Background: an optimization exercise with open tools, aiming at small area. Do not read the settings as production practice. The RTL was checked by simulation tests, not by an equivalence proof against the original design. Some runs may be left out. An edit can pass the tests and still lose a function that they never use. No activity file was given, so power comes from the tool's default toggle rates.

==> flow/run.sh <==
#!/bin/bash
# synth_recipe.tcl (not shown) runs the flow's synth.tcl, then flattens the netlist and writes it again
# the make line also repeats each setting of config.mk as NAME=value (left out here)
make -C /OpenROAD-flow-scripts/flow DESIGN_CONFIG=/design/flow/config.mk WORK_HOME=/design/flow/orfs CLKGATE_MAP_FILE= SYNTH_SCRIPT=/design/flow/synth_recipe.tcl finish
==> flow/config.mk <==
export PLATFORM = sky130hd
export DESIGN_NAME = RNG
export DESIGN_NICKNAME = RNG
export VERILOG_FILES = /design/flow/design.v
export SDC_FILE = /design/flow/constraint.sdc
export NUM_CORES = 4
export LEC_CHECK = 0
export CAP_MARGIN = 20
export CORE_MARGIN = 2
export CORE_UTILIZATION = 40
export CTS_BUF_LIST = sky130_fd_sc_hd__clkbuf_8
export CTS_CLUSTER_DIAMETER = 80
export CTS_CLUSTER_SIZE = 14
export PLACE_DENSITY = 0.6
export SLEW_MARGIN = 20
==> flow/constraint.sdc <==
create_clock -name core_clock -period 5.0 [get_ports {CLK}]
set_input_delay 1.0000 -clock core_clock [delete_from_list [all_inputs] [get_ports {CLK}]]
set_output_delay 1.0000 -clock core_clock [all_outputs]
set_load 0.01 [all_outputs]
==> flow/design.v <==
`timescale 1ns / 1ps
module RNG(
    input               CLK,
    input               RST,
    input               RND_IN,
    output reg [7:0]    OUT,
    output reg          WE,
    input               FULL
);
reg [7:0]           RND_DAT;
reg [2:0]           RND_SHIFT;
reg                 RND_CNT;
reg                 tog;
reg                 rd;
reg                 rd_ok;
reg                 init;
reg [10:0]          C;
wire                h    = C[0];
wire [3:0]          Q    = C[4:1];
wire [3:0]          G    = C[8:5];
wire                warm = C[10];
reg [7:0]           sbuf;        
reg [3:0]           sc;          
reg                 sact;        
wire edge_in  = RND_IN && !tog;
wire done     = warm && G[3];
wire cons     = !init && !done && rd;
wire cap      = cons && h;
wire cap_last = cap && (Q == 4'd12) && (G == 4'd7);
wire step     = init && !FULL;
wire mix      = init && FULL && rd;
always @(posedge CLK)
begin
    if (!RST) begin
        rd_ok <= 0;
        init <= 0;
        WE <= 0;
    end else begin
        rd_ok <= cons | mix;
        WE <= step;
        if (done)
            init <= 1;
    end
end
always @(posedge CLK)
begin
    if (!RST)
        C <= 0;
    else if (edge_in && RND_SHIFT == 0 && !warm)
        C <= C + 1;
    else if (cons) begin
        C[0] <= !h;
        if (h) begin
            if (Q == 4'd12) begin
                C[4:1] <= 0;
                C[8:5] <= G + 1;
            end else
                C[4:1] <= Q + 1;
        end
    end else if (mix)
        C[4:1] <= Q + 1;
end
always @(posedge CLK)
begin
    if (!RST) begin
        RND_SHIFT <= 0;
        tog <= 0;
        rd <= 0;
        RND_CNT <= 0;
        RND_DAT <= 0;
    end else begin
        RND_CNT <= !RND_CNT;
        if (rd_ok)
            rd <= 0;
        if (RND_IN == 0) begin
            tog <= 0;
        end else if (tog == 0) begin
            tog <= 1;
            RND_SHIFT <= RND_SHIFT + 1;
            RND_DAT[RND_SHIFT] <= RND_DAT[RND_SHIFT] ^ RND_CNT;
            if (RND_SHIFT == 0 && warm)
                rd <= 1;
        end
    end
end
always @(posedge CLK)
begin
    if (!RST)
        sact <= 0;
    else if (cap)
        sact <= 1;
    else if (sc == 4'd15)
        sact <= 0;
end
always @(posedge CLK)
begin
    sc <= cap ? 4'd0 : sc + 4'd1;
    sbuf <= cap ? RND_DAT : {sbuf[0], sbuf[7:1]};
end
wire [7:0] o_bit;
genvar g;
generate
for (g = 0; g < 8; g = g + 1) begin : gen
    localparam [3:0] B1 = (g % 4 == 0) ? 3 : (g % 4 == 1) ? 1 : (g % 4 == 2) ? 0 : 7;
    localparam [3:0] B2 = (g % 4 == 0) ? 4 : (g % 4 == 1) ? 6 : (g % 4 == 2) ? 2 : 0;
    reg [63:0] r0;
    reg [64:0] r1;
    reg [65:0] r2;
    wire here  = sact && (G == g) && (Q != 0);
    wire here12 = sact && (G == g + 1) && (Q == 0);
    wire s0 = here && (Q <= 4'd4);
    wire s1 = here && ((Q >= 4'd5 && Q <= 4'd8) || (Q == 4'd9 && sc == B1));
    wire s2 = (here && ((Q == 4'd9 && !sc[3]) || Q >= 4'd10)) ||
              (g != 7 && here12 && (!sc[3] || sc == B2 + 8 || sc == B2 + 9));
    wire e2 = step || s2;
    wire e0 = (step && !r2[0]) || s0;
    wire e1 = (step && r2[0]) || s1;
    wire m0 = mix && (Q == g);
    wire m1 = mix && (Q == g + 8);
    wire f0 = r0[0] ^ r0[1] ^ r0[3] ^ r0[4];
    wire f1 = r1[0] ^ r1[18];
    wire f2 = r2[0] ^ r2[1] ^ r2[9] ^ r2[10];
    assign o_bit[g] = r0[0] ^ r1[0];
    always @(posedge CLK) begin
        if (e0) begin
            r0[63] <= init ? f0 : sbuf[0];
            r0[62:10] <= r0[63:11];
            r0[1:0] <= r0[2:1];
        end
        if (e0 || m0)
            r0[9:2] <= ({8{e0}} & r0[10:3]) | ({8{m0}} & RND_DAT);
        if (e1) begin
            r1[64] <= init ? f1 : sbuf[0];
            r1[63:10] <= r1[64:11];
            r1[1:0] <= r1[2:1];
        end
        if (e1 || m1)
            r1[9:2] <= ({8{e1}} & r1[10:3]) | ({8{m1}} & RND_DAT);
    end
    if (g != 7) begin : l2
        always @(posedge CLK)
            if (e2)
                r2 <= {init ? f2 : sbuf[0], r2[65:1]};
    end else begin : l2
        always @(posedge CLK) begin
            if (e2)
                r2[55:0] <= {init ? r2[56] : sbuf[0], r2[55:1]};
            if (cap_last)
                r2[65:56] <= {RND_DAT[1:0], RND_DAT};
            else if (e2)
                r2[65:56] <= {f2, r2[65:57]};
        end
    end
end
endgenerate
always @(posedge CLK)
    OUT <= o_bit;
endmodule
==> run_1/clock_tree.png <==
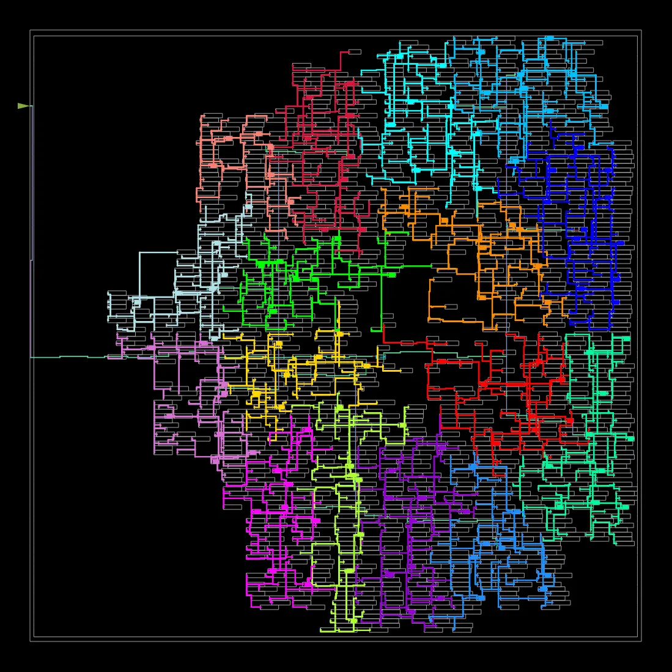
Clock H-tree levels: 4
total number of sequential cells: 1609
root buffer selected by CTS: sky130_fd_sc_hd__clkbuf_8
Clock Sink Count: 1609

==> run_1/wires.png <==
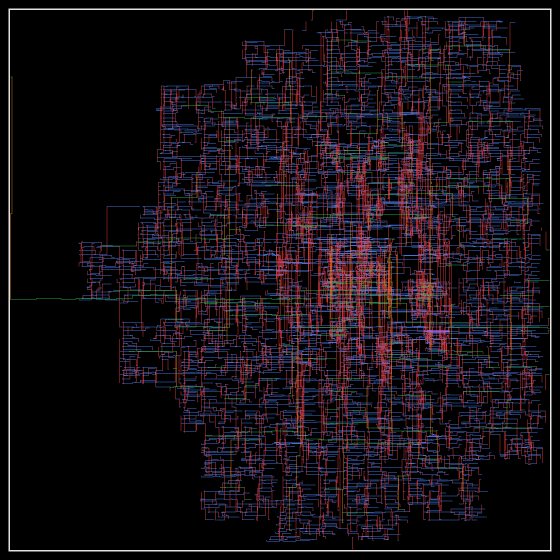
metal 4: drawn in orange, wire length 2210 um. metal 1: drawn in blue, wire length 35.2 mm. metal 5: drawn in purple, wire length 13.8 um. metal 3: drawn in green, wire length 3270 um. metal 2: drawn in red, wire length 30.6 mm.

==> results.py, run 1 <==
metrics = {
    "final_layout": {
        "seq-cell-share": 0.841,
        "postLayoutCellArea_mm2": 0.0568,
        "syn2layout_area_growth_pct": 8.84,
        "biggest_registers_after_layout": "gen.r2: 528 flops, gen.r1: 520 flops, gen.r0: 512 flops",
        "multi_input_gate_share_of_total_cell_area": 0.0729,
        "final_nets": 2344,
        "num-fill-cells": 10771,
        "count_of_clock_buffers_in_the_final_design": 135,
        "finalCoreUtilization": 0.439,
        "largest_cell_class": "flip-flops and latches",
    },
    "logic_synthesis": {
        "synthArstFlopShare": 0,
        "synthesized_flop_and_latch_total": 1609,
        "syn_avg_cell_area_um2": 23.8,
        "synthXorXnorAreaFrac": 0.0126,
        "post-synth-top-count-cell": "sky130_fd_sc_hd__edfxtp_1",
        "number_of_flops_mapped_to_enable_cells_by_yosys": 1560,
        "ys_warn_count": 1,
        "netlist-cell-type-count": 68,
        "yosysSeqAreaShare": 0.916,
        "synth_top_area_cell": "sky130_fd_sc_hd__edfxtp_1",
    },
    "run_status": {
        "result_of_the_run": "complete, no violations",
    },
    "hold_path": {
        "min-delay-start": "gen[3].r1[32]$_DFFE_PN_",
    },
    "worst_setup_path": {
        "cpLargestDelayFamily": "compound AO/OA/AOI/OAI gates",
        "worst-r2r-setup-slack_ps": 1570,
        "worst_setup_path_endpoint": "gen[6].r2[34]$_DFFE_PP_",
        "cp.depth": 7,
        "critical_path.cell_chain": "inv_1, ha_1, nor2b_1, o41ai_2, nor2_1, a221o_2, buf_4",
        "worst_reg2reg_endpoint": "gen[6].r2[34]$_DFFE_PP_",
        "setup.worst_path.start_class": "flip-flop",
        "timing.reg2reg.worst_path_depth": 7,
        "path_class": "flip-flop to flip-flop",
    },
    "power": {
        "internal_power_of_the_cells_mw": 17.1,
        "power.share.sequential": 0.687,
        "pg_comb_mw": 0.107,
        "power-top-group": "sequential cells",
    },
    "timing": {
        "holdWs_ps": 390,
        "finalSetupViolCount": 0,
        "grt_setup_unrepaired": "false",
    },
    "clock_tree": {
        "post_cts_buffers": 0,
        "total_of_cells_resized_after_clock_tree_synthesis": 0,
    },
    "routing": {
        "ant_nets": 0,
        "viasPerCell": 4.72,
        "via_count": 19549,
        "drc_markers": 0,
        "route.met2.wl_um": 30600,
    },
    "die": {
        "dieWidth_um": 365,
        "core_area_mm2": 0.129,
    },
    "global_route": {
        "grt_pass1_vias": 19429,
        "grt_use_met2": 0.150,
        "gr-max-usage-layer": "met1",
        "use_met3": 0.0260,
    },
}
==> run_1/flops_by_reg.png <==
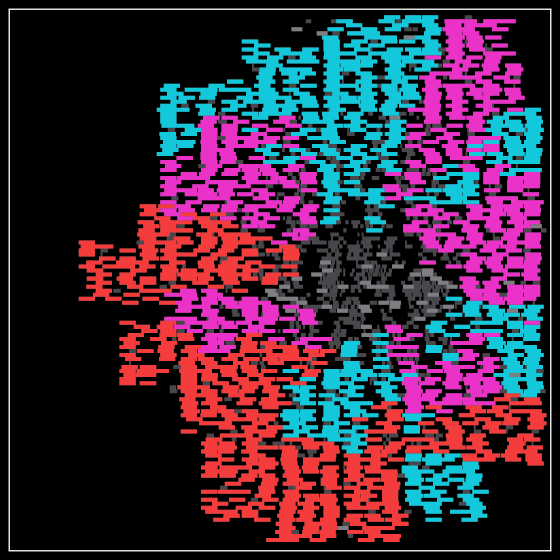
gen.r2: drawn in red, flops 528. gen.r1: drawn in cyan, flops 520. gen.r0: drawn in magenta, flops 512.
Another 49 sequential cells are not coloured.

==> run_1/io_fan.png <==
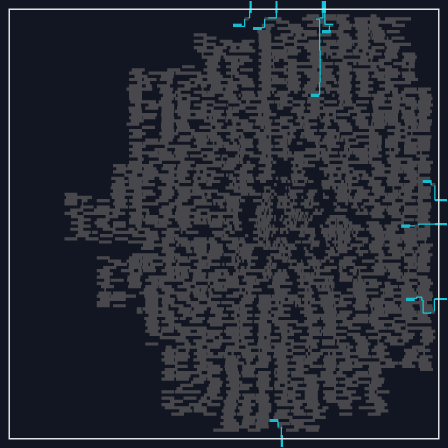
OUT: drawn in cyan, bits 8, direction output, end cells 8, buffers 8, wire 238 um.

==> run_1/logic_types.png <==
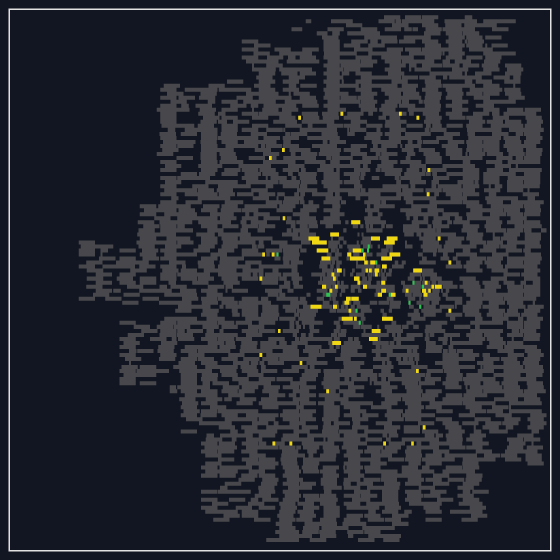

--- run 2 (diff from run 1) ---
--- a/flow/config.mk
+++ b/flow/config.mk
@@ -12,3 +12,3 @@
 export CTS_CLUSTER_DIAMETER = 80
-export CTS_CLUSTER_SIZE = 14
+export CTS_CLUSTER_SIZE = 16
 export PLACE_DENSITY = 0.6
==> run_2/logic_types.png <==
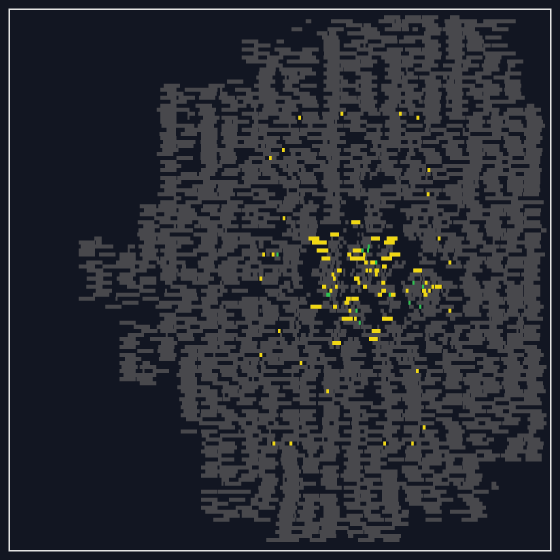
aoi and oai cells: drawn in yellow, cells 85, most used a21oi_1. inv cells: drawn in green, cells 14, most used inv_1.

==> run_2/flops_by_reg.png <==
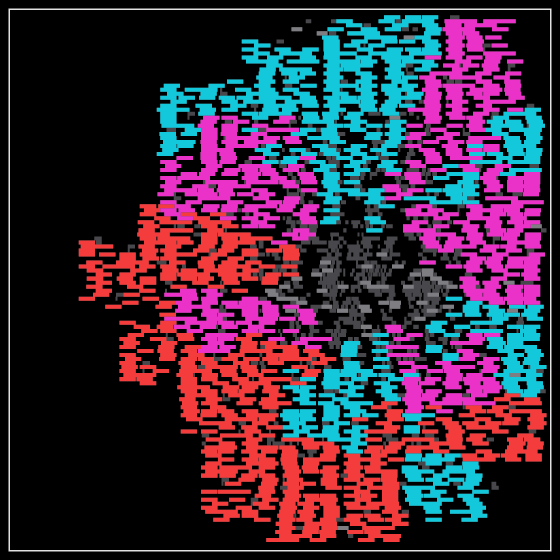
gen.r1: drawn in cyan, flops 520. gen.r2: drawn in red, flops 528. gen.r0: drawn in magenta, flops 512.
Another 49 sequential cells are not coloured.

==> run_2/io_fan.png <==
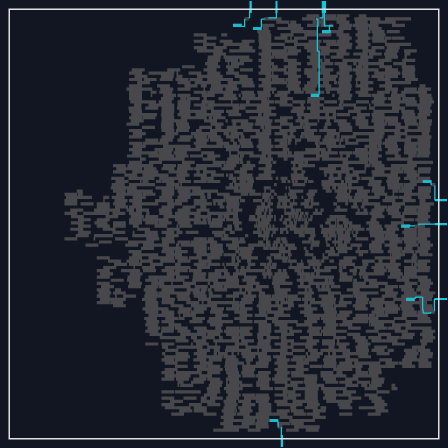
OUT: drawn in cyan, bits 8, direction output, end cells 8, buffers 8, wire 239 um.

==> run 2 against run 1 <==
Still clean; hold slack improved by 5.6 ps; global-route usage down 0.17 points; flip-flop and latch count unchanged; clock power decreased by 8.9%; power is 2.7% lower; die area stayed put; critical path depth unchanged; clock-buffer cell count is 22 lower; synthesized cell count is the same; worst setup slack worse by 16 ps; non-clock buffer count did not move; highest routed layer unchanged.
==> results.py, run 2 <==
metrics = {
    "die": {
        "core_area_mm2": 0.129,
        "dieWidth_um": 365,
    },
    "run_status": {
        "result_of_the_run": "complete, no violations",
    },
    "final_layout": {
        "biggest_registers_after_layout": "gen.r2: 528 flops, gen.r1: 520 flops, gen.r0: 512 flops",
        "finalCoreUtilization": 0.436,
        "nNonClkBuffers": 49,
        "seq-cell-share": 0.846,
        "final_nets": 2322,
        "regArea_mm2": 0.0478,
        "largest_cell_class": "flip-flops and latches",
        "layout.comb_gates.multi_input": 514,
        "postLayoutCellArea_mm2": 0.0565,
        "mostFrequentLayoutCells": "1560 x sky130_fd_sc_hd__edfxtp_1, 128 x sky130_fd_sc_hd__a22o_1, 113 x sky130_fd_sc_hd__clkbuf_8",
        "nFlopsAndLatches": 1609,
        "num-fill-cells": 10776,
        "multi_input_gate_share_of_total_cell_area": 0.0734,
        "count_of_clock_buffers_in_the_final_design": 113,
        "syn2layout_area_growth_pct": 8.21,
    },
    "power": {
        "pg_comb_mw": 0.108,
        "internal_power_of_the_cells_mw": 16.7,
        "pwr.group.clock_mw": 5.94,
        "finalPower_mw": 20.6,
        "power.share.sequential": 0.706,
        "sw_power_mw": 3.91,
        "power-top-group": "sequential cells",
    },
    "global_route": {
        "grtUsageMet1": 0.159,
        "use_met3": 0.0230,
        "grt_use_met2": 0.150,
        "grt_pass1_vias": 19289,
        "gr-max-usage-layer": "met1",
        "gr-usage-all-layers": 0.106,
        "grt_start_max_net_pins": 67,
        "global_route.overflow_total": 0,
    },
    "routing": {
        "viasPerCell": 4.72,
        "ant_nets": 0,
        "via_count": 19470,
        "routedWlPerCell_um": 17.2,
        "route.top_layer_used": "met5",
        "drc_markers": 0,
        "route.met2.wl_um": 30400,
    },
    "worst_setup_path": {
        "setup.worst_path.start_class": "flip-flop",
        "timing.reg2reg.worst_path_depth": 7,
        "cp.depth": 7,
        "path_class": "flip-flop to flip-flop",
        "worst-r2r-setup-slack_ps": 1560,
        "worst_setup_path_endpoint": "gen[6].r2[34]$_DFFE_PP_",
        "cpLargestDelayFamily": "compound AO/OA/AOI/OAI gates",
        "timing.critical_path.required_ps": 5440,
        "critical_path.cell_chain": "inv_1, ha_1, nor2b_1, o41ai_2, nor2_1, a221o_2, buf_4",
        "cp.arrival_ps": 3890,
        "worstReg2RegStart": "C[2]$_SDFFE_PN0P_",
        "worst_reg2reg_endpoint": "gen[6].r2[34]$_DFFE_PP_",
    },
    "logic_synthesis": {
        "synth_top_area_cell": "sky130_fd_sc_hd__edfxtp_1",
        "synthArstFlopShare": 0,
        "ys_warn_count": 1,
        "synthXorXnorAreaFrac": 0.0126,
        "synthesized_flop_and_latch_total": 1609,
        "syn-instance-count": 2195,
        "number_of_flops_mapped_to_enable_cells_by_yosys": 1560,
        "synth_nets": 2218,
        "netlist-cell-type-count": 68,
        "main_combinational_cell_family_by_area_after_synthesis": "compound AO/OA/AOI/OAI gates",
        "portion_of_netlist_area_occupied_by_mux_cells": 0.00537,
        "yosysSeqAreaShare": 0.916,
        "top_post_synthesis_cells_by_count": "1560 x sky130_fd_sc_hd__edfxtp_1, 129 x sky130_fd_sc_hd__a22o_1, 49 x sky130_fd_sc_hd__dfxtp_1, 42 x sky130_fd_sc_hd__xor2_1, 38 x sky130_fd_sc_hd__nand2_1",
        "post-synth-top-count-cell": "sky130_fd_sc_hd__edfxtp_1",
        "syn_avg_cell_area_um2": 23.8,
        "yosys-top-cells-area": "sky130_fd_sc_hd__edfxtp_1 90%, sky130_fd_sc_hd__a22o_1 2.2%, sky130_fd_sc_hd__dfxtp_1 1.9%",
    },
    "clock_tree": {
        "total_of_cells_resized_after_clock_tree_synthesis": 0,
        "clock_sink_count": 1609,
        "htree_levels": 3,
        "post_cts_buffers": 0,
        "cts_root_buf": "sky130_fd_sc_hd__clkbuf_8",
    },
    "timing": {
        "timing.clock.skew_ps": 68.1,
        "finalSetupViolCount": 0,
        "fmax_ghz": 0.290,
        "setup_slack_ps": 1560,
        "holdWs_ps": 396,
        "grt_setup_unrepaired": "false",
    },
    "placed_design": {
        "gp_congestion": 0.820,
        "numPlacedInstances": 3928,
    },
    "flow_run": {
        "max_cap_check_violation_count": 0,
    },
    "hold_path": {
        "min-delay-start": "gen[4].r1[16]$_DFFE_PN_",
    },
}
==> run_2/clocks.png <==
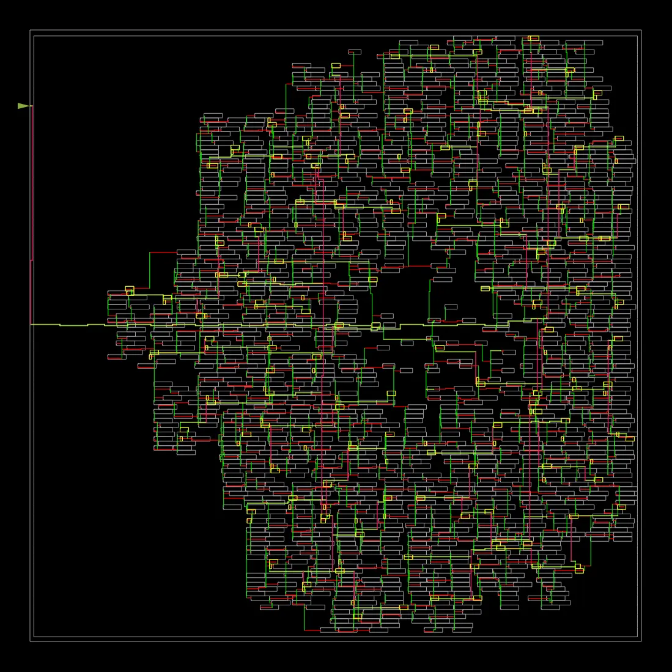

--- run 3 (changed files replaced; the others as in run 2) ---
removed: flow/run.sh
==> flow/design.v <==
`timescale 1ns / 1ps
module RNG(
    input               CLK,
    input               RST,
    input               RND_IN,
    output reg [7:0]    OUT,
    output reg          WE,
    input               FULL
);
reg [7:0]           RND_DAT;
reg [2:0]           RND_SHIFT;
reg                 RND_CNT;
reg                 tog;
reg                 rd;
reg                 rd_ok;
reg                 init;
reg [10:0]          C;
wire                h    = C[0];
wire [3:0]          Q    = C[4:1];
wire [3:0]          G    = C[8:5];
wire                warm = C[10];
wire                P    = RND_CNT;
reg [7:0]           sbuf;        
reg [3:0]           sc;          
reg                 sact;        
wire edge_in  = RND_IN && !tog;
wire done     = warm && G[3];
wire cons     = !init && !done && rd;
wire cap      = cons && h;
wire cap_last = cap && (Q == 4'd12) && (G == 4'd7);
wire step     = init && !FULL;
wire mix      = init && FULL && rd;
wire [7:0] RP = RND_DAT ^ {8{P}};
wire       SP = sbuf[0] ^ P;
always @(posedge CLK)
begin
    if (!RST) begin
        rd_ok <= 0;
        init <= 0;
        WE <= 0;
    end else begin
        rd_ok <= cons | mix;
        WE <= step;
        if (done)
            init <= 1;
    end
end
always @(posedge CLK)
begin
    if (!RST)
        C <= 0;
    else if (edge_in && RND_SHIFT == 0 && !warm)
        C <= C + 1;
    else if (cons) begin
        C[0] <= !h;
        if (h) begin
            if (Q == 4'd12) begin
                C[4:1] <= 0;
                C[8:5] <= G + 1;
            end else
                C[4:1] <= Q + 1;
        end
    end else if (mix)
        C[4:1] <= Q + 1;
end
always @(posedge CLK)
begin
    if (!RST) begin
        RND_SHIFT <= 0;
        tog <= 0;
        rd <= 0;
        RND_CNT <= 0;
        RND_DAT <= 0;
    end else begin
        RND_CNT <= !RND_CNT;
        if (rd_ok)
            rd <= 0;
        if (RND_IN == 0) begin
            tog <= 0;
        end else if (tog == 0) begin
            tog <= 1;
            RND_SHIFT <= RND_SHIFT + 1;
            RND_DAT[RND_SHIFT] <= RND_DAT[RND_SHIFT] ^ RND_CNT;
            if (RND_SHIFT == 0 && warm)
                rd <= 1;
        end
    end
end
always @(posedge CLK)
begin
    if (!RST)
        sact <= 0;
    else if (cap)
        sact <= 1;
    else if (sc == 4'd15)
        sact <= 0;
end
always @(posedge CLK)
begin
    sc <= cap ? 4'd0 : sc + 4'd1;
    sbuf <= cap ? RND_DAT : {sbuf[0], sbuf[7:1]};
end
wire [7:0] o_bit;
genvar g;
generate
for (g = 0; g < 8; g = g + 1) begin : gen
    localparam [3:0] B1 = (g % 4 == 0) ? 3 : (g % 4 == 1) ? 1 : (g % 4 == 2) ? 0 : 7;
    localparam [3:0] B2 = (g % 4 == 0) ? 4 : (g % 4 == 1) ? 6 : (g % 4 == 2) ? 2 : 0;
    reg [63:0] r0;
    reg [64:0] r1;
    reg [65:0] r2;
    wire here  = sact && (G == g) && (Q != 0);
    wire here12 = sact && (G == g + 1) && (Q == 0);
    wire s0 = here && (Q <= 4'd4);
    wire s1 = here && ((Q >= 4'd5 && Q <= 4'd8) || (Q == 4'd9 && sc == B1));
    wire s2 = (here && ((Q == 4'd9 && !sc[3]) || Q >= 4'd10)) ||
              (g != 7 && here12 && (!sc[3] || sc == B2 + 8 || sc == B2 + 9));
    wire sel = r2[0] ^ P;
    wire e2 = step || s2;
    wire e0 = (step && !sel) || s0;
    wire e1 = (step && sel) || s1;
    wire m0 = mix && (Q == g);
    wire m1 = mix && (Q == g + 8);
    wire f0 = r0[0] ^ r0[1] ^ r0[3] ^ r0[4];
    wire f1 = r1[0] ^ r1[18];
    wire f2 = r2[0] ^ r2[1] ^ r2[9] ^ r2[10];
    assign o_bit[g] = r0[0] ^ r1[0];
    wire [63:0] n0 = {init ? f0 ^ P : SP, r0[63:1]};
    wire [64:0] n1 = {init ? f1 ^ P : SP, r1[64:1]};
    always @(posedge CLK) begin
        r0[63:10] <= ~(e0 ? n0[63:10] : r0[63:10]);
        r0[1:0]   <= ~(e0 ? n0[1:0]   : r0[1:0]);
        r0[9:2]   <= ~(e0 ? n0[9:2]   : m0 ? RP : r0[9:2]);
        r1[64:10] <= ~(e1 ? n1[64:10] : r1[64:10]);
        r1[1:0]   <= ~(e1 ? n1[1:0]   : r1[1:0]);
        r1[9:2]   <= ~(e1 ? n1[9:2]   : m1 ? RP : r1[9:2]);
    end
    if (g != 7) begin : l2
        wire [65:0] n2 = {init ? f2 ^ P : SP, r2[65:1]};
        always @(posedge CLK)
            r2 <= ~(e2 ? n2 : r2);
    end else begin : l2
        wire [55:0] n2l = {init ? r2[56] : SP, r2[55:1]};
        wire [9:0]  n2h = {f2 ^ P, r2[65:57]};
        always @(posedge CLK) begin
            r2[55:0] <= ~(e2 ? n2l : r2[55:0]);
            r2[65:56] <= ~(cap_last ? {RP[1:0], RP} : e2 ? n2h : r2[65:56]);
        end
    end
end
endgenerate
always @(posedge CLK)
    OUT <= o_bit;
endmodule
==> flow/flow/run.sh <==
#!/bin/bash
# Standard layout, with one extra step between synthesis and floorplan:
# flow/remap.py maps each 2:1 mux of the synthesized netlist (mostly the
# flip-flops' next-state muxes) to an OR-AND-invert cell with a shared
# select inverter, which is smaller than the mux cell ABC picks.
# Registers and the rest of the flow are the standard ones.
set -euo pipefail
R=orfs/results/sky130hd/RNG/base

bash standard.sh synth > synth.log 2>&1
cp $R/1_2_yosys.v 1_2_yosys.orig.v
python3 flow/remap.py $R/1_2_yosys.v > remap.log 2>&1
rm -f $R/1_synth.odb $R/1_synth.sdc
bash standard.sh > layout.log 2>&1
==> flow/flow/remap.py <==
#!/usr/bin/env python3
"""Remap 2:1 muxes of a synthesized sky130hd netlist to OR-AND cells.

mux2i_N (Y = ~(S ? A1 : A0)) becomes o22ai_1 (Y = ~((A1|A2) & (B1|B2)))
with A1 = ~S, A2 = A1, B1 = S, B2 = A0; mux2_N becomes o22a_1 the same way.
~S comes from one inverter per select net, shared by all its muxes.
The function of every cell output is unchanged; registers are untouched.
usage: remap.py NETLIST (rewritten in place)
"""
import re
import sys

path = sys.argv[1]
text = open(path).read()

inst_re = re.compile(r"^(\s*)sky130_fd_sc_hd__(mux2i|mux2)_(\d+)\s+(\S+)\s*\((.*?)\);",
                     re.M | re.S)
pin_re = re.compile(r"\.(\w+)\((.*?)\)\s*(?:,|$)", re.S)

inv_of = {}
counts = {"mux2i": 0, "mux2": 0}


def net(v):
    # an escaped identifier keeps the space that ends it
    v = v.strip()
    return v + " " if v.startswith("\\") else v


def sn(net):
    if net not in inv_of:
        inv_of[net] = "remap_sn_%d" % len(inv_of)
    return inv_of[net]


def repl(m):
    ind, kind, _, name, body = m.groups()
    pins = {p: net(v) for p, v in pin_re.findall(body.strip())}
    s, a0, a1 = pins["S"], pins["A0"], pins["A1"]
    counts[kind] += 1
    if kind == "mux2i":
        cell, out = "o22ai_1", ("Y", pins["Y"])
    else:
        cell, out = "o22a_1", ("X", pins["X"])
    conn = [("A1", sn(s)), ("A2", a1), ("B1", s), ("B2", a0), out]
    body = ",\n".join("%s    .%s(%s)" % (ind, p, v) for p, v in conn)
    return "%ssky130_fd_sc_hd__%s %s (\n%s\n%s);" % (ind, cell, name, body, ind)


text = inst_re.sub(repl, text)

decl = "".join("  wire %s;\n" % w for w in inv_of.values())
invs = "".join(
    "  sky130_fd_sc_hd__inv_1 remap_inv_%d (\n    .A(%s),\n    .Y(%s)\n  );\n" % (i, net, w)
    for i, (net, w) in enumerate(inv_of.items()))
m = re.search(r"^module\s+\w+\s*\(.*?\);\n", text, re.M | re.S)
text = text[:m.end()] + decl + text[m.end():]
text = re.sub(r"^endmodule", invs + "endmodule", text, count=1, flags=re.M)
open(path, "w").write(text)
print("remapped %d mux2i and %d mux2 cells, added %d inverters"
      % (counts["mux2i"], counts["mux2"], len(inv_of)))
==> flow/standard.sh <==
#!/bin/bash
# synth_recipe.tcl (not shown) runs the flow's synth.tcl, then flattens the netlist and writes it again
# the make line also repeats each setting of config.mk as NAME=value (left out here)
make -C /OpenROAD-flow-scripts/flow DESIGN_CONFIG=/design/flow/config.mk WORK_HOME=/design/flow/orfs CLKGATE_MAP_FILE= SYNTH_SCRIPT=/design/flow/synth_recipe.tcl "${@:-finish}"
==> flow/config.mk <==
export PLATFORM = sky130hd
export DESIGN_NAME = RNG
export DESIGN_NICKNAME = RNG
export VERILOG_FILES = /design/flow/design.v
export SDC_FILE = /design/flow/constraint.sdc
export NUM_CORES = 4
export LEC_CHECK = 0
export CAP_MARGIN = 20
export CORE_MARGIN = 2
export CORE_UTILIZATION = 40
export CTS_BUF_LIST = sky130_fd_sc_hd__clkbuf_8
export CTS_CLUSTER_DIAMETER = 80
export CTS_CLUSTER_SIZE = 14
export PLACE_DENSITY = 0.6
export SLEW_MARGIN = 20
==> run_3/clocks.png <==
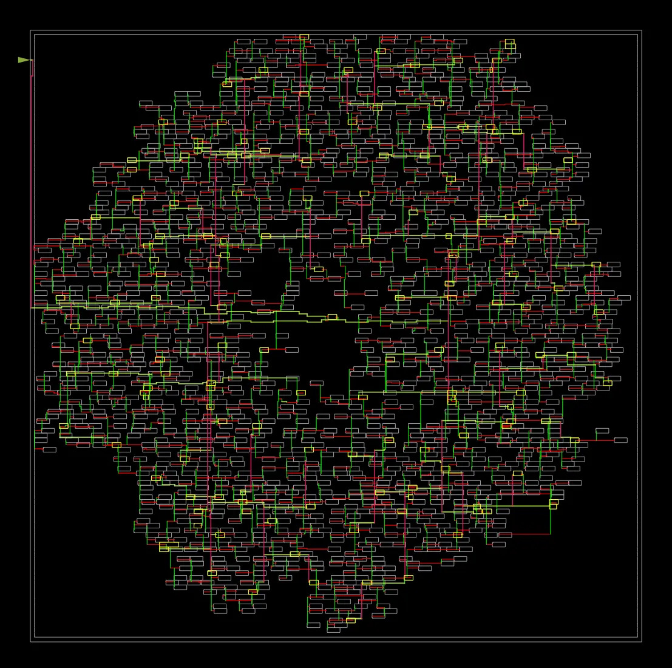
power in the clock group: 6.51 mW
maximum clock skew at final layout: 33.5 ps

==> run_3/clock_tree.png <==
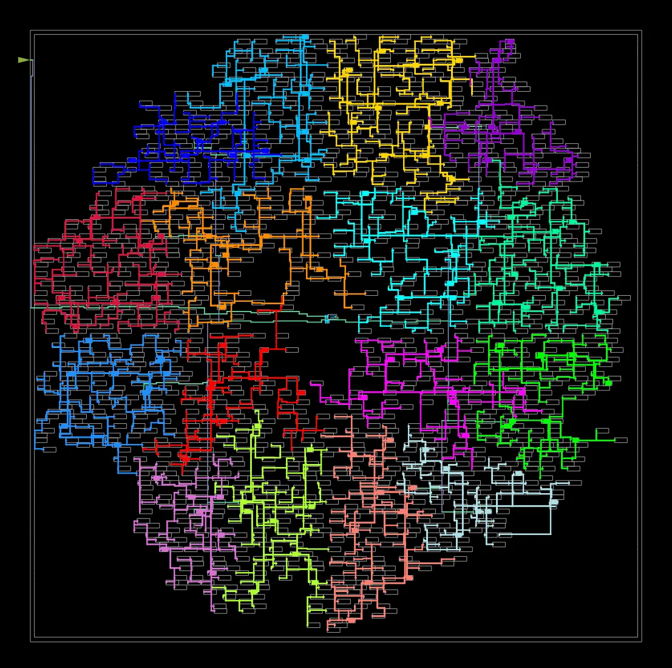
total CTS buffers: 134

==> run 3 against run 2 <==
Still clean; worst setup slack lost 190 ps; clock skew shrank 35 ps; register-to-register slack lost 190 ps; flip-flop and latch count is the same; synthesized cell count grew 90%; power grew 2.9%; cell count grew 41%; sequential power shrank 5%; synthesized area shrank 8.0%; fmax shrank 5.1%; critical path depth grew 1.
==> results.py, run 3 <==
metrics = {
    "worst_setup_path": {
        "worst_setup_path_endpoint": "gen[2].r2[8]$_DFF_P_",
        "worstReg2RegStart": "C[2]$_SDFFE_PN0P_",
        "timing.critical_path.to_type": "flip-flop",
        "setup.worst_path.start_class": "flip-flop",
        "critical_path.cell_chain": "inv_1, ha_1, nor3b_2, nor3_2, nand2_1, o221ai_4, inv_1, o22ai_1",
        "timing.critical_path.required_ps": 5720,
        "worst_reg2reg_endpoint": "gen[2].r2[8]$_DFF_P_",
        "cpLargestDelayFamily": "simple AND/OR/NAND/NOR gates",
        "cp.depth": 8,
        "worst-r2r-setup-slack_ps": 1370,
        "cp.arrival_ps": 4350,
        "path_class": "flip-flop to flip-flop",
        "timing.reg2reg.worst_path_depth": 8,
    },
    "final_layout": {
        "inverters": 200,
        "layout-drive-gt1-share": 0.0649,
        "seq-cell-share": 0.621,
        "finalCoreUtilization": 0.434,
        "regArea_mm2": 0.0322,
        "nFlopsAndLatches": 1609,
        "postLayoutCellArea_mm2": 0.0518,
        "nNonClkBuffers": 90,
        "layout.comb_gates.multi_input": 2156,
        "largest_cell_class": "flip-flops and latches",
        "mostFrequentLayoutCells": "1607 x sky130_fd_sc_hd__dfxtp_1, 1527 x sky130_fd_sc_hd__o22ai_1, 198 x sky130_fd_sc_hd__inv_1",
        "final_nets": 4214,
        "biggest_registers_after_layout": "gen.r2: 528 flops, gen.r1: 520 flops, gen.r0: 512 flops",
        "multi_input_gate_share_of_total_cell_area": 0.270,
        "largest_register_ff_count": 528,
        "num-fill-cells": 11305,
        "portion_of_the_layout_cell_area_used_by_non_clock_buffers": 0.0148,
        "syn2layout_area_growth_pct": 7.90,
    },
    "power": {
        "power.share.sequential": 0.656,
        "sw_power_mw": 4.70,
        "pg_comb_mw": 0.772,
        "power-top-group": "sequential cells",
        "finalPower_mw": 21.2,
        "internal_power_of_the_cells_mw": 16.5,
    },
    "routing": {
        "route.top_layer_used": "met5",
        "ant_nets": 0,
        "viasPerCell": 5.33,
        "drc_markers": 0,
        "route.met2.wl_um": 35000,
        "via_count": 31050,
        "routedWlPerCell_um": 14.2,
        "wirelength_um": 82900,
    },
    "global_route": {
        "grt_start_max_net_pins": 74,
        "gr-usage-all-layers": 0.133,
        "grt_use_met2": 0.201,
        "global_route.overflow_total": 0,
        "grt_pass1_wl_um": 141000,
        "grt_pass1_vias": 29025,
        "use_met3": 0.0263,
        "grtUsageMet1": 0.187,
        "gr-max-usage-layer": "met2",
    },
    "timing": {
        "timing.final.crit_share": 0.726,
        "setup_slack_ps": 1370,
        "grt_setup_unrepaired": "false",
        "fmax_ghz": 0.275,
        "finalSetupViolCount": 0,
        "holdWs_ps": 407,
    },
    "placed_design": {
        "gp_congestion": 0.823,
        "numPlacedInstances": 5667,
    },
    "clock_tree": {
        "clock_sink_count": 1609,
        "total_of_cells_resized_after_clock_tree_synthesis": 0,
        "cts_root_buf": "sky130_fd_sc_hd__clkbuf_8",
        "post_cts_buffers": 0,
    },
    "logic_synthesis": {
        "syn_avg_cell_area_um2": 11.5,
        "ys_warn_count": 1,
        "syn-instance-count": 4181,
    },
    "die": {
        "dieWidth_um": 351,
        "die-area_mm2": 0.123,
        "core_area_mm2": 0.119,
    },
    "hold_path": {
        "min-delay-start": "gen[1].r1[29]$_DFF_P_",
        "min_delay_worst_endpoint": "gen[1].r1[28]$_DFF_P_",
    },
    "run_status": {
        "result_of_the_run": "complete, no violations",
    },
    "flow_run": {
        "max_cap_check_violation_count": 0,
    },
}
==> run_3/wires.png <==
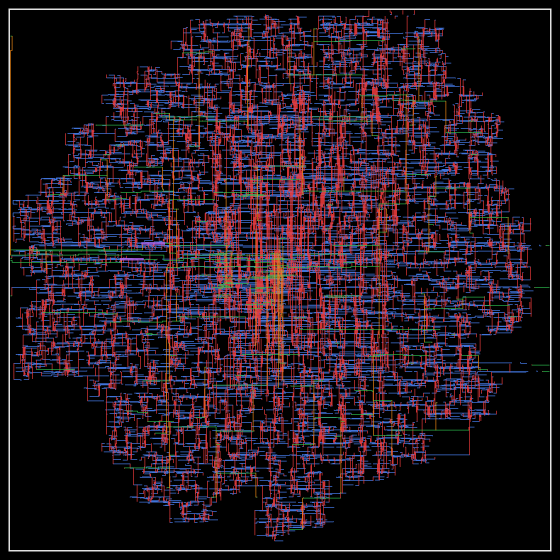
metal 5: drawn in purple, wire length 27.6 um. metal 2: drawn in red, wire length 35.0 mm. metal 3: drawn in green, wire length 2930 um. metal 1: drawn in blue, wire length 42.7 mm. metal 4: drawn in orange, wire length 2180 um.

==> run_3/flops_by_reg.png <==
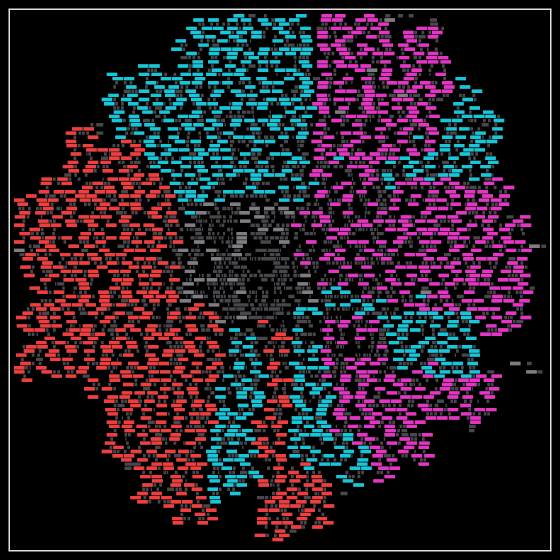

--- run 4 (diff from run 3) ---
==> flow/flow/remap.py (replaced) <==
#!/usr/bin/env python3
"""Remap 2:1 muxes of a synthesized sky130hd netlist to OR-AND cells.

mux2i_N (Y = ~(S ? A1 : A0)) becomes o22ai_1 (Y = ~((A1|A2) & (B1|B2)))
with A1 = ~S, A2 = A1, B1 = S, B2 = A0; mux2_N becomes o22a_1 the same way.
A select net driven through a tree of buffers is traced back to the
tree's root, which then drives the muxes directly, and ~S comes from one
inverter per root; buffers left without loads are removed.  The placer's
repair step buffers these nets again as their loads need.
The function of every cell output is unchanged; registers are untouched.
usage: remap.py NETLIST (rewritten in place)
"""
import re
import sys

path = sys.argv[1]
text = open(path).read()

inst_re = re.compile(r"^([ \t]*)sky130_fd_sc_hd__(\w+)\s+(\\\S+\s|\S+)\s*\((.*?)\);[ \t]*\n",
                     re.M | re.S)
pin_re = re.compile(r"\.(\w+)\((.*?)\)\s*(?:,|$)", re.S)
OUTS = ("X", "Y", "Q", "Q_N", "HI", "LO", "COUT", "SUM")


def net(v):
    # an escaped identifier keeps the space that ends it
    v = v.strip()
    return v + " " if v.startswith("\\") else v


insts = []
for m in inst_re.finditer(text):
    ind, cell, name, body = m.groups()
    pins = [(p, net(v)) for p, v in pin_re.findall(body.strip())]
    insts.append({"span": m.span(), "ind": ind, "cell": cell, "name": name.strip(),
                  "pins": pins, "keep": True})

driver = {}
loads = {}
for i, ins in enumerate(insts):
    for p, v in ins["pins"]:
        if p in OUTS:
            driver[v] = i
        else:
            loads.setdefault(v, []).append(i)

# nets used outside cell instances (ports, assigns) must stay
other = "\n".join(re.findall(r"^\s*(?:assign|input|output)\b.*$", text, re.M))


def is_buf(i):
    return re.fullmatch(r"(clk)?buf_\d+", insts[i]["cell"]) is not None


def root(s):
    while s in driver and is_buf(driver[s]):
        s = dict(insts[driver[s]]["pins"])["A"]
    return s


inv_of = {}
counts = {"mux2i": 0, "mux2": 0}


def sn(r):
    if r not in inv_of:
        inv_of[r] = "remap_sn_%d" % len(inv_of)
    return inv_of[r]


for ins in insts:
    kind = ins["cell"].rsplit("_", 1)[0]
    if kind not in counts:
        continue
    pins = dict(ins["pins"])
    counts[kind] += 1
    s = pins["S"]
    r = root(s)
    if r != s:
        loads[s].remove(insts.index(ins))
        loads.setdefault(r, []).append(insts.index(ins))
    if kind == "mux2i":
        ins["cell"], out = "o22ai_1", ("Y", pins["Y"])
    else:
        ins["cell"], out = "o22a_1", ("X", pins["X"])
    ins["pins"] = [("A1", sn(r)), ("A2", pins["A1"]), ("B1", r), ("B2", pins["A0"]), out]

# drop buffers that no longer drive anything
removed = 0
changed = True
while changed:
    changed = False
    for i, ins in enumerate(insts):
        if not ins["keep"] or not is_buf(i):
            continue
        o = dict(ins["pins"])
        o = o.get("X", o.get("Y"))
        if loads.get(o) or re.search(r"(?<![\w$\\.\[])" + re.escape(o.strip()) + r"(?![\w$\[])", other):
            continue
        ins["keep"] = False
        removed += 1
        a = dict(ins["pins"])["A"]
        loads[a] = [j for j in loads[a] if j != i]
        changed = True

out = []
pos = 0
for ins in insts:
    a, b = ins["span"]
    out.append(text[pos:a])
    pos = b
    if ins["keep"]:
        body = ",\n".join("%s    .%s(%s)" % (ins["ind"], p, v) for p, v in ins["pins"])
        out.append("%ssky130_fd_sc_hd__%s %s (\n%s\n%s);\n"
                   % (ins["ind"], ins["cell"], ins["name"] + (" " if ins["name"].startswith("\\") else ""),
                      body, ins["ind"]))
out.append(text[pos:])
text = "".join(out)

decl = "".join("  wire %s;\n" % w for w in inv_of.values())
invs = "".join(
    "  sky130_fd_sc_hd__inv_1 remap_inv_%d (\n    .A(%s),\n    .Y(%s)\n  );\n" % (i, r, w)
    for i, (r, w) in enumerate(inv_of.items()))
m = re.search(r"^module\s+\w+\s*\(.*?\);\n", text, re.M | re.S)
text = text[:m.end()] + decl + text[m.end():]
m = re.search(r"^endmodule", text, re.M)
text = text[:m.start()] + invs + text[m.start():]
open(path, "w").write(text)
print("remapped %d mux2i and %d mux2 cells, added %d inverters, removed %d buffers"
      % (counts["mux2i"], counts["mux2"], len(inv_of), removed))
--- a/flow/config.mk
+++ b/flow/config.mk
@@ -9,7 +9,7 @@
 export CORE_MARGIN = 2
-export CORE_UTILIZATION = 40
+export CORE_UTILIZATION = 55
 export CTS_BUF_LIST = sky130_fd_sc_hd__clkbuf_8
-export CTS_CLUSTER_DIAMETER = 80
-export CTS_CLUSTER_SIZE = 14
-export PLACE_DENSITY = 0.6
+export CTS_CLUSTER_DIAMETER = 60
+export CTS_CLUSTER_SIZE = 18
+export PLACE_DENSITY = 0.7
 export SLEW_MARGIN = 20
==> run_4/flops_by_reg.png <==
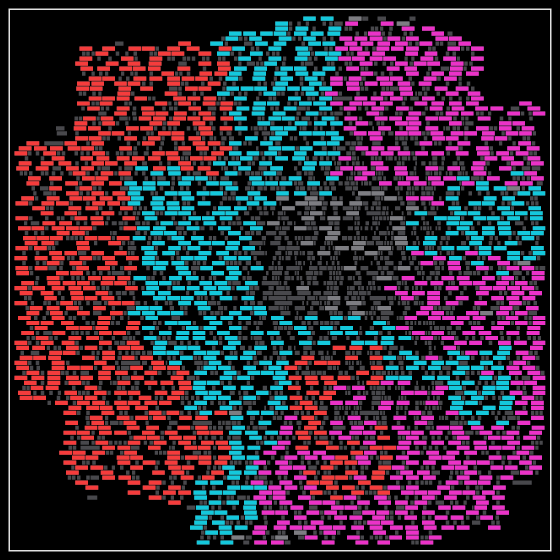
gen.r2: drawn in red, flops 528. gen.r0: drawn in magenta, flops 512. gen.r1: drawn in cyan, flops 520.
Another 49 sequential cells are not coloured.

==> run_4/clock_tree.png <==
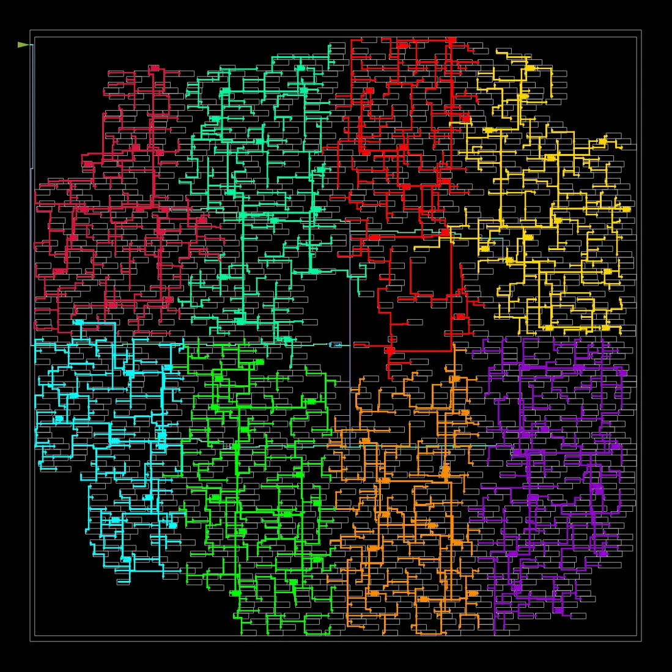
Clock H-tree levels: 3
total CTS buffers: 106

==> run_4/wires.png <==
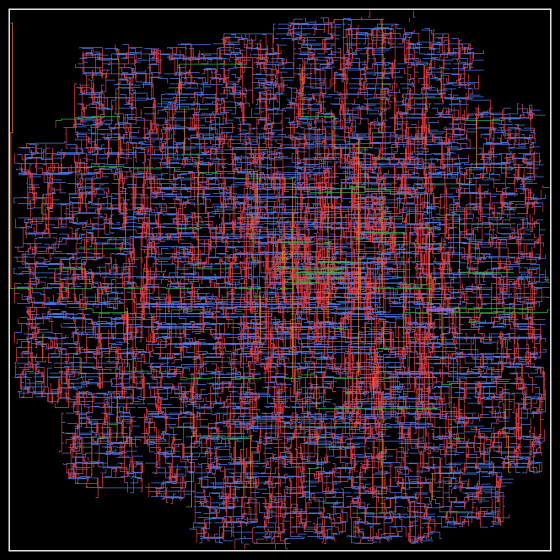
metal 2: drawn in red, wire length 35.7 mm. metal 1: drawn in blue, wire length 41.1 mm. metal 5: drawn in purple, wire length 13.8 um. metal 3: drawn in green, wire length 2540 um. metal 4: drawn in orange, wire length 1770 um.

==> run 4 against run 3 <==
Hold slack gained 12 ps; via count decreased by 1.3%; sequential power hardly changed; die area decreased by 29%; global-route usage up 5.0 points; still clean on timing, DRC and antenna; cell area shrank 2.6%; largest cell class unchanged; highest routed layer unchanged.
==> results.py, run 4 <==
metrics = {
    "timing": {
        "finalSetupViolCount": 0,
        "timing.clock.skew_ps": 37.5,
        "fmax_ghz": 0.286,
        "grt_setup_unrepaired": "false",
    },
    "logic_synthesis": {
        "ys_warn_count": 1,
        "synth_nets": 3899,
        "syn-instance-count": 3876,
        "syn_avg_cell_area_um2": 12.0,
    },
    "power": {
        "power.share.sequential": 0.663,
        "pg_comb_mw": 0.794,
        "power-top-group": "sequential cells",
        "sw_power_mw": 4.55,
        "pwr.group.clock_mw": 6.28,
        "finalPower_mw": 21.0,
        "internal_power_of_the_cells_mw": 16.5,
    },
    "final_layout": {
        "nNonClkBuffers": 80,
        "postLayoutCellArea_mm2": 0.0505,
        "final_nets": 4030,
        "largest_cell_class": "flip-flops and latches",
        "nFlopsAndLatches": 1609,
        "num-fill-cells": 6808,
        "inverters": 54,
        "count_of_clock_buffers_in_the_final_design": 116,
        "layout-drive-gt1-share": 0.0638,
        "finalCoreUtilization": 0.604,
        "portion_of_the_layout_cell_area_used_by_non_clock_buffers": 0.0132,
        "regArea_mm2": 0.0322,
        "largest_register_ff_count": 528,
    },
    "clock_tree": {
        "post_cts_buffers": 0,
        "total_of_cells_resized_after_clock_tree_synthesis": 0,
    },
    "worst_setup_path": {
        "worst_reg2reg_endpoint": "gen[2].r2[21]$_DFF_P_",
        "cpLargestDelayFamily": "buffers and inverters",
        "worst_setup_path_endpoint": "gen[2].r2[21]$_DFF_P_",
        "timing.reg2reg.worst_path_depth": 9,
        "setup.worst_path.start_class": "flip-flop",
        "worstReg2RegStart": "C[2]$_SDFFE_PN0P_",
        "path_class": "flip-flop to flip-flop",
        "timing.critical_path.to_type": "flip-flop",
        "critical_path.cell_chain": "inv_4, ha_1, nand2b_1, a31oi_2, nand2_1, o221ai_4, clkinv_1, buf_4, o22ai_1",
    },
    "routing": {
        "routedWlPerCell_um": 15.8,
        "ant_nets": 0,
        "route.top_layer_used": "met5",
        "route.met2.wl_um": 35700,
        "wirelength_um": 81200,
        "viasPerCell": 5.98,
        "via_count": 30655,
    },
    "run_status": {
        "result_of_the_run": "complete, no violations",
    },
    "global_route": {
        "grt_pass1_wl_um": 136000,
        "global_route.overflow_total": 0,
        "grt_start_max_net_pins": 73,
        "grt_pass1_vias": 28183,
    },
    "die": {
        "die-area_mm2": 0.0867,
        "dieWidth_um": 294,
        "core_area_mm2": 0.0836,
    },
    "hold_path": {
        "min_delay_worst_endpoint": "gen[0].r1[44]$_DFF_P_",
    },
    "placed_design": {
        "gp_congestion": 0.861,
        "numPlacedInstances": 4978,
    },
}
==> run_4/logic_types.png <==
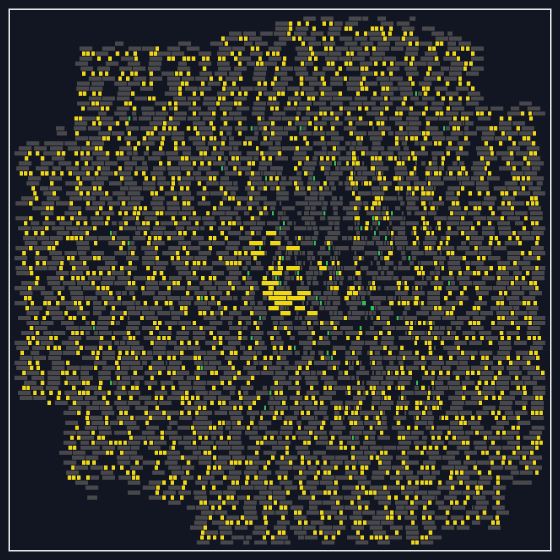

--- run 5 (diff from run 4) ---
--- a/flow/config.mk
+++ b/flow/config.mk
@@ -9,7 +9,7 @@
 export CORE_MARGIN = 2
-export CORE_UTILIZATION = 55
+export CORE_UTILIZATION = 40
 export CTS_BUF_LIST = sky130_fd_sc_hd__clkbuf_8
-export CTS_CLUSTER_DIAMETER = 60
-export CTS_CLUSTER_SIZE = 18
-export PLACE_DENSITY = 0.7
+export CTS_CLUSTER_DIAMETER = 80
+export CTS_CLUSTER_SIZE = 14
+export PLACE_DENSITY = 0.6
 export SLEW_MARGIN = 20
==> run_5/logic_types.png <==
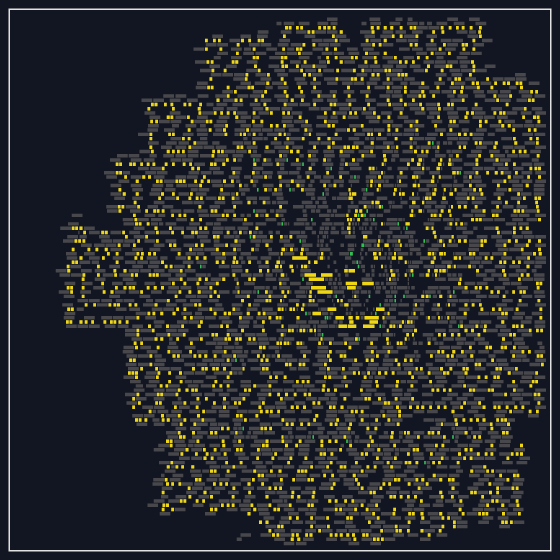
inv cells: drawn in green, cells 54, most used inv_1. aoi and oai cells: drawn in yellow, cells 1724, most used o22ai_1, where spread over the die.

==> run_5/wires.png <==
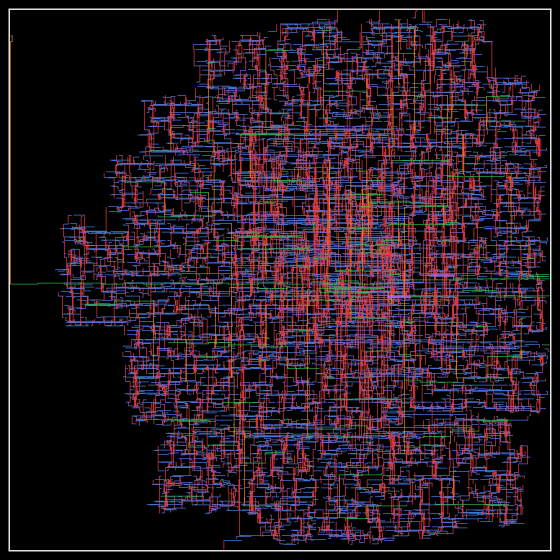
metal 3: drawn in green, wire length 3150 um. metal 1: drawn in blue, wire length 42.3 mm. metal 5: drawn in purple, wire length 27.6 um. metal 4: drawn in orange, wire length 1990 um. metal 2: drawn in red, wire length 35.5 mm.

==> run_5/io_fan.png <==
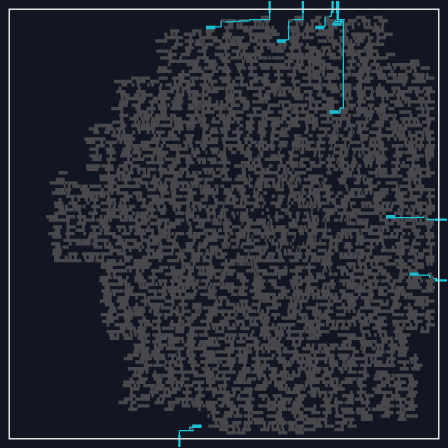
OUT: drawn in cyan, bits 8, direction output, end cells 8, buffers 8, wire 291 um.

==> run 5 against run 4 <==
Combinational power about the same; sequential share of layout area down 0.75 points; critical path depth down 3; worst setup slack better by 85 ps; highest routed layer unchanged.
==> results.py, run 5 <==
metrics = {
    "worst_setup_path": {
        "cpLargestDelayFamily": "simple AND/OR/NAND/NOR gates",
        "crit_buf_inv": 1,
        "worst-r2r-setup-slack_ps": 1580,
        "path_class": "flip-flop to flip-flop",
        "timing.reg2reg.worst_path_depth": 6,
        "critical_path.cell_chain": "nor3b_4, nor3_2, nand2_1, o221ai_4, buf_4, o22ai_1",
        "worst_reg2reg_endpoint": "gen[2].r2[35]$_DFF_P_",
        "setup.worst_path.start_class": "flip-flop",
        "timing.critical_path.slowest_cell_delay_ps": 780,
        "worstReg2RegStart": "C[4]$_SDFFE_PN0P_",
        "worst_path_max_delay_cell": "sky130_fd_sc_hd__dfxtp_1",
        "worst_setup_path_endpoint": "gen[2].r2[35]$_DFF_P_",
        "cp.arrival_ps": 4070,
        "cp.depth": 6,
        "timing.critical_path.to_type": "flip-flop",
        "timing.critical_path.required_ps": 5660,
    },
    "global_route": {
        "grtUsageMet1": 0.190,
        "grt_use_met2": 0.210,
        "gr-max-usage-layer": "met2",
        "antenna_found_initial": 3,
        "grt_pass1_wl_um": 138000,
        "grt_start_max_net_pins": 73,
        "grt_pass1_vias": 28332,
        "use_met3": 0.0274,
        "gr-usage-all-layers": 0.136,
        "global_route.overflow_total": 0,
    },
    "routing": {
        "routedLengthMet1_um": 42300,
        "route.met2.wl_um": 35500,
        "ant_nets": 0,
        "routedWlPerCell_um": 14.9,
        "drt_first_iter_violations": 1740,
        "met3RoutedLength_um": 3150,
        "viasPerCell": 5.50,
        "via_count": 30599,
        "wirelength_um": 82900,
        "route.top_layer_used": "met5",
        "drc_markers": 0,
    },
    "clock_tree": {
        "clock_sink_count": 1609,
        "post_cts_buffers": 0,
        "htree_levels": 4,
        "cts-root-to-sink-buffers": 3,
        "worst_skew_pair.late_latency_ps": 820,
        "cts_root_buf": "sky130_fd_sc_hd__clkbuf_8",
        "total_of_cells_resized_after_clock_tree_synthesis": 0,
        "cts_inserted_buffers": 133,
    },
    "hold_path": {
        "min_delay_worst_endpoint": "gen[6].r1[6]$_DFF_P_",
        "hold-path-cell-count": 1,
        "min-delay-start": "gen[6].r1[7]$_DFF_P_",
    },
    "logic_synthesis": {
        "synth_nets": 3899,
        "post_synth_instance_area_mm2": 0.0464,
        "ys_warn_count": 1,
        "syn-instance-count": 3876,
        "syn_avg_cell_area_um2": 12.0,
    },
    "timing": {
        "timing.final.hold_violations": 0,
        "finalSetupViolCount": 0,
        "timing.clock.skew_ps": 35.1,
        "setup_slack_ps": 1580,
        "holdWs_ps": 406,
        "fmax_ghz": 0.293,
        "grt_setup_unrepaired": "false",
        "worst_slew_pin_slew_ps": 1060,
        "worst_slew_margin_rel": 0.292,
        "timing.final.crit_share": 0.683,
        "layout_min_cycle_time_ps": 3420,
    },
    "power": {
        "power-top-group": "sequential cells",
        "power.share.sequential": 0.658,
        "sw_power_mw": 4.67,
        "internal_power_of_the_cells_mw": 16.5,
        "finalPower_mw": 21.2,
        "switching_share": 0.221,
        "seq_cell_power_mw": 13.9,
        "pwr.group.clock_mw": 6.44,
        "pg_comb_mw": 0.794,
        "clock_power_share": 0.304,
    },
    "die": {
        "dieWidth_um": 345,
        "n_tap_cell": 1512,
        "die-area_mm2": 0.119,
        "core.rowCount": 124,
        "die_height_um": 345,
        "core_area_mm2": 0.115,
    },
    "final_layout": {
        "nNonClkBuffers": 79,
        "layout-drive-gt1-share": 0.0674,
        "layout.comb_gates.multi_input": 2156,
        "top_register": "gen.r2",
        "multi_input_gate_share_of_total_cell_area": 0.275,
        "count_of_clock_buffers_in_the_final_design": 135,
        "final_nets": 4056,
        "seq-cell-share": 0.631,
        "layoutNonFillerInstCount": 5565,
        "num-fill-cells": 10744,
        "nFlopsAndLatches": 1609,
        "portion_of_the_layout_cell_area_used_by_non_clock_buffers": 0.0128,
        "inverters": 54,
        "biggest_registers_after_layout": "gen.r2: 528 flops, gen.r1: 520 flops, gen.r0: 512 flops",
        "regArea_mm2": 0.0322,
        "mostFrequentLayoutCells": "1605 x sky130_fd_sc_hd__dfxtp_1, 1527 x sky130_fd_sc_hd__o22ai_1, 135 x sky130_fd_sc_hd__clkbuf_8",
        "finalCoreUtilization": 0.445,
        "clk_share": 0.0398,
        "postLayoutCellArea_mm2": 0.0511,
        "largest_cell_class": "flip-flops and latches",
        "syn2layout_area_growth_pct": 10.1,
        "largest_register_ff_count": 528,
    },
    "placed_design": {
        "gp_congestion": 0.831,
        "worst_slack_placed_ps": 1160,
        "dpl.hpwl_um": 47700,
        "numPlacedInstances": 5409,
        "io_buffer_count": 12,
    },
    "flow_run": {
        "max_cap_check_violation_count": 0,
    },
    "run_status": {
        "result_of_the_run": "complete, no violations",
    },
}
==> run_5/clocks.png <==
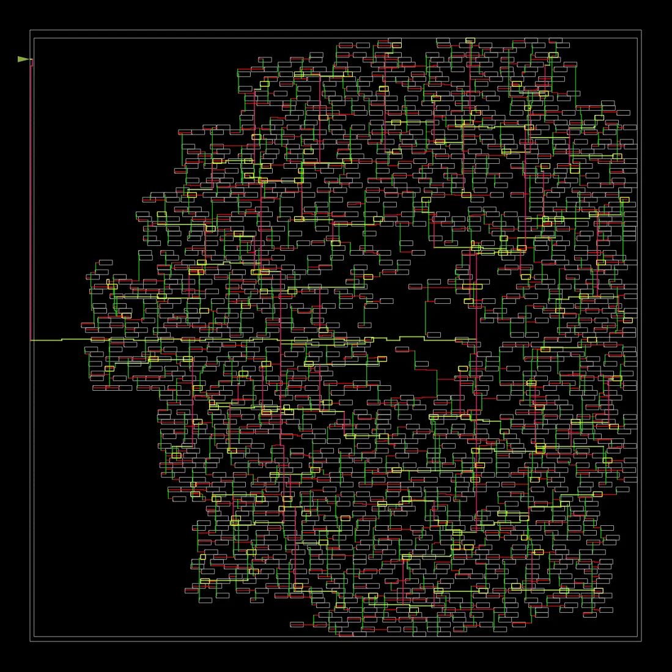

--- run 6 (diff from run 5) ---
--- a/flow/design.v
+++ b/flow/design.v
@@ -123,2 +123,4 @@
     wire m1 = mix && (Q == g + 8);
+    wire h0 = !(e0 || m0);
+    wire h1 = !(e1 || m1);
     wire f0 = r0[0] ^ r0[1] ^ r0[3] ^ r0[4];
@@ -132,6 +134,6 @@
         r0[1:0]   <= ~(e0 ? n0[1:0]   : r0[1:0]);
-        r0[9:2]   <= ~(e0 ? n0[9:2]   : m0 ? RP : r0[9:2]);
+        r0[9:2]   <= ~(({8{e0}} & n0[9:2]) | ({8{m0}} & RP) | ({8{h0}} & r0[9:2]));
         r1[64:10] <= ~(e1 ? n1[64:10] : r1[64:10]);
         r1[1:0]   <= ~(e1 ? n1[1:0]   : r1[1:0]);
-        r1[9:2]   <= ~(e1 ? n1[9:2]   : m1 ? RP : r1[9:2]);
+        r1[9:2]   <= ~(({8{e1}} & n1[9:2]) | ({8{m1}} & RP) | ({8{h1}} & r1[9:2]));
     end
--- a/flow/config.mk
+++ b/flow/config.mk
@@ -9,7 +9,7 @@
 export CORE_MARGIN = 2
-export CORE_UTILIZATION = 40
+export CORE_UTILIZATION = 55
 export CTS_BUF_LIST = sky130_fd_sc_hd__clkbuf_8
-export CTS_CLUSTER_DIAMETER = 80
-export CTS_CLUSTER_SIZE = 14
-export PLACE_DENSITY = 0.6
+export CTS_CLUSTER_DIAMETER = 60
+export CTS_CLUSTER_SIZE = 18
+export PLACE_DENSITY = 0.7
 export SLEW_MARGIN = 20
==> run_6/clocks.png <==
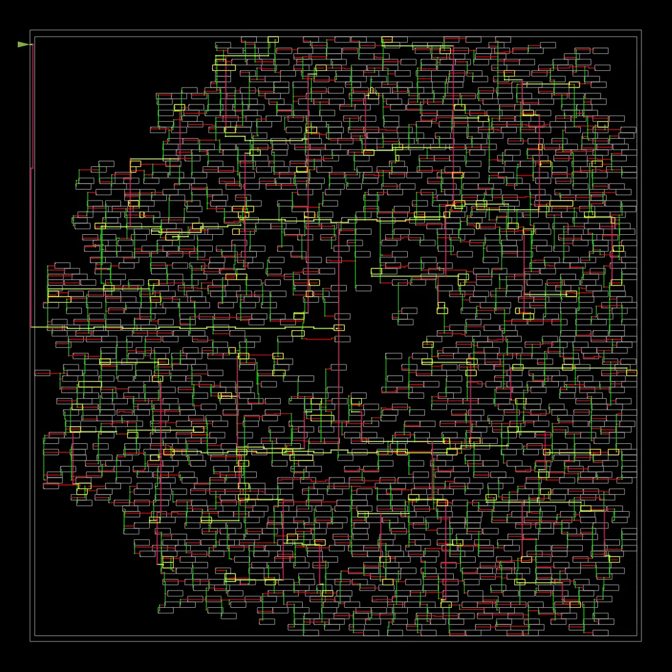
clock latency on the worst-skew pair: 760 ps
count of clock buffers in the final design: 111
power in the clock group: 6.17 mW
maximum clock skew at final layout: 52.6 ps

==> run_6/flops_by_reg.png <==
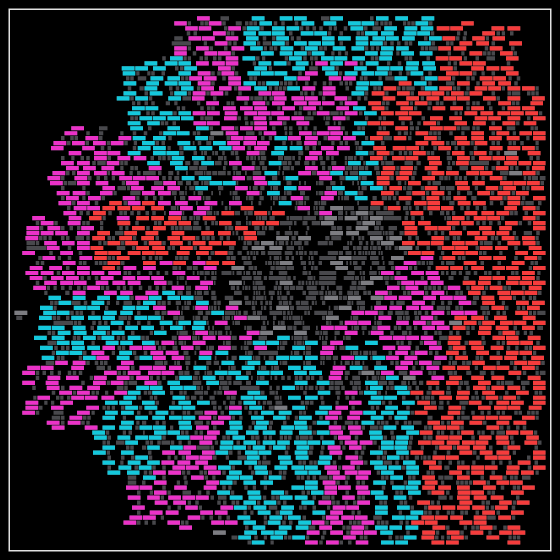
gen.r2: drawn in red, flops 528. gen.r1: drawn in cyan, flops 520. gen.r0: drawn in magenta, flops 512.
Another 49 sequential cells are not coloured.

==> run_6/io_fan.png <==
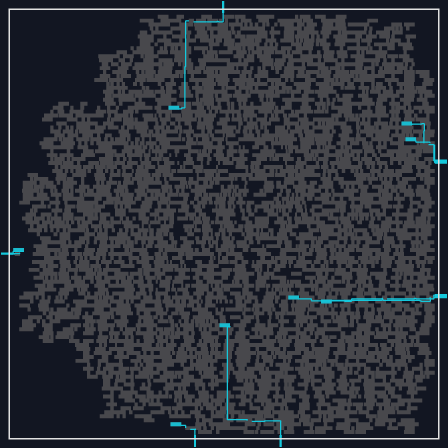
OUT: drawn in cyan, bits 8, direction output, end cells 8, buffers 8, wire 481 um.

==> run 6 against run 5 <==
First-iteration DRC count shrank 4.7%; power shrank 1.3%; flip-flop and latch count is the same; clock power shrank 4.2%; worst setup slack lost 350 ps; global-route usage grew 4.5 points; core utilization grew 16 points.
==> results.py, run 6 <==
metrics = {
    "final_layout": {
        "top_register": "gen.r2",
        "num-fill-cells": 6748,
        "most_common_library_cell_in_the_layout_ignoring_fill_and_taps": "sky130_fd_sc_hd__dfxtp_1",
        "layoutNonFillerInstCount": 5091,
        "finalCoreUtilization": 0.602,
        "final_nets": 3999,
        "clk_share": 0.0378,
        "multi_input_gate_share_of_total_cell_area": 0.276,
        "syn2layout_area_growth_pct": 8.53,
        "portion_of_the_layout_cell_area_used_by_non_clock_buffers": 0.0149,
        "largest_cell_class": "flip-flops and latches",
        "nFlopsAndLatches": 1609,
        "inverters": 53,
        "biggest_registers_after_layout": "gen.r2: 528 flops, gen.r1: 520 flops, gen.r0: 512 flops",
        "mostFrequentLayoutCells": "1607 x sky130_fd_sc_hd__dfxtp_1, 1416 x sky130_fd_sc_hd__o22ai_1, 148 x sky130_fd_sc_hd__nor2_1",
        "layout.comb_gates.multi_input": 2117,
        "regArea_mm2": 0.0322,
        "layout-drive-gt1-share": 0.0664,
        "postLayoutCellArea_mm2": 0.0503,
        "nNonClkBuffers": 90,
        "seq-cell-share": 0.640,
    },
    "die": {
        "die_height_um": 294,
        "dieWidth_um": 294,
        "core.rowCount": 106,
        "die-area_mm2": 0.0866,
        "n_tap_cell": 1080,
    },
    "logic_synthesis": {
        "syn_avg_cell_area_um2": 12.0,
        "post_synth_instance_area_mm2": 0.0463,
        "synth_nets": 3877,
        "ys_warn_count": 1,
        "syn-instance-count": 3855,
    },
    "power": {
        "power.ir.vdd_worst_mv": 0.274,
        "switching_share": 0.218,
        "sw_power_mw": 4.55,
        "clock_power_share": 0.296,
        "seq_cell_power_mw": 14.0,
        "power.share.sequential": 0.669,
        "pg_comb_mw": 0.732,
        "finalPower_mw": 20.9,
        "power-top-group": "sequential cells",
    },
    "worst_setup_path": {
        "timing.critical_path.slowest_cell_delay_ps": 770,
        "path_class": "flip-flop to flip-flop",
        "cpLargestDelayFamily": "buffers and inverters",
        "cp.depth": 10,
        "worst_reg2reg_endpoint": "gen[4].r2[21]$_DFF_P_",
        "cp.arrival_ps": 4460,
        "critical_path.cell_chain": "inv_1, ha_1, nor2b_1, o41ai_4, buf_4, o21ai_1, a21oi_4, clkinv_1, buf_4, o22ai_1",
        "timing.critical_path.to_type": "flip-flop",
        "timing.critical_path.required_ps": 5690,
        "worst_setup_path_endpoint": "gen[4].r2[21]$_DFF_P_",
        "worst-r2r-setup-slack_ps": 1230,
        "timing.reg2reg.worst_path_depth": 10,
        "worstReg2RegStart": "C[2]$_SDFFE_PN0P_",
        "setup.worst_path.start_class": "flip-flop",
    },
    "hold_path": {
        "min-delay-start": "gen[6].r1[43]$_DFF_P_",
        "hold-path-cell-count": 1,
    },
    "global_route": {
        "grtUsageMet1": 0.256,
        "grt_use_met2": 0.289,
        "grt_start_max_net_pins": 68,
        "gr-usage-all-layers": 0.182,
        "grt_pass1_vias": 28471,
        "global_route.overflow_total": 0,
        "antenna_found_initial": 2,
        "use_met3": 0.0324,
        "grt_pass1_wl_um": 136000,
        "gr-max-usage-layer": "met2",
    },
    "routing": {
        "via_count": 30470,
        "wirelength_um": 80800,
        "ant_nets": 0,
        "viasPerCell": 5.99,
        "drc_markers": 0,
        "route.top_layer_used": "met4",
        "routedWlPerCell_um": 15.9,
        "route.met2.wl_um": 35100,
        "drt_first_iter_violations": 1658,
        "met3RoutedLength_um": 2940,
        "routedLengthMet1_um": 41000,
    },
    "timing": {
        "timing.final.crit_share": 0.754,
        "timing.final.hold_violations": 0,
        "finalSetupViolCount": 0,
        "grt_setup_unrepaired": "false",
        "layout_min_cycle_time_ps": 3770,
        "holdWs_ps": 407,
        "fmax_ghz": 0.265,
        "worst_slew_margin_rel": 0.248,
        "worst_slew_pin_slew_ps": 1110,
        "setup_slack_ps": 1230,
    },
    "placed_design": {
        "gp_congestion": 0.864,
        "io_buffer_count": 12,
        "numPlacedInstances": 4948,
        "dpl.hpwl_um": 47500,
    },
    "clock_tree": {
        "post_cts_buffers": 0,
        "cts-root-to-sink-buffers": 3,
        "cts_root_buf": "sky130_fd_sc_hd__clkbuf_8",
        "cts_inserted_buffers": 106,
        "htree_levels": 3,
        "total_of_cells_resized_after_clock_tree_synthesis": 0,
    },
    "flow_run": {
        "max_cap_check_violation_count": 0,
    },
    "run_status": {
        "result_of_the_run": "complete, no violations",
    },
}
==> run_6/wires.png <==
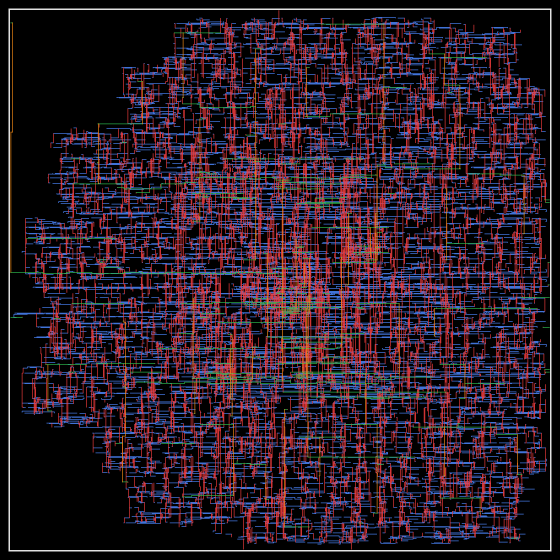

--- run 7 (diff from run 6) ---
==> flow/flow/run.sh (replaced) <==
#!/bin/bash
# Standard layout, with one extra step between synthesis and floorplan:
# flow/resyn.ys re-maps the combinational logic of the standard synthesis
# for area (see there); the registers and the rest of the flow are
# the standard ones.
set -euo pipefail
R=orfs/results/sky130hd/RNG/base
YOSYS=$FLOW_HOME/../tools/install/yosys/bin/yosys
[[ -x $YOSYS ]] || YOSYS=yosys

bash standard.sh synth > synth.log 2>&1
cp $R/1_2_yosys.v 1_2_yosys.std.v
$YOSYS -l resyn.log -s flow/resyn.ys > /dev/null 2>&1
cp 1_2_yosys.resyn.v $R/1_2_yosys.v
rm -f $R/1_synth.odb $R/1_synth.sdc
bash standard.sh > layout.log 2>&1
==> flow/flow/area.abc (new file) <==
strash; dch; amap; topo
==> flow/flow/resyn.ys (new file) <==
# Re-map the combinational logic of the standard synthesis for area.
# The flip-flops are kept as they are (same instances, names and cells):
# their cells are read as black boxes, every other cell as its liberty
# function, and ABC maps the logic between them with an area-oriented
# script.  The 2:1 mux cells are left out of the mapping, which makes ABC
# build the flip-flops' next-state muxes from OR-AND-invert cells with a
# shared inverted select, which are smaller.
read_liberty -ignore_miss_func /OpenROAD-flow-scripts/flow/platforms/sky130hd/lib/sky130_fd_sc_hd__tt_025C_1v80.lib
blackbox sky130_fd_sc_hd__df* sky130_fd_sc_hd__edf* sky130_fd_sc_hd__sdf* sky130_fd_sc_hd__dl*
read_verilog 1_2_yosys.std.v
hierarchy -top RNG
flatten
opt_clean
stat
abc -liberty /OpenROAD-flow-scripts/flow/platforms/sky130hd/lib/sky130_fd_sc_hd__tt_025C_1v80.lib -dont_use *mux2* -dont_use *lpflow* -dont_use *probe* -script flow/area.abc
opt_clean
stat -liberty /OpenROAD-flow-scripts/flow/platforms/sky130hd/lib/sky130_fd_sc_hd__tt_025C_1v80.lib
write_verilog -noattr 1_2_yosys.resyn.v
--- a/flow/config.mk
+++ b/flow/config.mk
@@ -9,7 +9,7 @@
 export CORE_MARGIN = 2
-export CORE_UTILIZATION = 55
+export CORE_UTILIZATION = 62
 export CTS_BUF_LIST = sky130_fd_sc_hd__clkbuf_8
-export CTS_CLUSTER_DIAMETER = 60
-export CTS_CLUSTER_SIZE = 18
-export PLACE_DENSITY = 0.7
+export CTS_CLUSTER_DIAMETER = 50
+export CTS_CLUSTER_SIZE = 22
+export PLACE_DENSITY = 0.75
 export SLEW_MARGIN = 20
removed: flow/flow/remap.py
==> run_7/wires.png <==
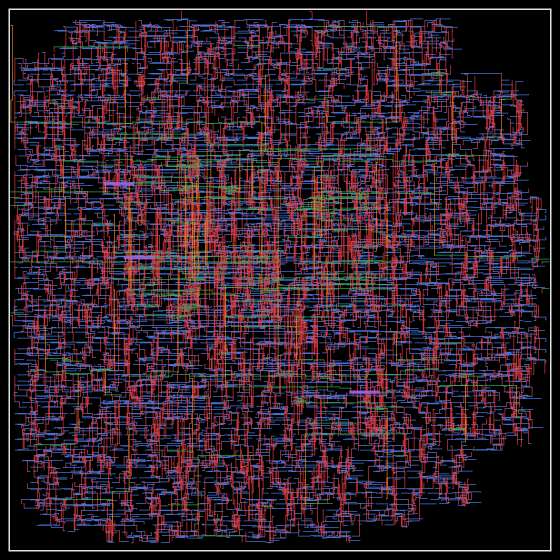
metal 2: drawn in red, wire length 35.3 mm. metal 3: drawn in green, wire length 3960 um. metal 4: drawn in orange, wire length 1860 um. metal 1: drawn in blue, wire length 38.6 mm. metal 5: drawn in purple, wire length 41.4 um.

==> run_7/io_fan.png <==
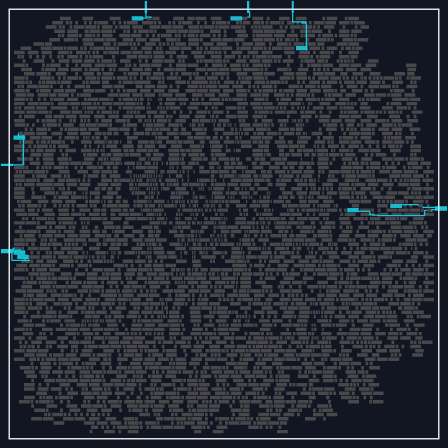
OUT: drawn in cyan, bits 8, direction output, end cells 8, buffers 8, wire 202 um.

==> run_7/flops_by_reg.png <==
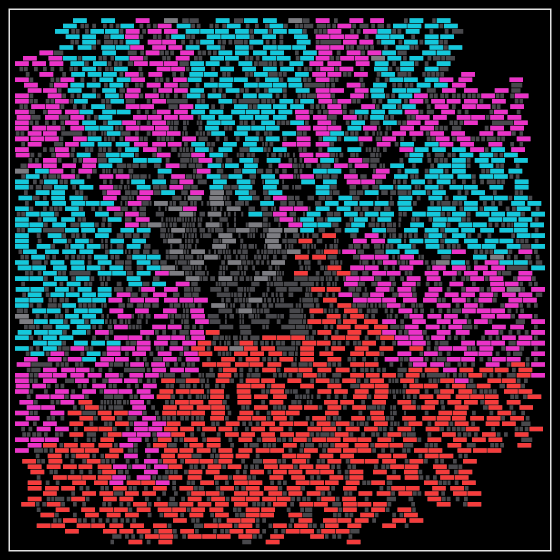
gen.r0: drawn in magenta, flops 512. gen.r1: drawn in cyan, flops 520. gen.r2: drawn in red, flops 528.
Another 49 sequential cells are not coloured.

==> run 7 against run 6 <==
Sequential power about the same; combinational power up 3.8%; wire length down 1.2%; sequential share of layout area up 0.68 points; hold slack better by 31 ps; register-to-register slack better by 260 ps; clock-buffer cell count up 7; cell area down 1.1%; synthesized cell count down 4.1%; critical path type is now input port to flip-flop.
==> results.py, run 7 <==
metrics = {
    "final_layout": {
        "largest_register_ff_count": 528,
        "count_of_clock_buffers_in_the_final_design": 118,
        "layoutNonFillerInstCount": 4922,
        "finalCoreUtilization": 0.695,
        "biggest_registers_after_layout": "gen.r2: 528 flops, gen.r1: 520 flops, gen.r0: 512 flops",
        "postLayoutCellArea_mm2": 0.0498,
        "regArea_mm2": 0.0322,
        "mostFrequentLayoutCells": "1608 x sky130_fd_sc_hd__dfxtp_1, 1427 x sky130_fd_sc_hd__o22ai_1, 157 x sky130_fd_sc_hd__nor2_1",
        "top_register": "gen.r2",
        "num-fill-cells": 5169,
        "multi_input_gate_share_of_total_cell_area": 0.258,
        "clk_share": 0.0520,
        "layout.comb_gates.multi_input": 2004,
        "nNonClkBuffers": 75,
        "portion_of_the_layout_cell_area_used_by_non_clock_buffers": 0.0126,
        "most_common_library_cell_in_the_layout_ignoring_fill_and_taps": "sky130_fd_sc_hd__dfxtp_1",
        "layout-drive-gt1-share": 0.0755,
        "final_nets": 3887,
        "syn2layout_area_growth_pct": 10.7,
    },
    "global_route": {
        "gr-max-usage-layer": "met2",
        "grtUsageMet1": 0.294,
        "grt_pass1_wl_um": 134000,
        "gr-usage-all-layers": 0.208,
        "grt_start_max_net_pins": 69,
        "use_met3": 0.0371,
        "global_route.overflow_total": 0,
        "grt_use_met2": 0.327,
    },
    "placed_design": {
        "worst_slack_placed_ps": 763,
        "gp_congestion": 0.856,
        "io_buffer_count": 12,
        "dpl.hpwl_um": 45600,
        "numPlacedInstances": 4721,
    },
    "die": {
        "dieWidth_um": 273,
        "die-area_mm2": 0.0747,
        "n_tap_cell": 950,
        "core_area_mm2": 0.0716,
        "die_height_um": 273,
        "core.rowCount": 98,
    },
    "timing": {
        "layout_min_cycle_time_ps": 3550,
        "timing.final.hold_violations": 0,
        "timing.clock.skew_ps": 41.8,
        "worst_slew_margin_rel": 0.218,
        "grt_setup_unrepaired": "false",
        "timing.final.crit_share": 0.710,
        "finalSetupViolCount": 0,
        "worst_slew_pin_slew_ps": 1170,
        "fmax_ghz": 0.282,
        "holdWs_ps": 438,
    },
    "clock_tree": {
        "worst_skew_pair.late_latency_ps": 750,
        "cts-root-to-sink-buffers": 3,
        "htree_levels": 3,
        "post_cts_buffers": 0,
        "cts_inserted_buffers": 109,
        "total_of_cells_resized_after_clock_tree_synthesis": 0,
        "cts_root_buf": "sky130_fd_sc_hd__clkbuf_8",
    },
    "power": {
        "power-top-group": "sequential cells",
        "pg_comb_mw": 0.760,
        "finalPower_mw": 22.1,
        "clock_power_share": 0.328,
        "power.ir.vdd_worst_mv": 0.435,
        "pwr.group.clock_mw": 7.25,
        "switching_share": 0.230,
        "power.share.sequential": 0.638,
        "sw_power_mw": 5.09,
        "seq_cell_power_mw": 14.1,
        "internal_power_of_the_cells_mw": 17.0,
    },
    "worst_setup_path": {
        "crit_buf_inv": 4,
        "timing.critical_path.required_ps": 5650,
        "timing.reg2reg.worst_path_depth": 10,
        "worst-r2r-setup-slack_ps": 1490,
        "cp_common_cell": "sky130_fd_sc_hd__clkinv_1",
        "cp.arrival_ps": 4200,
        "worst_setup_path_endpoint": "C[8]$_SDFFE_PN0P_",
        "worst_reg2reg_endpoint": "gen[1].r2[60]$_DFF_P_",
        "cp.depth": 13,
        "critical_path.cell_chain": "clkdlybuf4s50_1, clkinv_1, nor2_1, clkinv_1, or2_0, nor3_1, clkinv_1, nor2_1, nand3_1, o21ai_0, and3_1, nand2_1, a221oi_1",
        "cpLargestDelayFamily": "simple AND/OR/NAND/NOR gates",
        "timing.critical_path.slowest_cell_delay_ps": 520,
        "worstReg2RegStart": "C[1]$_SDFFE_PN0P_",
        "setup.worst_path.start_class": "input port",
        "worst_path_max_delay_cell": "sky130_fd_sc_hd__clkdlybuf4s50_1",
        "path_class": "input port to flip-flop",
    },
    "logic_synthesis": {
        "ys_warn_count": 1,
        "synth_nets": 3701,
        "post_synth_instance_area_mm2": 0.0450,
        "syn_avg_cell_area_um2": 12.2,
        "syn-instance-count": 3697,
    },
    "routing": {
        "drc_markers": 0,
        "ant_nets": 0,
        "route.met2.wl_um": 35300,
        "drt_first_iter_violations": 2371,
        "met3RoutedLength_um": 3960,
        "routedLengthMet1_um": 38600,
        "wirelength_um": 79800,
        "route.top_layer_used": "met5",
    },
    "flow_run": {
        "max_cap_check_violation_count": 0,
    },
    "run_status": {
        "result_of_the_run": "complete, no violations",
    },
    "hold_path": {
        "hold-path-cell-count": 1,
        "min-delay-start": "gen[6].r2[65]$_DFF_P_",
        "min_delay_worst_endpoint": "gen[6].r2[65]$_DFF_P_",
    },
}
==> run_7/clocks.png <==
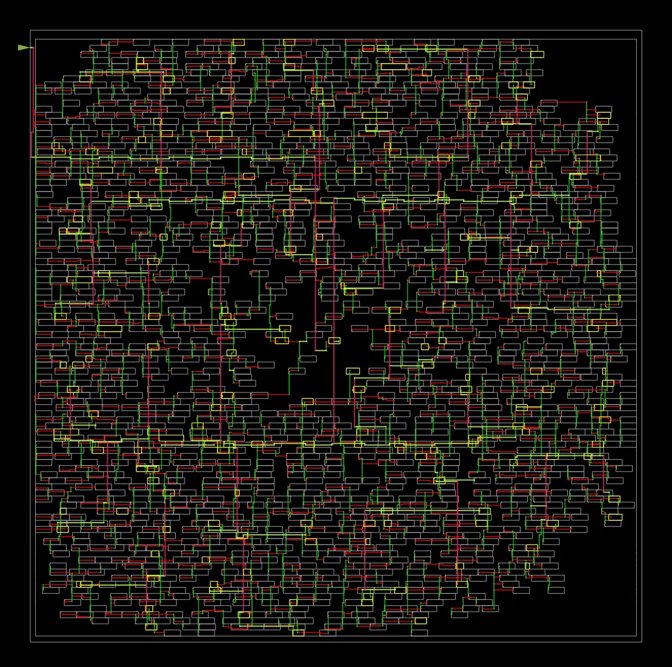

--- run 8 (diff from run 7) ---
--- a/flow/config.mk
+++ b/flow/config.mk
@@ -7,3 +7,3 @@
 export LEC_CHECK = 0
-export CAP_MARGIN = 20
+export CAP_MARGIN = 0
 export CORE_MARGIN = 2
@@ -12,4 +12,4 @@
 export CTS_CLUSTER_DIAMETER = 50
-export CTS_CLUSTER_SIZE = 22
+export CTS_CLUSTER_SIZE = 20
 export PLACE_DENSITY = 0.75
-export SLEW_MARGIN = 20
+export SLEW_MARGIN = 0
==> run_8/clocks.png <==
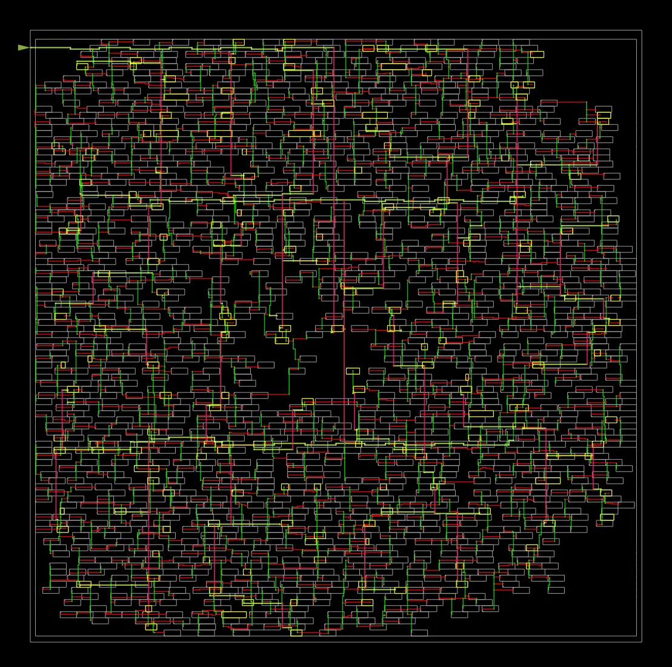
power in the clock group: 7.08 mW
count of clock buffers in the final design: 121
maximum clock skew at final layout: 45.6 ps

==> run_8/io_fan.png <==
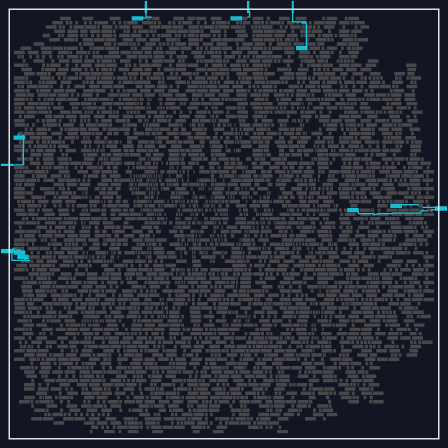
OUT: drawn in cyan, bits 8, direction output, end cells 8, buffers 8, wire 201 um.

==> run_8/wires.png <==
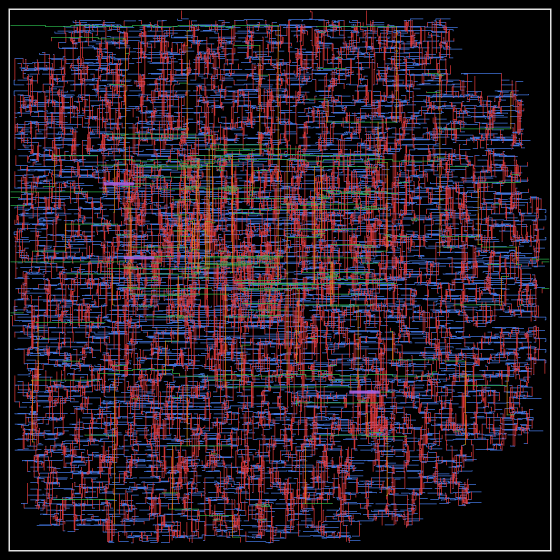
metal 2: drawn in red, wire length 35.3 mm. metal 5: drawn in purple, wire length 41.4 um. metal 4: drawn in orange, wire length 2030 um. metal 3: drawn in green, wire length 3700 um. metal 1: drawn in blue, wire length 38.8 mm.

==> run 8 against run 7 <==
Non-clock buffer count decreased by 1; highest routed layer unchanged; critical endpoint is now gen[6].r2[21]$_DFF_P_; global-route usage hardly changed; sequential share of layout area up 0.16 points; hold slack got worse by 9.9 ps; synthesized area did not move.
==> results.py, run 8 <==
metrics = {
    "routing": {
        "drc_markers": 0,
        "drt_first_iter_violations": 2470,
        "route.met2.wl_um": 35300,
        "ant_nets": 0,
        "met3RoutedLength_um": 3700,
        "viasPerCell": 6.23,
        "wirelength_um": 79900,
        "via_count": 30624,
        "routedWlPerCell_um": 16.3,
    },
    "worst_setup_path": {
        "timing.critical_path.to_type": "flip-flop",
        "timing.critical_path.slowest_cell_delay_ps": 840,
        "worstReg2RegStart": "C[1]$_SDFFE_PN0P_",
        "timing.reg2reg.worst_path_depth": 11,
        "cpLargestDelayFamily": "buffers and inverters",
        "worst_setup_path_endpoint": "gen[6].r2[21]$_DFF_P_",
        "crit_buf_inv": 4,
        "critical_path.cell_chain": "nor2_1, clkinv_1, nor2_1, nand2_1, clkinv_1, o21ai_0, nand3b_1, o221ai_4, clkinv_1, buf_4, o22ai_1",
        "cp_common_cell": "sky130_fd_sc_hd__clkinv_1",
        "cp.arrival_ps": 4500,
        "timing.critical_path.required_ps": 5650,
        "worst_reg2reg_endpoint": "gen[6].r2[21]$_DFF_P_",
        "setup.worst_path.start_class": "flip-flop",
        "worst-r2r-setup-slack_ps": 1150,
        "path_class": "flip-flop to flip-flop",
    },
    "timing": {
        "grt_setup_unrepaired": "false",
        "finalSetupViolCount": 0,
        "timing.final.hold_violations": 0,
        "holdWs_ps": 428,
        "setup_slack_ps": 1150,
        "layout_min_cycle_time_ps": 3850,
        "timing.final.crit_share": 0.770,
        "worst_slew_pin_slew_ps": 1180,
    },
    "final_layout": {
        "biggest_registers_after_layout": "gen.r2: 528 flops, gen.r1: 520 flops, gen.r0: 512 flops",
        "nNonClkBuffers": 74,
        "multi_input_gate_share_of_total_cell_area": 0.258,
        "portion_of_the_layout_cell_area_used_by_non_clock_buffers": 0.0120,
        "final_nets": 3888,
        "nFlopsAndLatches": 1609,
        "clk_share": 0.0503,
        "largest_register_ff_count": 528,
        "top_register": "gen.r2",
        "finalCoreUtilization": 0.693,
        "largest_cell_class": "flip-flops and latches",
        "layout.comb_gates.multi_input": 2004,
        "inverters": 84,
        "syn2layout_area_growth_pct": 10.4,
        "seq-cell-share": 0.649,
    },
    "global_route": {
        "grt_start_max_net_pins": 69,
        "antenna_found_initial": 5,
        "global_route.overflow_total": 0,
        "grt_use_met2": 0.324,
        "gr-max-usage-layer": "met2",
        "use_met3": 0.0371,
        "grtUsageMet1": 0.297,
        "gr-usage-all-layers": 0.208,
    },
    "clock_tree": {
        "post_cts_buffers": 0,
        "worst_skew_pair.late_latency_ps": 760,
        "cts-root-to-sink-buffers": 3,
        "total_of_cells_resized_after_clock_tree_synthesis": 0,
        "cts_inserted_buffers": 111,
    },
    "power": {
        "power-top-group": "sequential cells",
        "sw_power_mw": 4.99,
        "internal_power_of_the_cells_mw": 17.0,
        "pg_comb_mw": 0.759,
        "finalPower_mw": 22.0,
        "power.share.sequential": 0.643,
        "power.ir.vdd_worst_mv": 0.377,
        "seq_cell_power_mw": 14.1,
        "clock_power_share": 0.323,
    },
    "placed_design": {
        "worst_slack_placed_ps": 763,
        "dpl.hpwl_um": 45600,
        "io_buffer_count": 12,
        "gp_congestion": 0.856,
    },
    "hold_path": {
        "min_delay_worst_endpoint": "gen[5].r0[11]$_DFF_P_",
        "min-delay-start": "gen[5].r0[12]$_DFF_P_",
        "hold-path-cell-count": 1,
    },
    "die": {
        "core_area_mm2": 0.0716,
        "die_height_um": 273,
        "dieWidth_um": 273,
        "core.rowCount": 98,
        "die-area_mm2": 0.0747,
    },
    "run_status": {
        "result_of_the_run": "complete, no violations",
    },
    "logic_synthesis": {
        "post_synth_instance_area_mm2": 0.0450,
        "syn_avg_cell_area_um2": 12.2,
        "ys_warn_count": 1,
        "synth_nets": 3701,
    },
    "flow_run": {
        "max_cap_check_violation_count": 0,
    },
}
==> run_8/logic_types.png <==
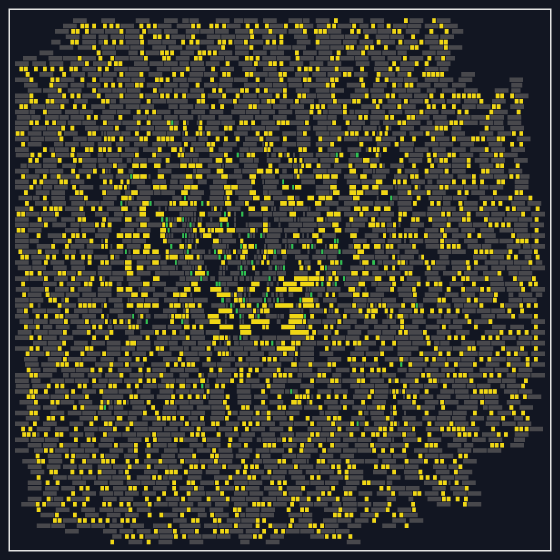

--- run 9 (diff from run 8) ---
==> flow/config.mk (replaced) <==
export PLATFORM = sky130hd
export DESIGN_NAME = RNG
export DESIGN_NICKNAME = RNG
export VERILOG_FILES = /design/flow/design.v
export SDC_FILE = /design/flow/constraint.sdc
export NUM_CORES = 4
export LEC_CHECK = 0
export CAP_MARGIN = 10
export CORE_MARGIN = 2
export CORE_UTILIZATION = 50
export CTS_BUF_LIST = sky130_fd_sc_hd__clkbuf_8
export CTS_CLUSTER_DIAMETER = 60
export CTS_CLUSTER_SIZE = 18
export PLACE_DENSITY = 0.65
export SLEW_MARGIN = 10
==> run_9/logic_types.png <==
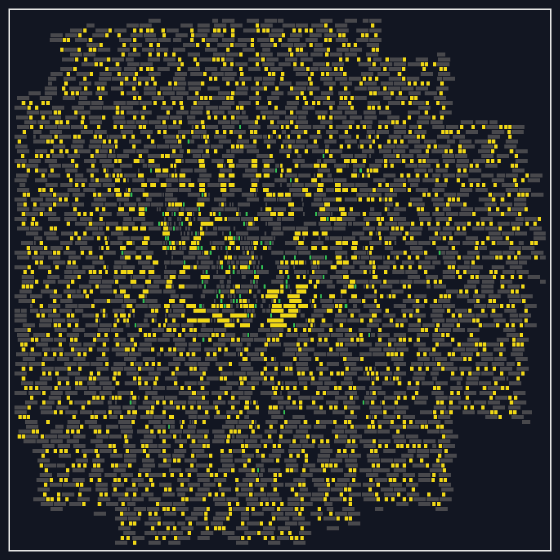
aoi and oai cells: drawn in yellow, cells 1771, most used o22ai_1, where spread over the die. inv cells: drawn in green, cells 84, most used clkinv_1, where centre.

==> run_9/clocks.png <==
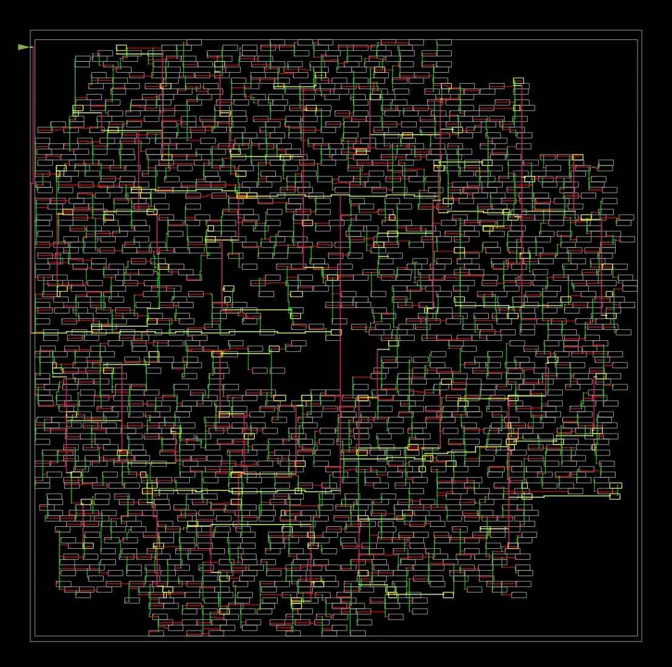
clock latency on the worst-skew pair: 770 ps
maximum clock skew at final layout: 52.8 ps

==> run_9/clock_tree.png <==
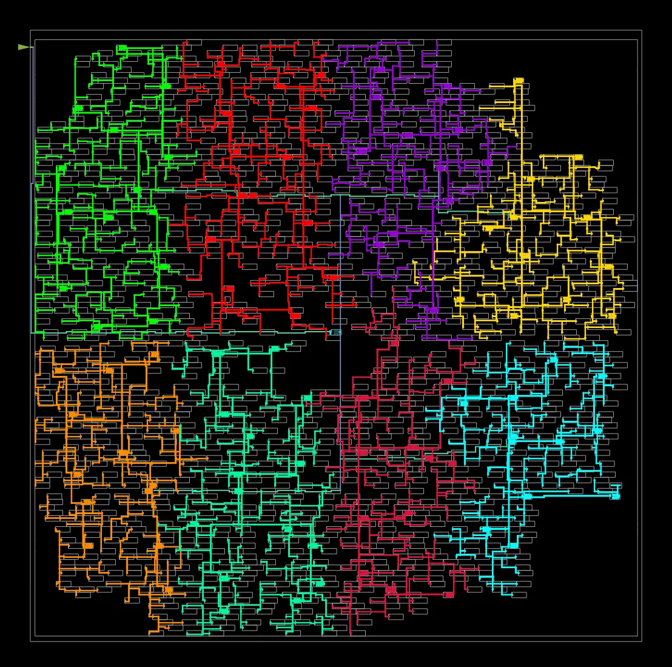
total CTS buffers: 105

==> run 9 against run 8 <==
Still clean on timing, DRC and antenna; non-clock buffer count rose by 1; first-iteration DRC count fell by 0.57%; wire length fell by 1.4%; largest power group unchanged.
==> results.py, run 9 <==
metrics = {
    "run_status": {
        "result_of_the_run": "complete, no violations",
    },
    "worst_setup_path": {
        "cp_common_cell": "sky130_fd_sc_hd__clkinv_1",
        "timing.reg2reg.worst_path_depth": 11,
        "worst-r2r-setup-slack_ps": 1390,
        "timing.critical_path.slowest_cell_delay_ps": 680,
        "cpLargestDelayFamily": "buffers and inverters",
        "crit_buf_inv": 4,
        "timing.critical_path.required_ps": 5650,
        "critical_path.cell_chain": "nor2_1, clkinv_1, nor2_1, nand2_1, clkinv_1, o21ai_0, nand3b_1, o221ai_4, clkinv_1, buf_4, o22ai_1",
        "cp.arrival_ps": 4260,
        "worstReg2RegStart": "C[1]$_SDFFE_PN0P_",
        "path_class": "flip-flop to flip-flop",
        "cp.depth": 11,
        "worst_path_max_delay_cell": "sky130_fd_sc_hd__clkinv_1",
        "timing.critical_path.to_type": "flip-flop",
        "worst_reg2reg_endpoint": "gen[6].r2[38]$_DFF_P_",
    },
    "power": {
        "pwr.group.clock_mw": 5.85,
        "switching_share": 0.222,
        "sw_power_mw": 4.59,
        "power.ir.vdd_worst_mv": 0.267,
        "internal_power_of_the_cells_mw": 16.1,
        "clock_power_share": 0.282,
        "finalPower_mw": 20.7,
        "seq_cell_power_mw": 14.1,
        "power.share.sequential": 0.681,
        "pg_comb_mw": 0.753,
    },
    "global_route": {
        "grt_start_max_net_pins": 69,
        "grt_use_met2": 0.256,
        "gr-usage-all-layers": 0.165,
        "use_met3": 0.0274,
        "grt_pass1_vias": 27435,
        "gr-max-usage-layer": "met2",
        "global_route.overflow_total": 0,
    },
    "routing": {
        "drt_first_iter_violations": 2456,
        "wirelength_um": 78800,
        "met3RoutedLength_um": 2870,
        "route.met2.wl_um": 33600,
        "viasPerCell": 5.95,
        "routedLengthMet1_um": 40500,
        "drc_markers": 0,
    },
    "hold_path": {
        "hold-path-cell-count": 1,
        "min-delay-start": "gen[4].r2[63]$_DFF_P_",
        "min_delay_worst_endpoint": "gen[4].r2[62]$_DFF_P_",
    },
    "clock_tree": {
        "htree_levels": 3,
        "total_of_cells_resized_after_clock_tree_synthesis": 0,
        "cts_root_buf": "sky130_fd_sc_hd__clkbuf_8",
    },
    "final_layout": {
        "postLayoutCellArea_mm2": 0.0492,
        "top_register": "gen.r2",
        "count_of_clock_buffers_in_the_final_design": 110,
        "syn2layout_area_growth_pct": 9.40,
        "finalCoreUtilization": 0.554,
        "final_nets": 3883,
        "most_common_library_cell_in_the_layout_ignoring_fill_and_taps": "sky130_fd_sc_hd__dfxtp_1",
        "regArea_mm2": 0.0322,
        "multi_input_gate_share_of_total_cell_area": 0.261,
        "layout-drive-gt1-share": 0.0601,
        "largest_register_ff_count": 528,
        "portion_of_the_layout_cell_area_used_by_non_clock_buffers": 0.0130,
        "num-fill-cells": 7572,
        "largest_cell_class": "flip-flops and latches",
        "nNonClkBuffers": 75,
        "seq-cell-share": 0.655,
        "inverters": 84,
        "mostFrequentLayoutCells": "1608 x sky130_fd_sc_hd__dfxtp_1, 1427 x sky130_fd_sc_hd__o22ai_1, 157 x sky130_fd_sc_hd__nor2_1",
        "layout.comb_gates.multi_input": 2004,
    },
    "logic_synthesis": {
        "post_synth_instance_area_mm2": 0.0450,
        "syn_avg_cell_area_um2": 12.2,
        "syn-instance-count": 3697,
    },
    "timing": {
        "layout_min_cycle_time_ps": 3610,
        "finalSetupViolCount": 0,
        "worst_slew_margin_rel": 0.245,
        "fmax_ghz": 0.277,
        "holdWs_ps": 435,
        "timing.final.hold_violations": 0,
        "worst_slew_pin_slew_ps": 1130,
        "setup_slack_ps": 1390,
    },
    "flow_run": {
        "max_cap_check_violation_count": 0,
    },
    "die": {
        "die_height_um": 304,
        "dieWidth_um": 304,
        "core.rowCount": 109,
        "n_tap_cell": 1165,
    },
    "placed_design": {
        "dpl.hpwl_um": 44300,
        "numPlacedInstances": 4936,
        "gp_congestion": 0.823,
    },
}
==> run_9/io_fan.png <==
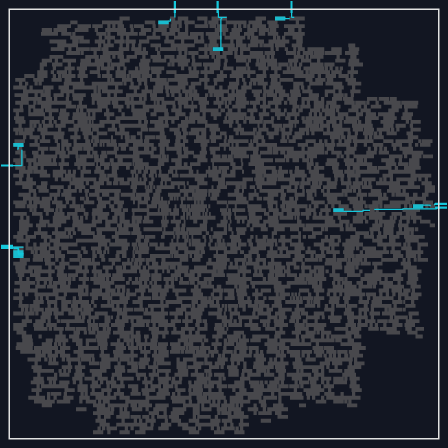

--- run 10 (diff from run 9) ---
--- a/flow/config.mk
+++ b/flow/config.mk
@@ -7,5 +7,5 @@
 export LEC_CHECK = 0
-export CAP_MARGIN = 10
+export CAP_MARGIN = 20
 export CORE_MARGIN = 2
-export CORE_UTILIZATION = 50
+export CORE_UTILIZATION = 55
 export CTS_BUF_LIST = sky130_fd_sc_hd__clkbuf_8
@@ -13,3 +13,3 @@
 export CTS_CLUSTER_SIZE = 18
-export PLACE_DENSITY = 0.65
-export SLEW_MARGIN = 10
+export PLACE_DENSITY = 0.7
+export SLEW_MARGIN = 20
==> run_10/io_fan.png <==
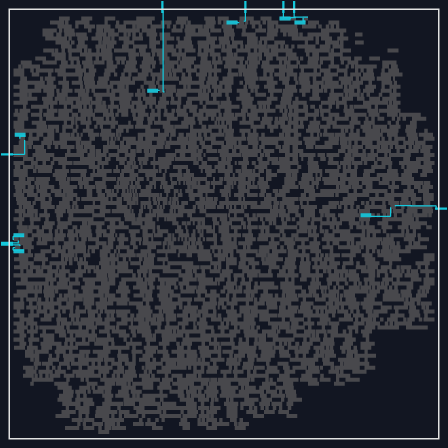
OUT: drawn in cyan, bits 8, direction output, end cells 8, buffers 8, wire 209 um.

==> run_10/clock_tree.png <==
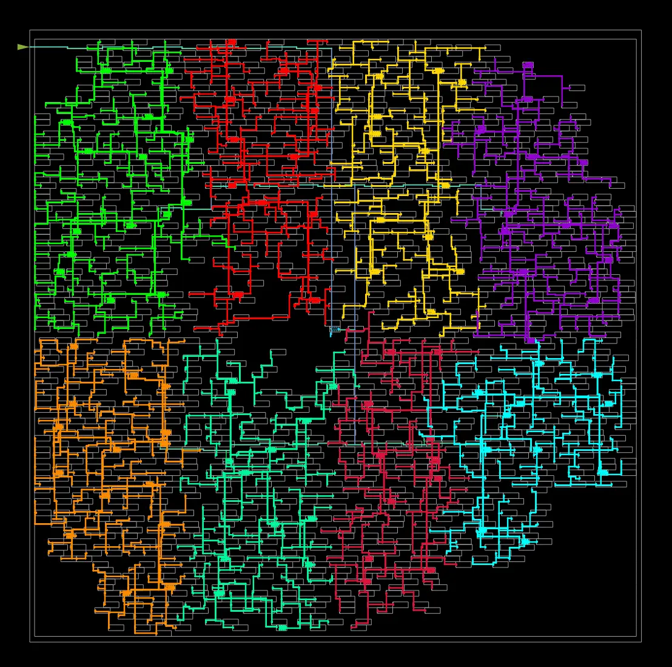
total CTS buffers: 103

==> run_10/flops_by_reg.png <==
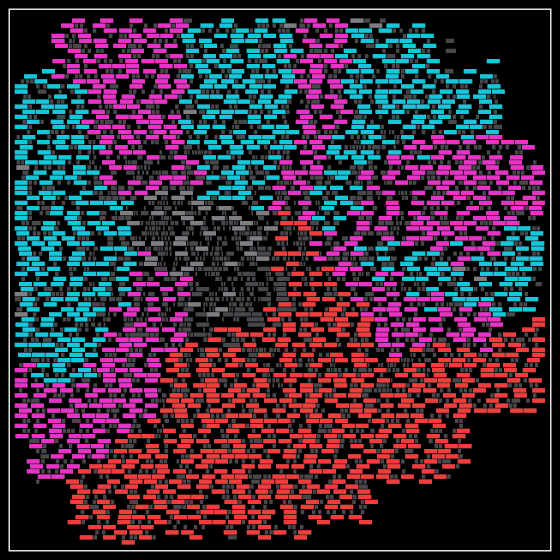
gen.r0: drawn in magenta, flops 512, where spread over the die. gen.r2: drawn in red, flops 528. gen.r1: drawn in cyan, flops 520.

==> run 10 against run 9 <==
Sequential power hardly changed; combinational power hardly changed; hold slack worse by 1.5 ps; synthesized area stayed put; clock power is 0.9% lower; synthesized cell count stayed put; sequential share of layout area is 0.25 points higher; via count is 0.35% higher; flip-flop and latch count stayed put; largest cell class unchanged; largest power group unchanged.
==> results.py, run 10 <==
metrics = {
    "routing": {
        "ant_nets": 0,
        "routedWlPerCell_um": 15.6,
        "route.top_layer_used": "met5",
        "wirelength_um": 77600,
        "via_count": 30293,
        "routedLengthMet1_um": 39200,
        "drc_markers": 0,
        "drt_first_iter_violations": 2292,
        "route.met2.wl_um": 33300,
        "met3RoutedLength_um": 3470,
        "viasPerCell": 6.10,
    },
    "global_route": {
        "gr-usage-all-layers": 0.180,
        "grtUsageMet1": 0.260,
        "grt_use_met2": 0.282,
        "gr-max-usage-layer": "met2",
        "global_route.overflow_total": 0,
        "antenna_found_initial": 4,
        "grt_pass1_vias": 27925,
        "grt_start_max_net_pins": 69,
        "grt_pass1_wl_um": 133000,
        "use_met3": 0.0290,
    },
    "power": {
        "pwr.group.clock_mw": 5.80,
        "power-top-group": "sequential cells",
        "internal_power_of_the_cells_mw": 16.2,
        "clock_power_share": 0.281,
        "power.ir.vdd_worst_mv": 0.276,
        "seq_cell_power_mw": 14.1,
        "finalPower_mw": 20.7,
        "sw_power_mw": 4.50,
        "power.share.sequential": 0.683,
        "pg_comb_mw": 0.752,
        "switching_share": 0.218,
    },
    "final_layout": {
        "largest_cell_class": "flip-flops and latches",
        "seq-cell-share": 0.657,
        "largest_register_ff_count": 528,
        "inverters": 84,
        "nNonClkBuffers": 75,
        "clk_share": 0.0347,
        "layoutNonFillerInstCount": 4962,
        "syn2layout_area_growth_pct": 8.99,
        "biggest_registers_after_layout": "gen.r2: 528 flops, gen.r1: 520 flops, gen.r0: 512 flops",
        "layout.comb_gates.multi_input": 2004,
        "nFlopsAndLatches": 1609,
        "finalCoreUtilization": 0.607,
        "multi_input_gate_share_of_total_cell_area": 0.262,
        "regArea_mm2": 0.0322,
        "postLayoutCellArea_mm2": 0.0490,
        "final_nets": 3881,
        "layout-drive-gt1-share": 0.0587,
        "portion_of_the_layout_cell_area_used_by_non_clock_buffers": 0.0125,
        "mostFrequentLayoutCells": "1608 x sky130_fd_sc_hd__dfxtp_1, 1427 x sky130_fd_sc_hd__o22ai_1, 157 x sky130_fd_sc_hd__nor2_1",
        "top_register": "gen.r2",
        "num-fill-cells": 6609,
        "count_of_clock_buffers_in_the_final_design": 108,
    },
    "timing": {
        "worst_slew_margin_rel": 0.233,
        "worst_slew_pin_slew_ps": 1150,
        "setup_slack_ps": 1380,
        "timing.clock.skew_ps": 41.4,
        "timing.final.hold_violations": 0,
        "finalSetupViolCount": 0,
        "fmax_ghz": 0.276,
        "holdWs_ps": 433,
        "grt_setup_unrepaired": "false",
        "timing.final.crit_share": 0.724,
        "layout_min_cycle_time_ps": 3620,
    },
    "placed_design": {
        "io_buffer_count": 12,
        "worst_slack_placed_ps": 765,
        "dpl.hpwl_um": 44600,
        "gp_congestion": 0.825,
        "numPlacedInstances": 4830,
    },
    "logic_synthesis": {
        "synth_nets": 3701,
        "syn_avg_cell_area_um2": 12.2,
        "post_synth_instance_area_mm2": 0.0450,
        "syn-instance-count": 3697,
        "ys_warn_count": 1,
    },
    "worst_setup_path": {
        "timing.critical_path.required_ps": 5590,
        "path_class": "flip-flop to flip-flop",
        "setup.worst_path.start_class": "flip-flop",
        "worst_setup_path_endpoint": "gen[0].r1[4]$_DFF_P_",
        "cp_common_cell": "sky130_fd_sc_hd__nor2_1",
        "critical_path.cell_chain": "nor2_1, clkinv_1, nor2_1, nand2_1, clkinv_1, nor2_1, nand2_1, nor2_1, a21oi_4, clkinv_1, nor2_1, a222oi_1",
        "timing.critical_path.slowest_cell_delay_ps": 740,
        "timing.critical_path.to_type": "flip-flop",
        "cp.arrival_ps": 4210,
        "worst_reg2reg_endpoint": "gen[0].r1[4]$_DFF_P_",
        "cpLargestDelayFamily": "simple AND/OR/NAND/NOR gates",
        "worstReg2RegStart": "C[1]$_SDFFE_PN0P_",
        "timing.reg2reg.worst_path_depth": 12,
        "crit_buf_inv": 3,
        "worst-r2r-setup-slack_ps": 1380,
        "worst_path_max_delay_cell": "sky130_fd_sc_hd__clkinv_1",
    },
    "clock_tree": {
        "total_of_cells_resized_after_clock_tree_synthesis": 0,
        "cts_root_buf": "sky130_fd_sc_hd__clkbuf_8",
        "worst_skew_pair.late_latency_ps": 770,
        "htree_levels": 3,
        "cts-root-to-sink-buffers": 3,
        "clock_sink_count": 1609,
        "post_cts_buffers": 0,
    },
    "die": {
        "core_area_mm2": 0.0807,
        "core.rowCount": 104,
        "die_height_um": 290,
        "n_tap_cell": 1060,
        "ios": 13,
        "dieWidth_um": 290,
    },
    "hold_path": {
        "hold-path-cell-count": 2,
        "min_delay_worst_endpoint": "sbuf[1]$_DFF_P_",
        "min-delay-start": "sbuf[2]$_DFF_P_",
    },
    "flow_run": {
        "max_cap_check_violation_count": 0,
    },
    "run_status": {
        "result_of_the_run": "complete, no violations",
    },
}
==> run_10/clocks.png <==
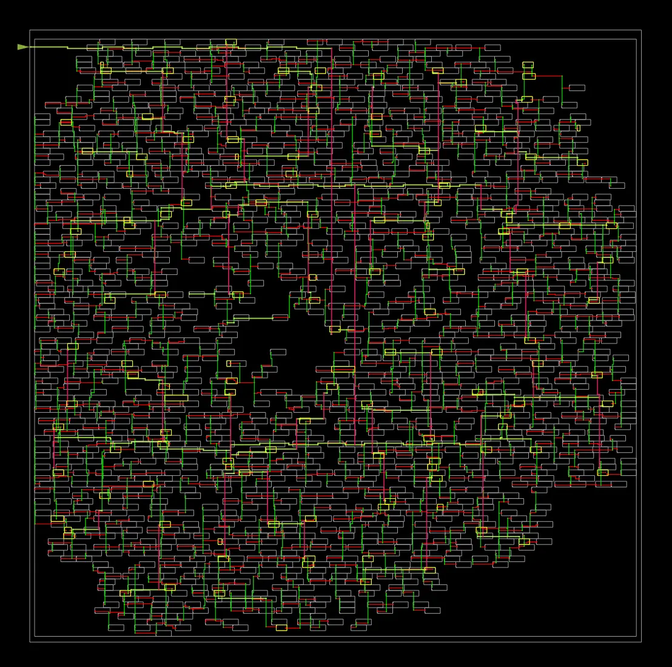

--- run 11 (diff from run 10) ---
--- a/flow/flow/run.sh
+++ b/flow/flow/run.sh
@@ -3,4 +3,4 @@
 # flow/resyn.ys re-maps the combinational logic of the standard synthesis
-# for area (see there); the registers and the rest of the flow are
-# the standard ones.
+# for area (see there); the clock tree is built without dummy loads;
+# the registers and the rest of the flow are the standard ones.
 set -euo pipefail
@@ -15,2 +15,7 @@
 rm -f $R/1_synth.odb $R/1_synth.sdc
-bash standard.sh > layout.log 2>&1
+# clock tree: the standard flow's settings from config.mk, without the dummy loads
+# CTS adds to balance the tree
+CTS="-sink_clustering_enable -repair_clock_nets -sink_clustering_size 18"
+CTS="$CTS -sink_clustering_max_diameter 60 -buf_list sky130_fd_sc_hd__clkbuf_8"
+CTS="$CTS -dont_use_dummy_load"
+bash standard.sh "CTS_ARGS=$CTS" finish > layout.log 2>&1
==> run_11/clocks.png <==
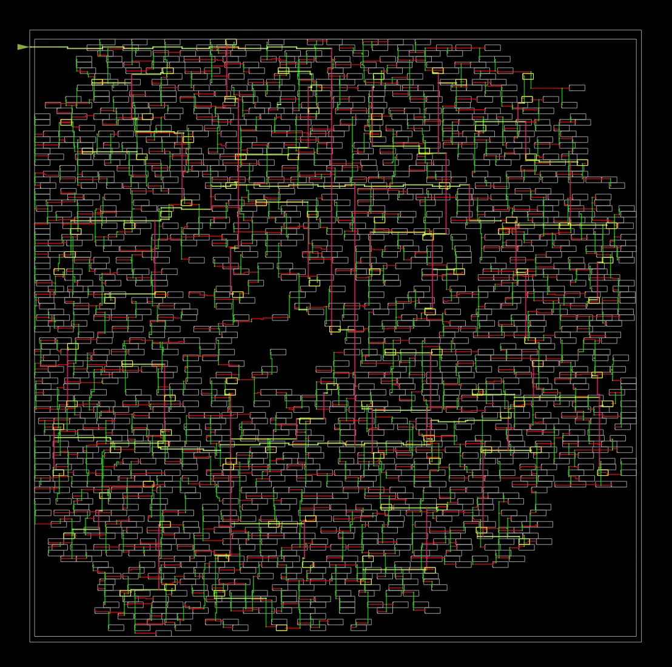
clock latency on the worst-skew pair: 750 ps
power in the clock group: 5.40 mW
maximum clock skew at final layout: 65.5 ps
count of clock buffers in the final design: 103

==> run_11/flops_by_reg.png <==
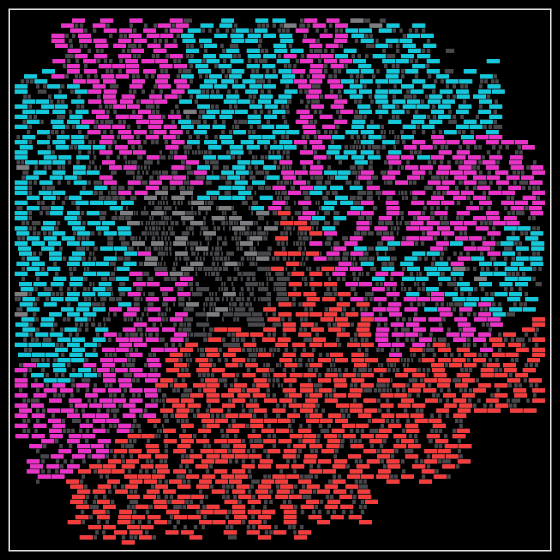
gen.r0: drawn in magenta, flops 512, where spread over the die. gen.r2: drawn in red, flops 528. gen.r1: drawn in cyan, flops 520.

==> run_11/io_fan.png <==
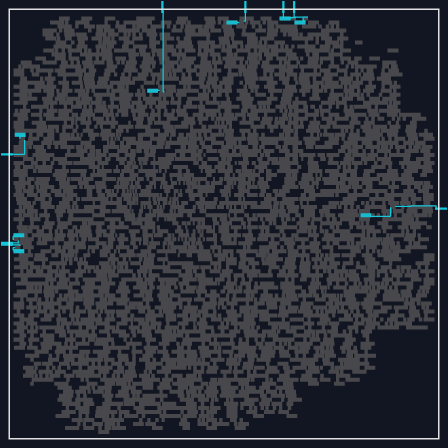
OUT: drawn in cyan, bits 8, direction output, end cells 8, buffers 8, wire 209 um.

==> run 11 against run 10 <==
Still clean; cell area fell by 0.57%; cell count fell by 0.52%; clock power fell by 6.9%; sequential power barely moved; register-to-register slack barely moved; core utilization fell by 0.35 points; synthesized area did not move; hold slack got worse by 41 ps; via count fell by 0.18%; global-route usage barely moved; sequential share of layout area rose by 0.38 points.
==> results.py, run 11 <==
metrics = {
    "power": {
        "power-top-group": "sequential cells",
        "seq_cell_power_mw": 14.1,
        "switching_share": 0.215,
        "clock_power_share": 0.266,
        "sw_power_mw": 4.34,
        "finalPower_mw": 20.3,
        "pg_comb_mw": 0.752,
    },
    "worst_setup_path": {
        "timing.reg2reg.worst_path_depth": 11,
        "critical_path.cell_chain": "clkdlybuf4s50_1, clkinv_1, nor2_1, clkinv_1, or2_0, nor3_1, clkinv_1, nor2_1, nand3_1, o21ai_0, and3_1, nand2_1, a221oi_1",
        "timing.critical_path.slowest_cell_delay_ps": 520,
        "worst-r2r-setup-slack_ps": 1380,
        "cp_common_cell": "sky130_fd_sc_hd__clkinv_1",
        "crit_buf_inv": 4,
        "worst_path_max_delay_cell": "sky130_fd_sc_hd__clkdlybuf4s50_1",
        "cpLargestDelayFamily": "simple AND/OR/NAND/NOR gates",
        "setup.worst_path.start_class": "input port",
        "cp.depth": 13,
        "worstReg2RegStart": "C[1]$_SDFFE_PN0P_",
        "timing.critical_path.required_ps": 5620,
        "worst_reg2reg_endpoint": "gen[6].r2[33]$_DFF_P_",
    },
    "routing": {
        "wirelength_um": 77500,
        "ant_nets": 0,
        "viasPerCell": 6.13,
        "drc_markers": 0,
        "met3RoutedLength_um": 3020,
        "routedLengthMet1_um": 39600,
        "via_count": 30237,
    },
    "timing": {
        "finalSetupViolCount": 0,
        "fmax_ghz": 0.275,
        "worst_slew_margin_rel": 0.236,
        "grt_setup_unrepaired": "false",
        "layout_min_cycle_time_ps": 3630,
        "setup_slack_ps": 1370,
        "holdWs_ps": 392,
        "timing.final.hold_violations": 0,
    },
    "final_layout": {
        "layout.comb_gates.multi_input": 2004,
        "multi_input_gate_share_of_total_cell_area": 0.263,
        "largest_cell_class": "flip-flops and latches",
        "mostFrequentLayoutCells": "1608 x sky130_fd_sc_hd__dfxtp_1, 1427 x sky130_fd_sc_hd__o22ai_1, 157 x sky130_fd_sc_hd__nor2_1",
        "num-fill-cells": 6651,
        "postLayoutCellArea_mm2": 0.0487,
        "layout-drive-gt1-share": 0.0534,
        "portion_of_the_layout_cell_area_used_by_non_clock_buffers": 0.0126,
        "largest_register_ff_count": 528,
        "biggest_registers_after_layout": "gen.r2: 528 flops, gen.r1: 520 flops, gen.r0: 512 flops",
        "nNonClkBuffers": 75,
        "clk_share": 0.0291,
        "regArea_mm2": 0.0322,
        "top_register": "gen.r2",
        "layoutNonFillerInstCount": 4936,
        "finalCoreUtilization": 0.604,
        "inverters": 84,
        "final_nets": 3881,
    },
    "placed_design": {
        "dpl.hpwl_um": 44600,
        "worst_slack_placed_ps": 765,
        "numPlacedInstances": 4830,
        "io_buffer_count": 12,
        "gp_congestion": 0.825,
    },
    "global_route": {
        "grt_start_max_net_pins": 69,
        "grt_pass1_vias": 27897,
        "grt_pass1_wl_um": 133000,
        "grt_use_met2": 0.282,
        "antenna_found_initial": 4,
        "grtUsageMet1": 0.259,
        "gr-usage-all-layers": 0.180,
        "global_route.overflow_total": 0,
    },
    "die": {
        "core_area_mm2": 0.0807,
        "dieWidth_um": 290,
        "n_tap_cell": 1060,
        "ios": 13,
        "die-area_mm2": 0.0841,
        "core.rowCount": 104,
    },
    "clock_tree": {
        "cts_root_buf": "sky130_fd_sc_hd__clkbuf_8",
        "clock_sink_count": 1609,
        "cts-root-to-sink-buffers": 3,
        "post_cts_buffers": 0,
        "cts_inserted_buffers": 103,
        "htree_levels": 3,
    },
    "logic_synthesis": {
        "post_synth_instance_area_mm2": 0.0450,
        "syn_avg_cell_area_um2": 12.2,
        "ys_warn_count": 1,
        "synth_nets": 3701,
    },
    "hold_path": {
        "min_delay_worst_endpoint": "gen[4].r0[39]$_DFF_P_",
        "hold-path-cell-count": 1,
    },
    "run_status": {
        "result_of_the_run": "complete, no violations",
    },
}
==> run_11/clock_tree.png <==
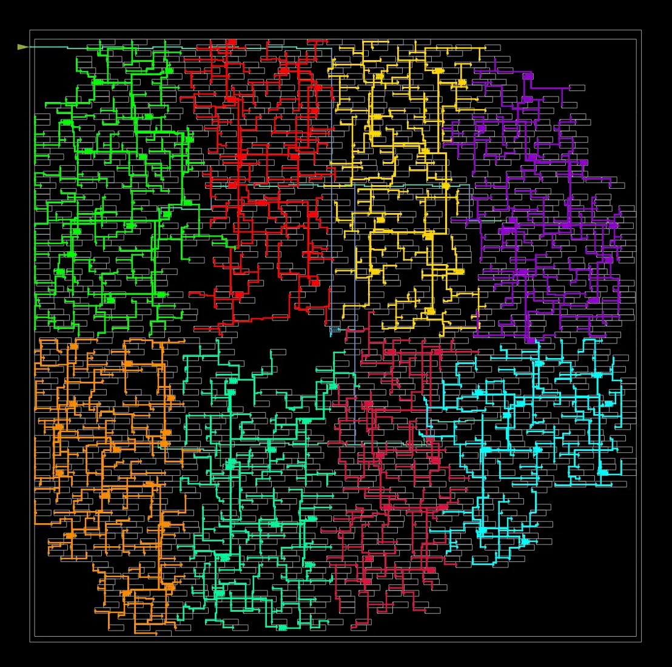

--- run 12 (diff from run 11) ---
--- a/flow/design.v
+++ b/flow/design.v
@@ -22,3 +22,2 @@
 wire                P    = RND_CNT;
-reg [7:0]           sbuf;        
 reg [3:0]           sc;          
@@ -29,3 +28,3 @@
 wire cap      = cons && h;
-wire cap_last = cap && (Q == 4'd12) && (G == 4'd7);
+wire rot      = sact && !G[3];      
 wire step     = init && !FULL;
@@ -33,3 +32,3 @@
 wire [7:0] RP = RND_DAT ^ {8{P}};
-wire       SP = sbuf[0] ^ P;
+wire       SP;                       
 always @(posedge CLK)
@@ -100,3 +99,2 @@
     sc <= cap ? 4'd0 : sc + 4'd1;
-    sbuf <= cap ? RND_DAT : {sbuf[0], sbuf[7:1]};
 end
@@ -144,7 +142,7 @@
     end else begin : l2
-        wire [55:0] n2l = {init ? r2[56] : SP, r2[55:1]};
-        wire [9:0]  n2h = {f2 ^ P, r2[65:57]};
+        wire [9:0]  n2h = {f2 ^ P, r2[65], init ? r2[64] : r2[56], r2[63:57]};
+        assign SP = r2[56];
         always @(posedge CLK) begin
-            r2[55:0] <= ~(e2 ? n2l : r2[55:0]);
-            r2[65:56] <= ~(cap_last ? {RP[1:0], RP} : e2 ? n2h : r2[65:56]);
+            r2[55:0] <= ~(e2 ? r2[56:1] : r2[55:0]);
+            r2[65:56] <= ~(cap ? {RP[1:0], RP} : (e2 || rot) ? n2h : r2[65:56]);
         end
--- a/flow/flow/run.sh
+++ b/flow/flow/run.sh
@@ -17,4 +17,4 @@
 # CTS adds to balance the tree
-CTS="-sink_clustering_enable -repair_clock_nets -sink_clustering_size 18"
-CTS="$CTS -sink_clustering_max_diameter 60 -buf_list sky130_fd_sc_hd__clkbuf_8"
+CTS="-sink_clustering_enable -repair_clock_nets -sink_clustering_size 12"
+CTS="$CTS -sink_clustering_max_diameter 40 -buf_list sky130_fd_sc_hd__clkbuf_4"
 CTS="$CTS -dont_use_dummy_load"
==> run_12/clock_tree.png <==
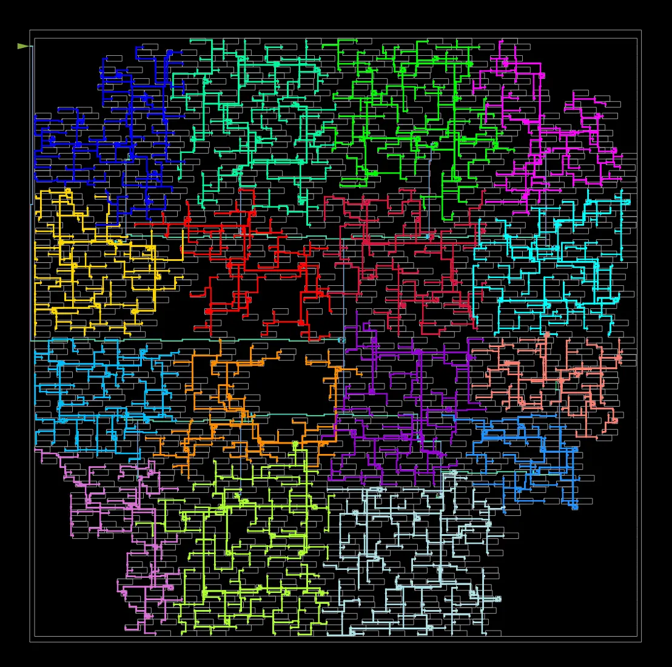
root buffer selected by CTS: sky130_fd_sc_hd__clkbuf_4
total number of sequential cells: 1601
Clock Sink Count: 1601

==> run_12/logic_types.png <==
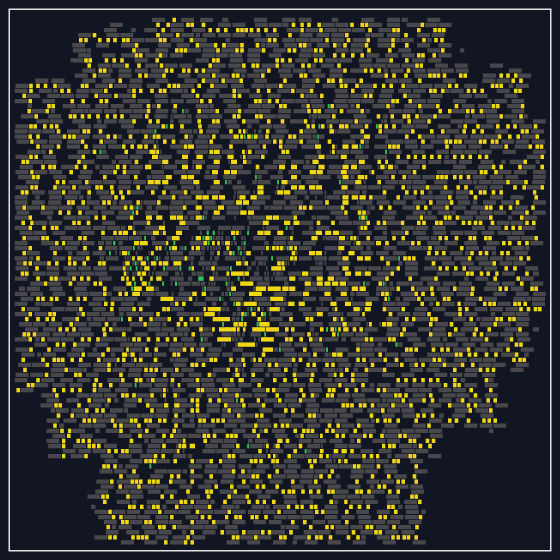
inv cells: drawn in green, cells 88, most used clkinv_1. aoi and oai cells: drawn in yellow, cells 1731, most used o22ai_1, where spread over the die.

==> run 12 against run 11 <==
Fmax is 0.13% lower; combinational power rose by about 10%; via count increased by 1.4%.
==> results.py, run 12 <==
metrics = {
    "die": {
        "core.rowCount": 104,
        "n_tap_cell": 1060,
        "core_area_mm2": 0.0807,
    },
    "flow_run": {
        "max_cap_check_violation_count": 0,
    },
    "worst_setup_path": {
        "worstReg2RegStart": "C[1]$_SDFFE_PN0P_",
        "setup.worst_path.start_class": "flip-flop",
        "timing.critical_path.slowest_cell_delay_ps": 520,
        "cp.arrival_ps": 4500,
        "timing.critical_path.to_type": "flip-flop",
        "timing.critical_path.required_ps": 5860,
        "worst-r2r-setup-slack_ps": 1360,
        "worst_path_max_delay_cell": "sky130_fd_sc_hd__clkinv_1",
        "critical_path.cell_chain": "nor2_1, clkinv_1, nor2_1, o21ai_0, or2_0, a211oi_1, nor3_4, clkinv_1, buf_4, o22ai_1",
    },
    "global_route": {
        "grt_pass1_wl_um": 133000,
        "gr-max-usage-layer": "met2",
        "global_route.overflow_total": 0,
    },
    "final_layout": {
        "postLayoutCellArea_mm2": 0.0484,
        "layout.comb_gates.multi_input": 1990,
        "biggest_registers_after_layout": "gen.r2: 528 flops, gen.r1: 520 flops, gen.r0: 512 flops",
        "nNonClkBuffers": 75,
        "clk_share": 0.0259,
        "finalCoreUtilization": 0.600,
        "count_of_clock_buffers_in_the_final_design": 167,
        "portion_of_the_layout_cell_area_used_by_non_clock_buffers": 0.0127,
        "mostFrequentLayoutCells": "1600 x sky130_fd_sc_hd__dfxtp_1, 1434 x sky130_fd_sc_hd__o22ai_1, 167 x sky130_fd_sc_hd__clkbuf_4",
        "layout-drive-gt1-share": 0.0678,
        "layoutNonFillerInstCount": 4988,
        "regArea_mm2": 0.0321,
        "seq-cell-share": 0.662,
        "inverters": 88,
        "final_nets": 3927,
        "largest_register_ff_count": 528,
        "most_common_library_cell_in_the_layout_ignoring_fill_and_taps": "sky130_fd_sc_hd__dfxtp_1",
    },
    "power": {
        "power.ir.vdd_worst_mv": 0.260,
        "switching_share": 0.223,
        "pg_comb_mw": 0.829,
        "finalPower_mw": 20.2,
        "clock_power_share": 0.255,
    },
    "clock_tree": {
        "cts-root-to-sink-buffers": 3,
        "worst_skew_pair.late_latency_ps": 1100,
    },
    "logic_synthesis": {
        "post_synth_instance_area_mm2": 0.0448,
        "syn-instance-count": 3679,
        "synth_nets": 3683,
    },
    "routing": {
        "routedWlPerCell_um": 15.7,
        "viasPerCell": 6.14,
        "via_count": 30650,
        "drc_markers": 0,
        "route.top_layer_used": "met5",
    },
    "timing": {
        "timing.final.hold_violations": 0,
        "finalSetupViolCount": 0,
        "worst_slew_margin_rel": 0.250,
        "timing.final.crit_share": 0.728,
        "grt_setup_unrepaired": "false",
        "holdWs_ps": 325,
        "fmax_ghz": 0.275,
    },
    "placed_design": {
        "io_buffer_count": 12,
        "worst_slack_placed_ps": 702,
        "numPlacedInstances": 4813,
        "gp_congestion": 0.829,
    },
    "hold_path": {
        "min_delay_worst_endpoint": "gen[3].r2[44]$_DFF_P_",
        "hold-path-cell-count": 1,
    },
    "run_status": {
        "result_of_the_run": "complete, no violations",
    },
}
==> run_12/wires.png <==
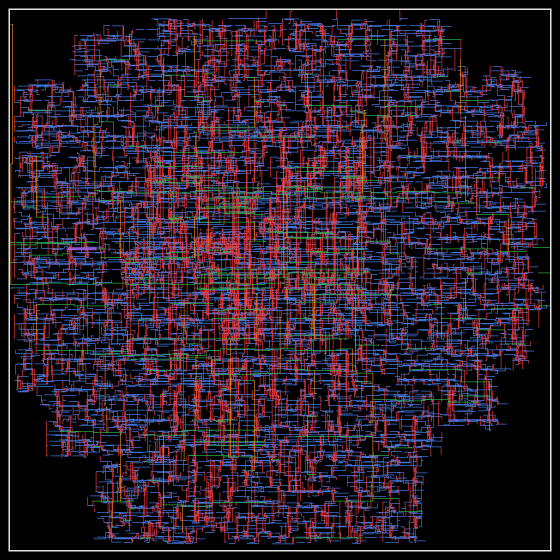
metal 3: drawn in green, wire length 3840 um. metal 2: drawn in red, wire length 32.9 mm. metal 5: drawn in purple, wire length 13.8 um. metal 1: drawn in blue, wire length 40.0 mm. metal 4: drawn in orange, wire length 1750 um.

==> separate check: timing with driven ports <==
No port has a modelled driver above. Below, the same layouts with a new extraction and two added sets of constraints. Step 1: set_driving_cell puts a clkbuf_16 on CLK and a buf_2 on each other input, an assumption about the parent block. Step 2, shift: input delay + t, output delay - t, t = (earliest + latest rising clock arrival at the registers) / 2. This alone moves slack from input paths to output paths. Three values: no drivers, after step 1, after step 2; two values: the first two.
run | t, ns | setup WS [ns] | clock arrival spread, ns | worst register clock-pin slew, ns | cell pins on the clock port's net
run 1 | 0.894 | 1.571 / 1.571 / 1.273 | 0.049 / 0.050 | 0.10 / 0.10 | 1
run 2 | 0.868 | 1.555 / 1.555 / 1.265 | 0.068 / 0.068 | 0.12 / 0.12 | 1
run 3 | 0.863 | 1.370 / 1.370 / 1.114 | 0.039 / 0.040 | 0.10 / 0.10 | 1
run 4 | 0.796 | 1.500 / 1.500 / 0.988 | 0.039 / 0.040 | 0.11 / 0.11 | 1
run 5 | 0.861 | 1.584 / 1.584 / 1.085 | 0.041 / 0.042 | 0.10 / 0.10 | 1
run 6 | 0.797 | 1.231 / 1.231 / 0.923 | 0.054 / 0.054 | 0.11 / 0.11 | 1
run 7 | 0.803 | 1.448 / 1.485 / 0.683 | 0.050 / 0.050 | 0.12 / 0.12 | 1
run 8 | 0.807 | 1.150 / 1.150 / 0.675 | 0.052 / 0.052 | 0.12 / 0.12 | 1
run 9 | 0.808 | 1.391 / 1.391 / 0.679 | 0.054 / 0.055 | 0.11 / 0.11 | 1
run 10 | 0.810 | 1.380 / 1.380 / 0.635 | 0.041 / 0.042 | 0.12 / 0.12 | 1
run 11 | 0.786 | 1.365 / 1.380 / 0.621 | 0.080 / 0.081 | 0.12 / 0.12 | 1
run 12 | 1.067 | 1.360 / 1.360 / 0.574 | 0.192 / 0.192 | 0.13 / 0.13 | 1
After both steps setup and hold are still met in every run listed. The setup slack of run 12, which loses most, moves by 0.000 ns with the drivers and by -0.786 ns with both steps.
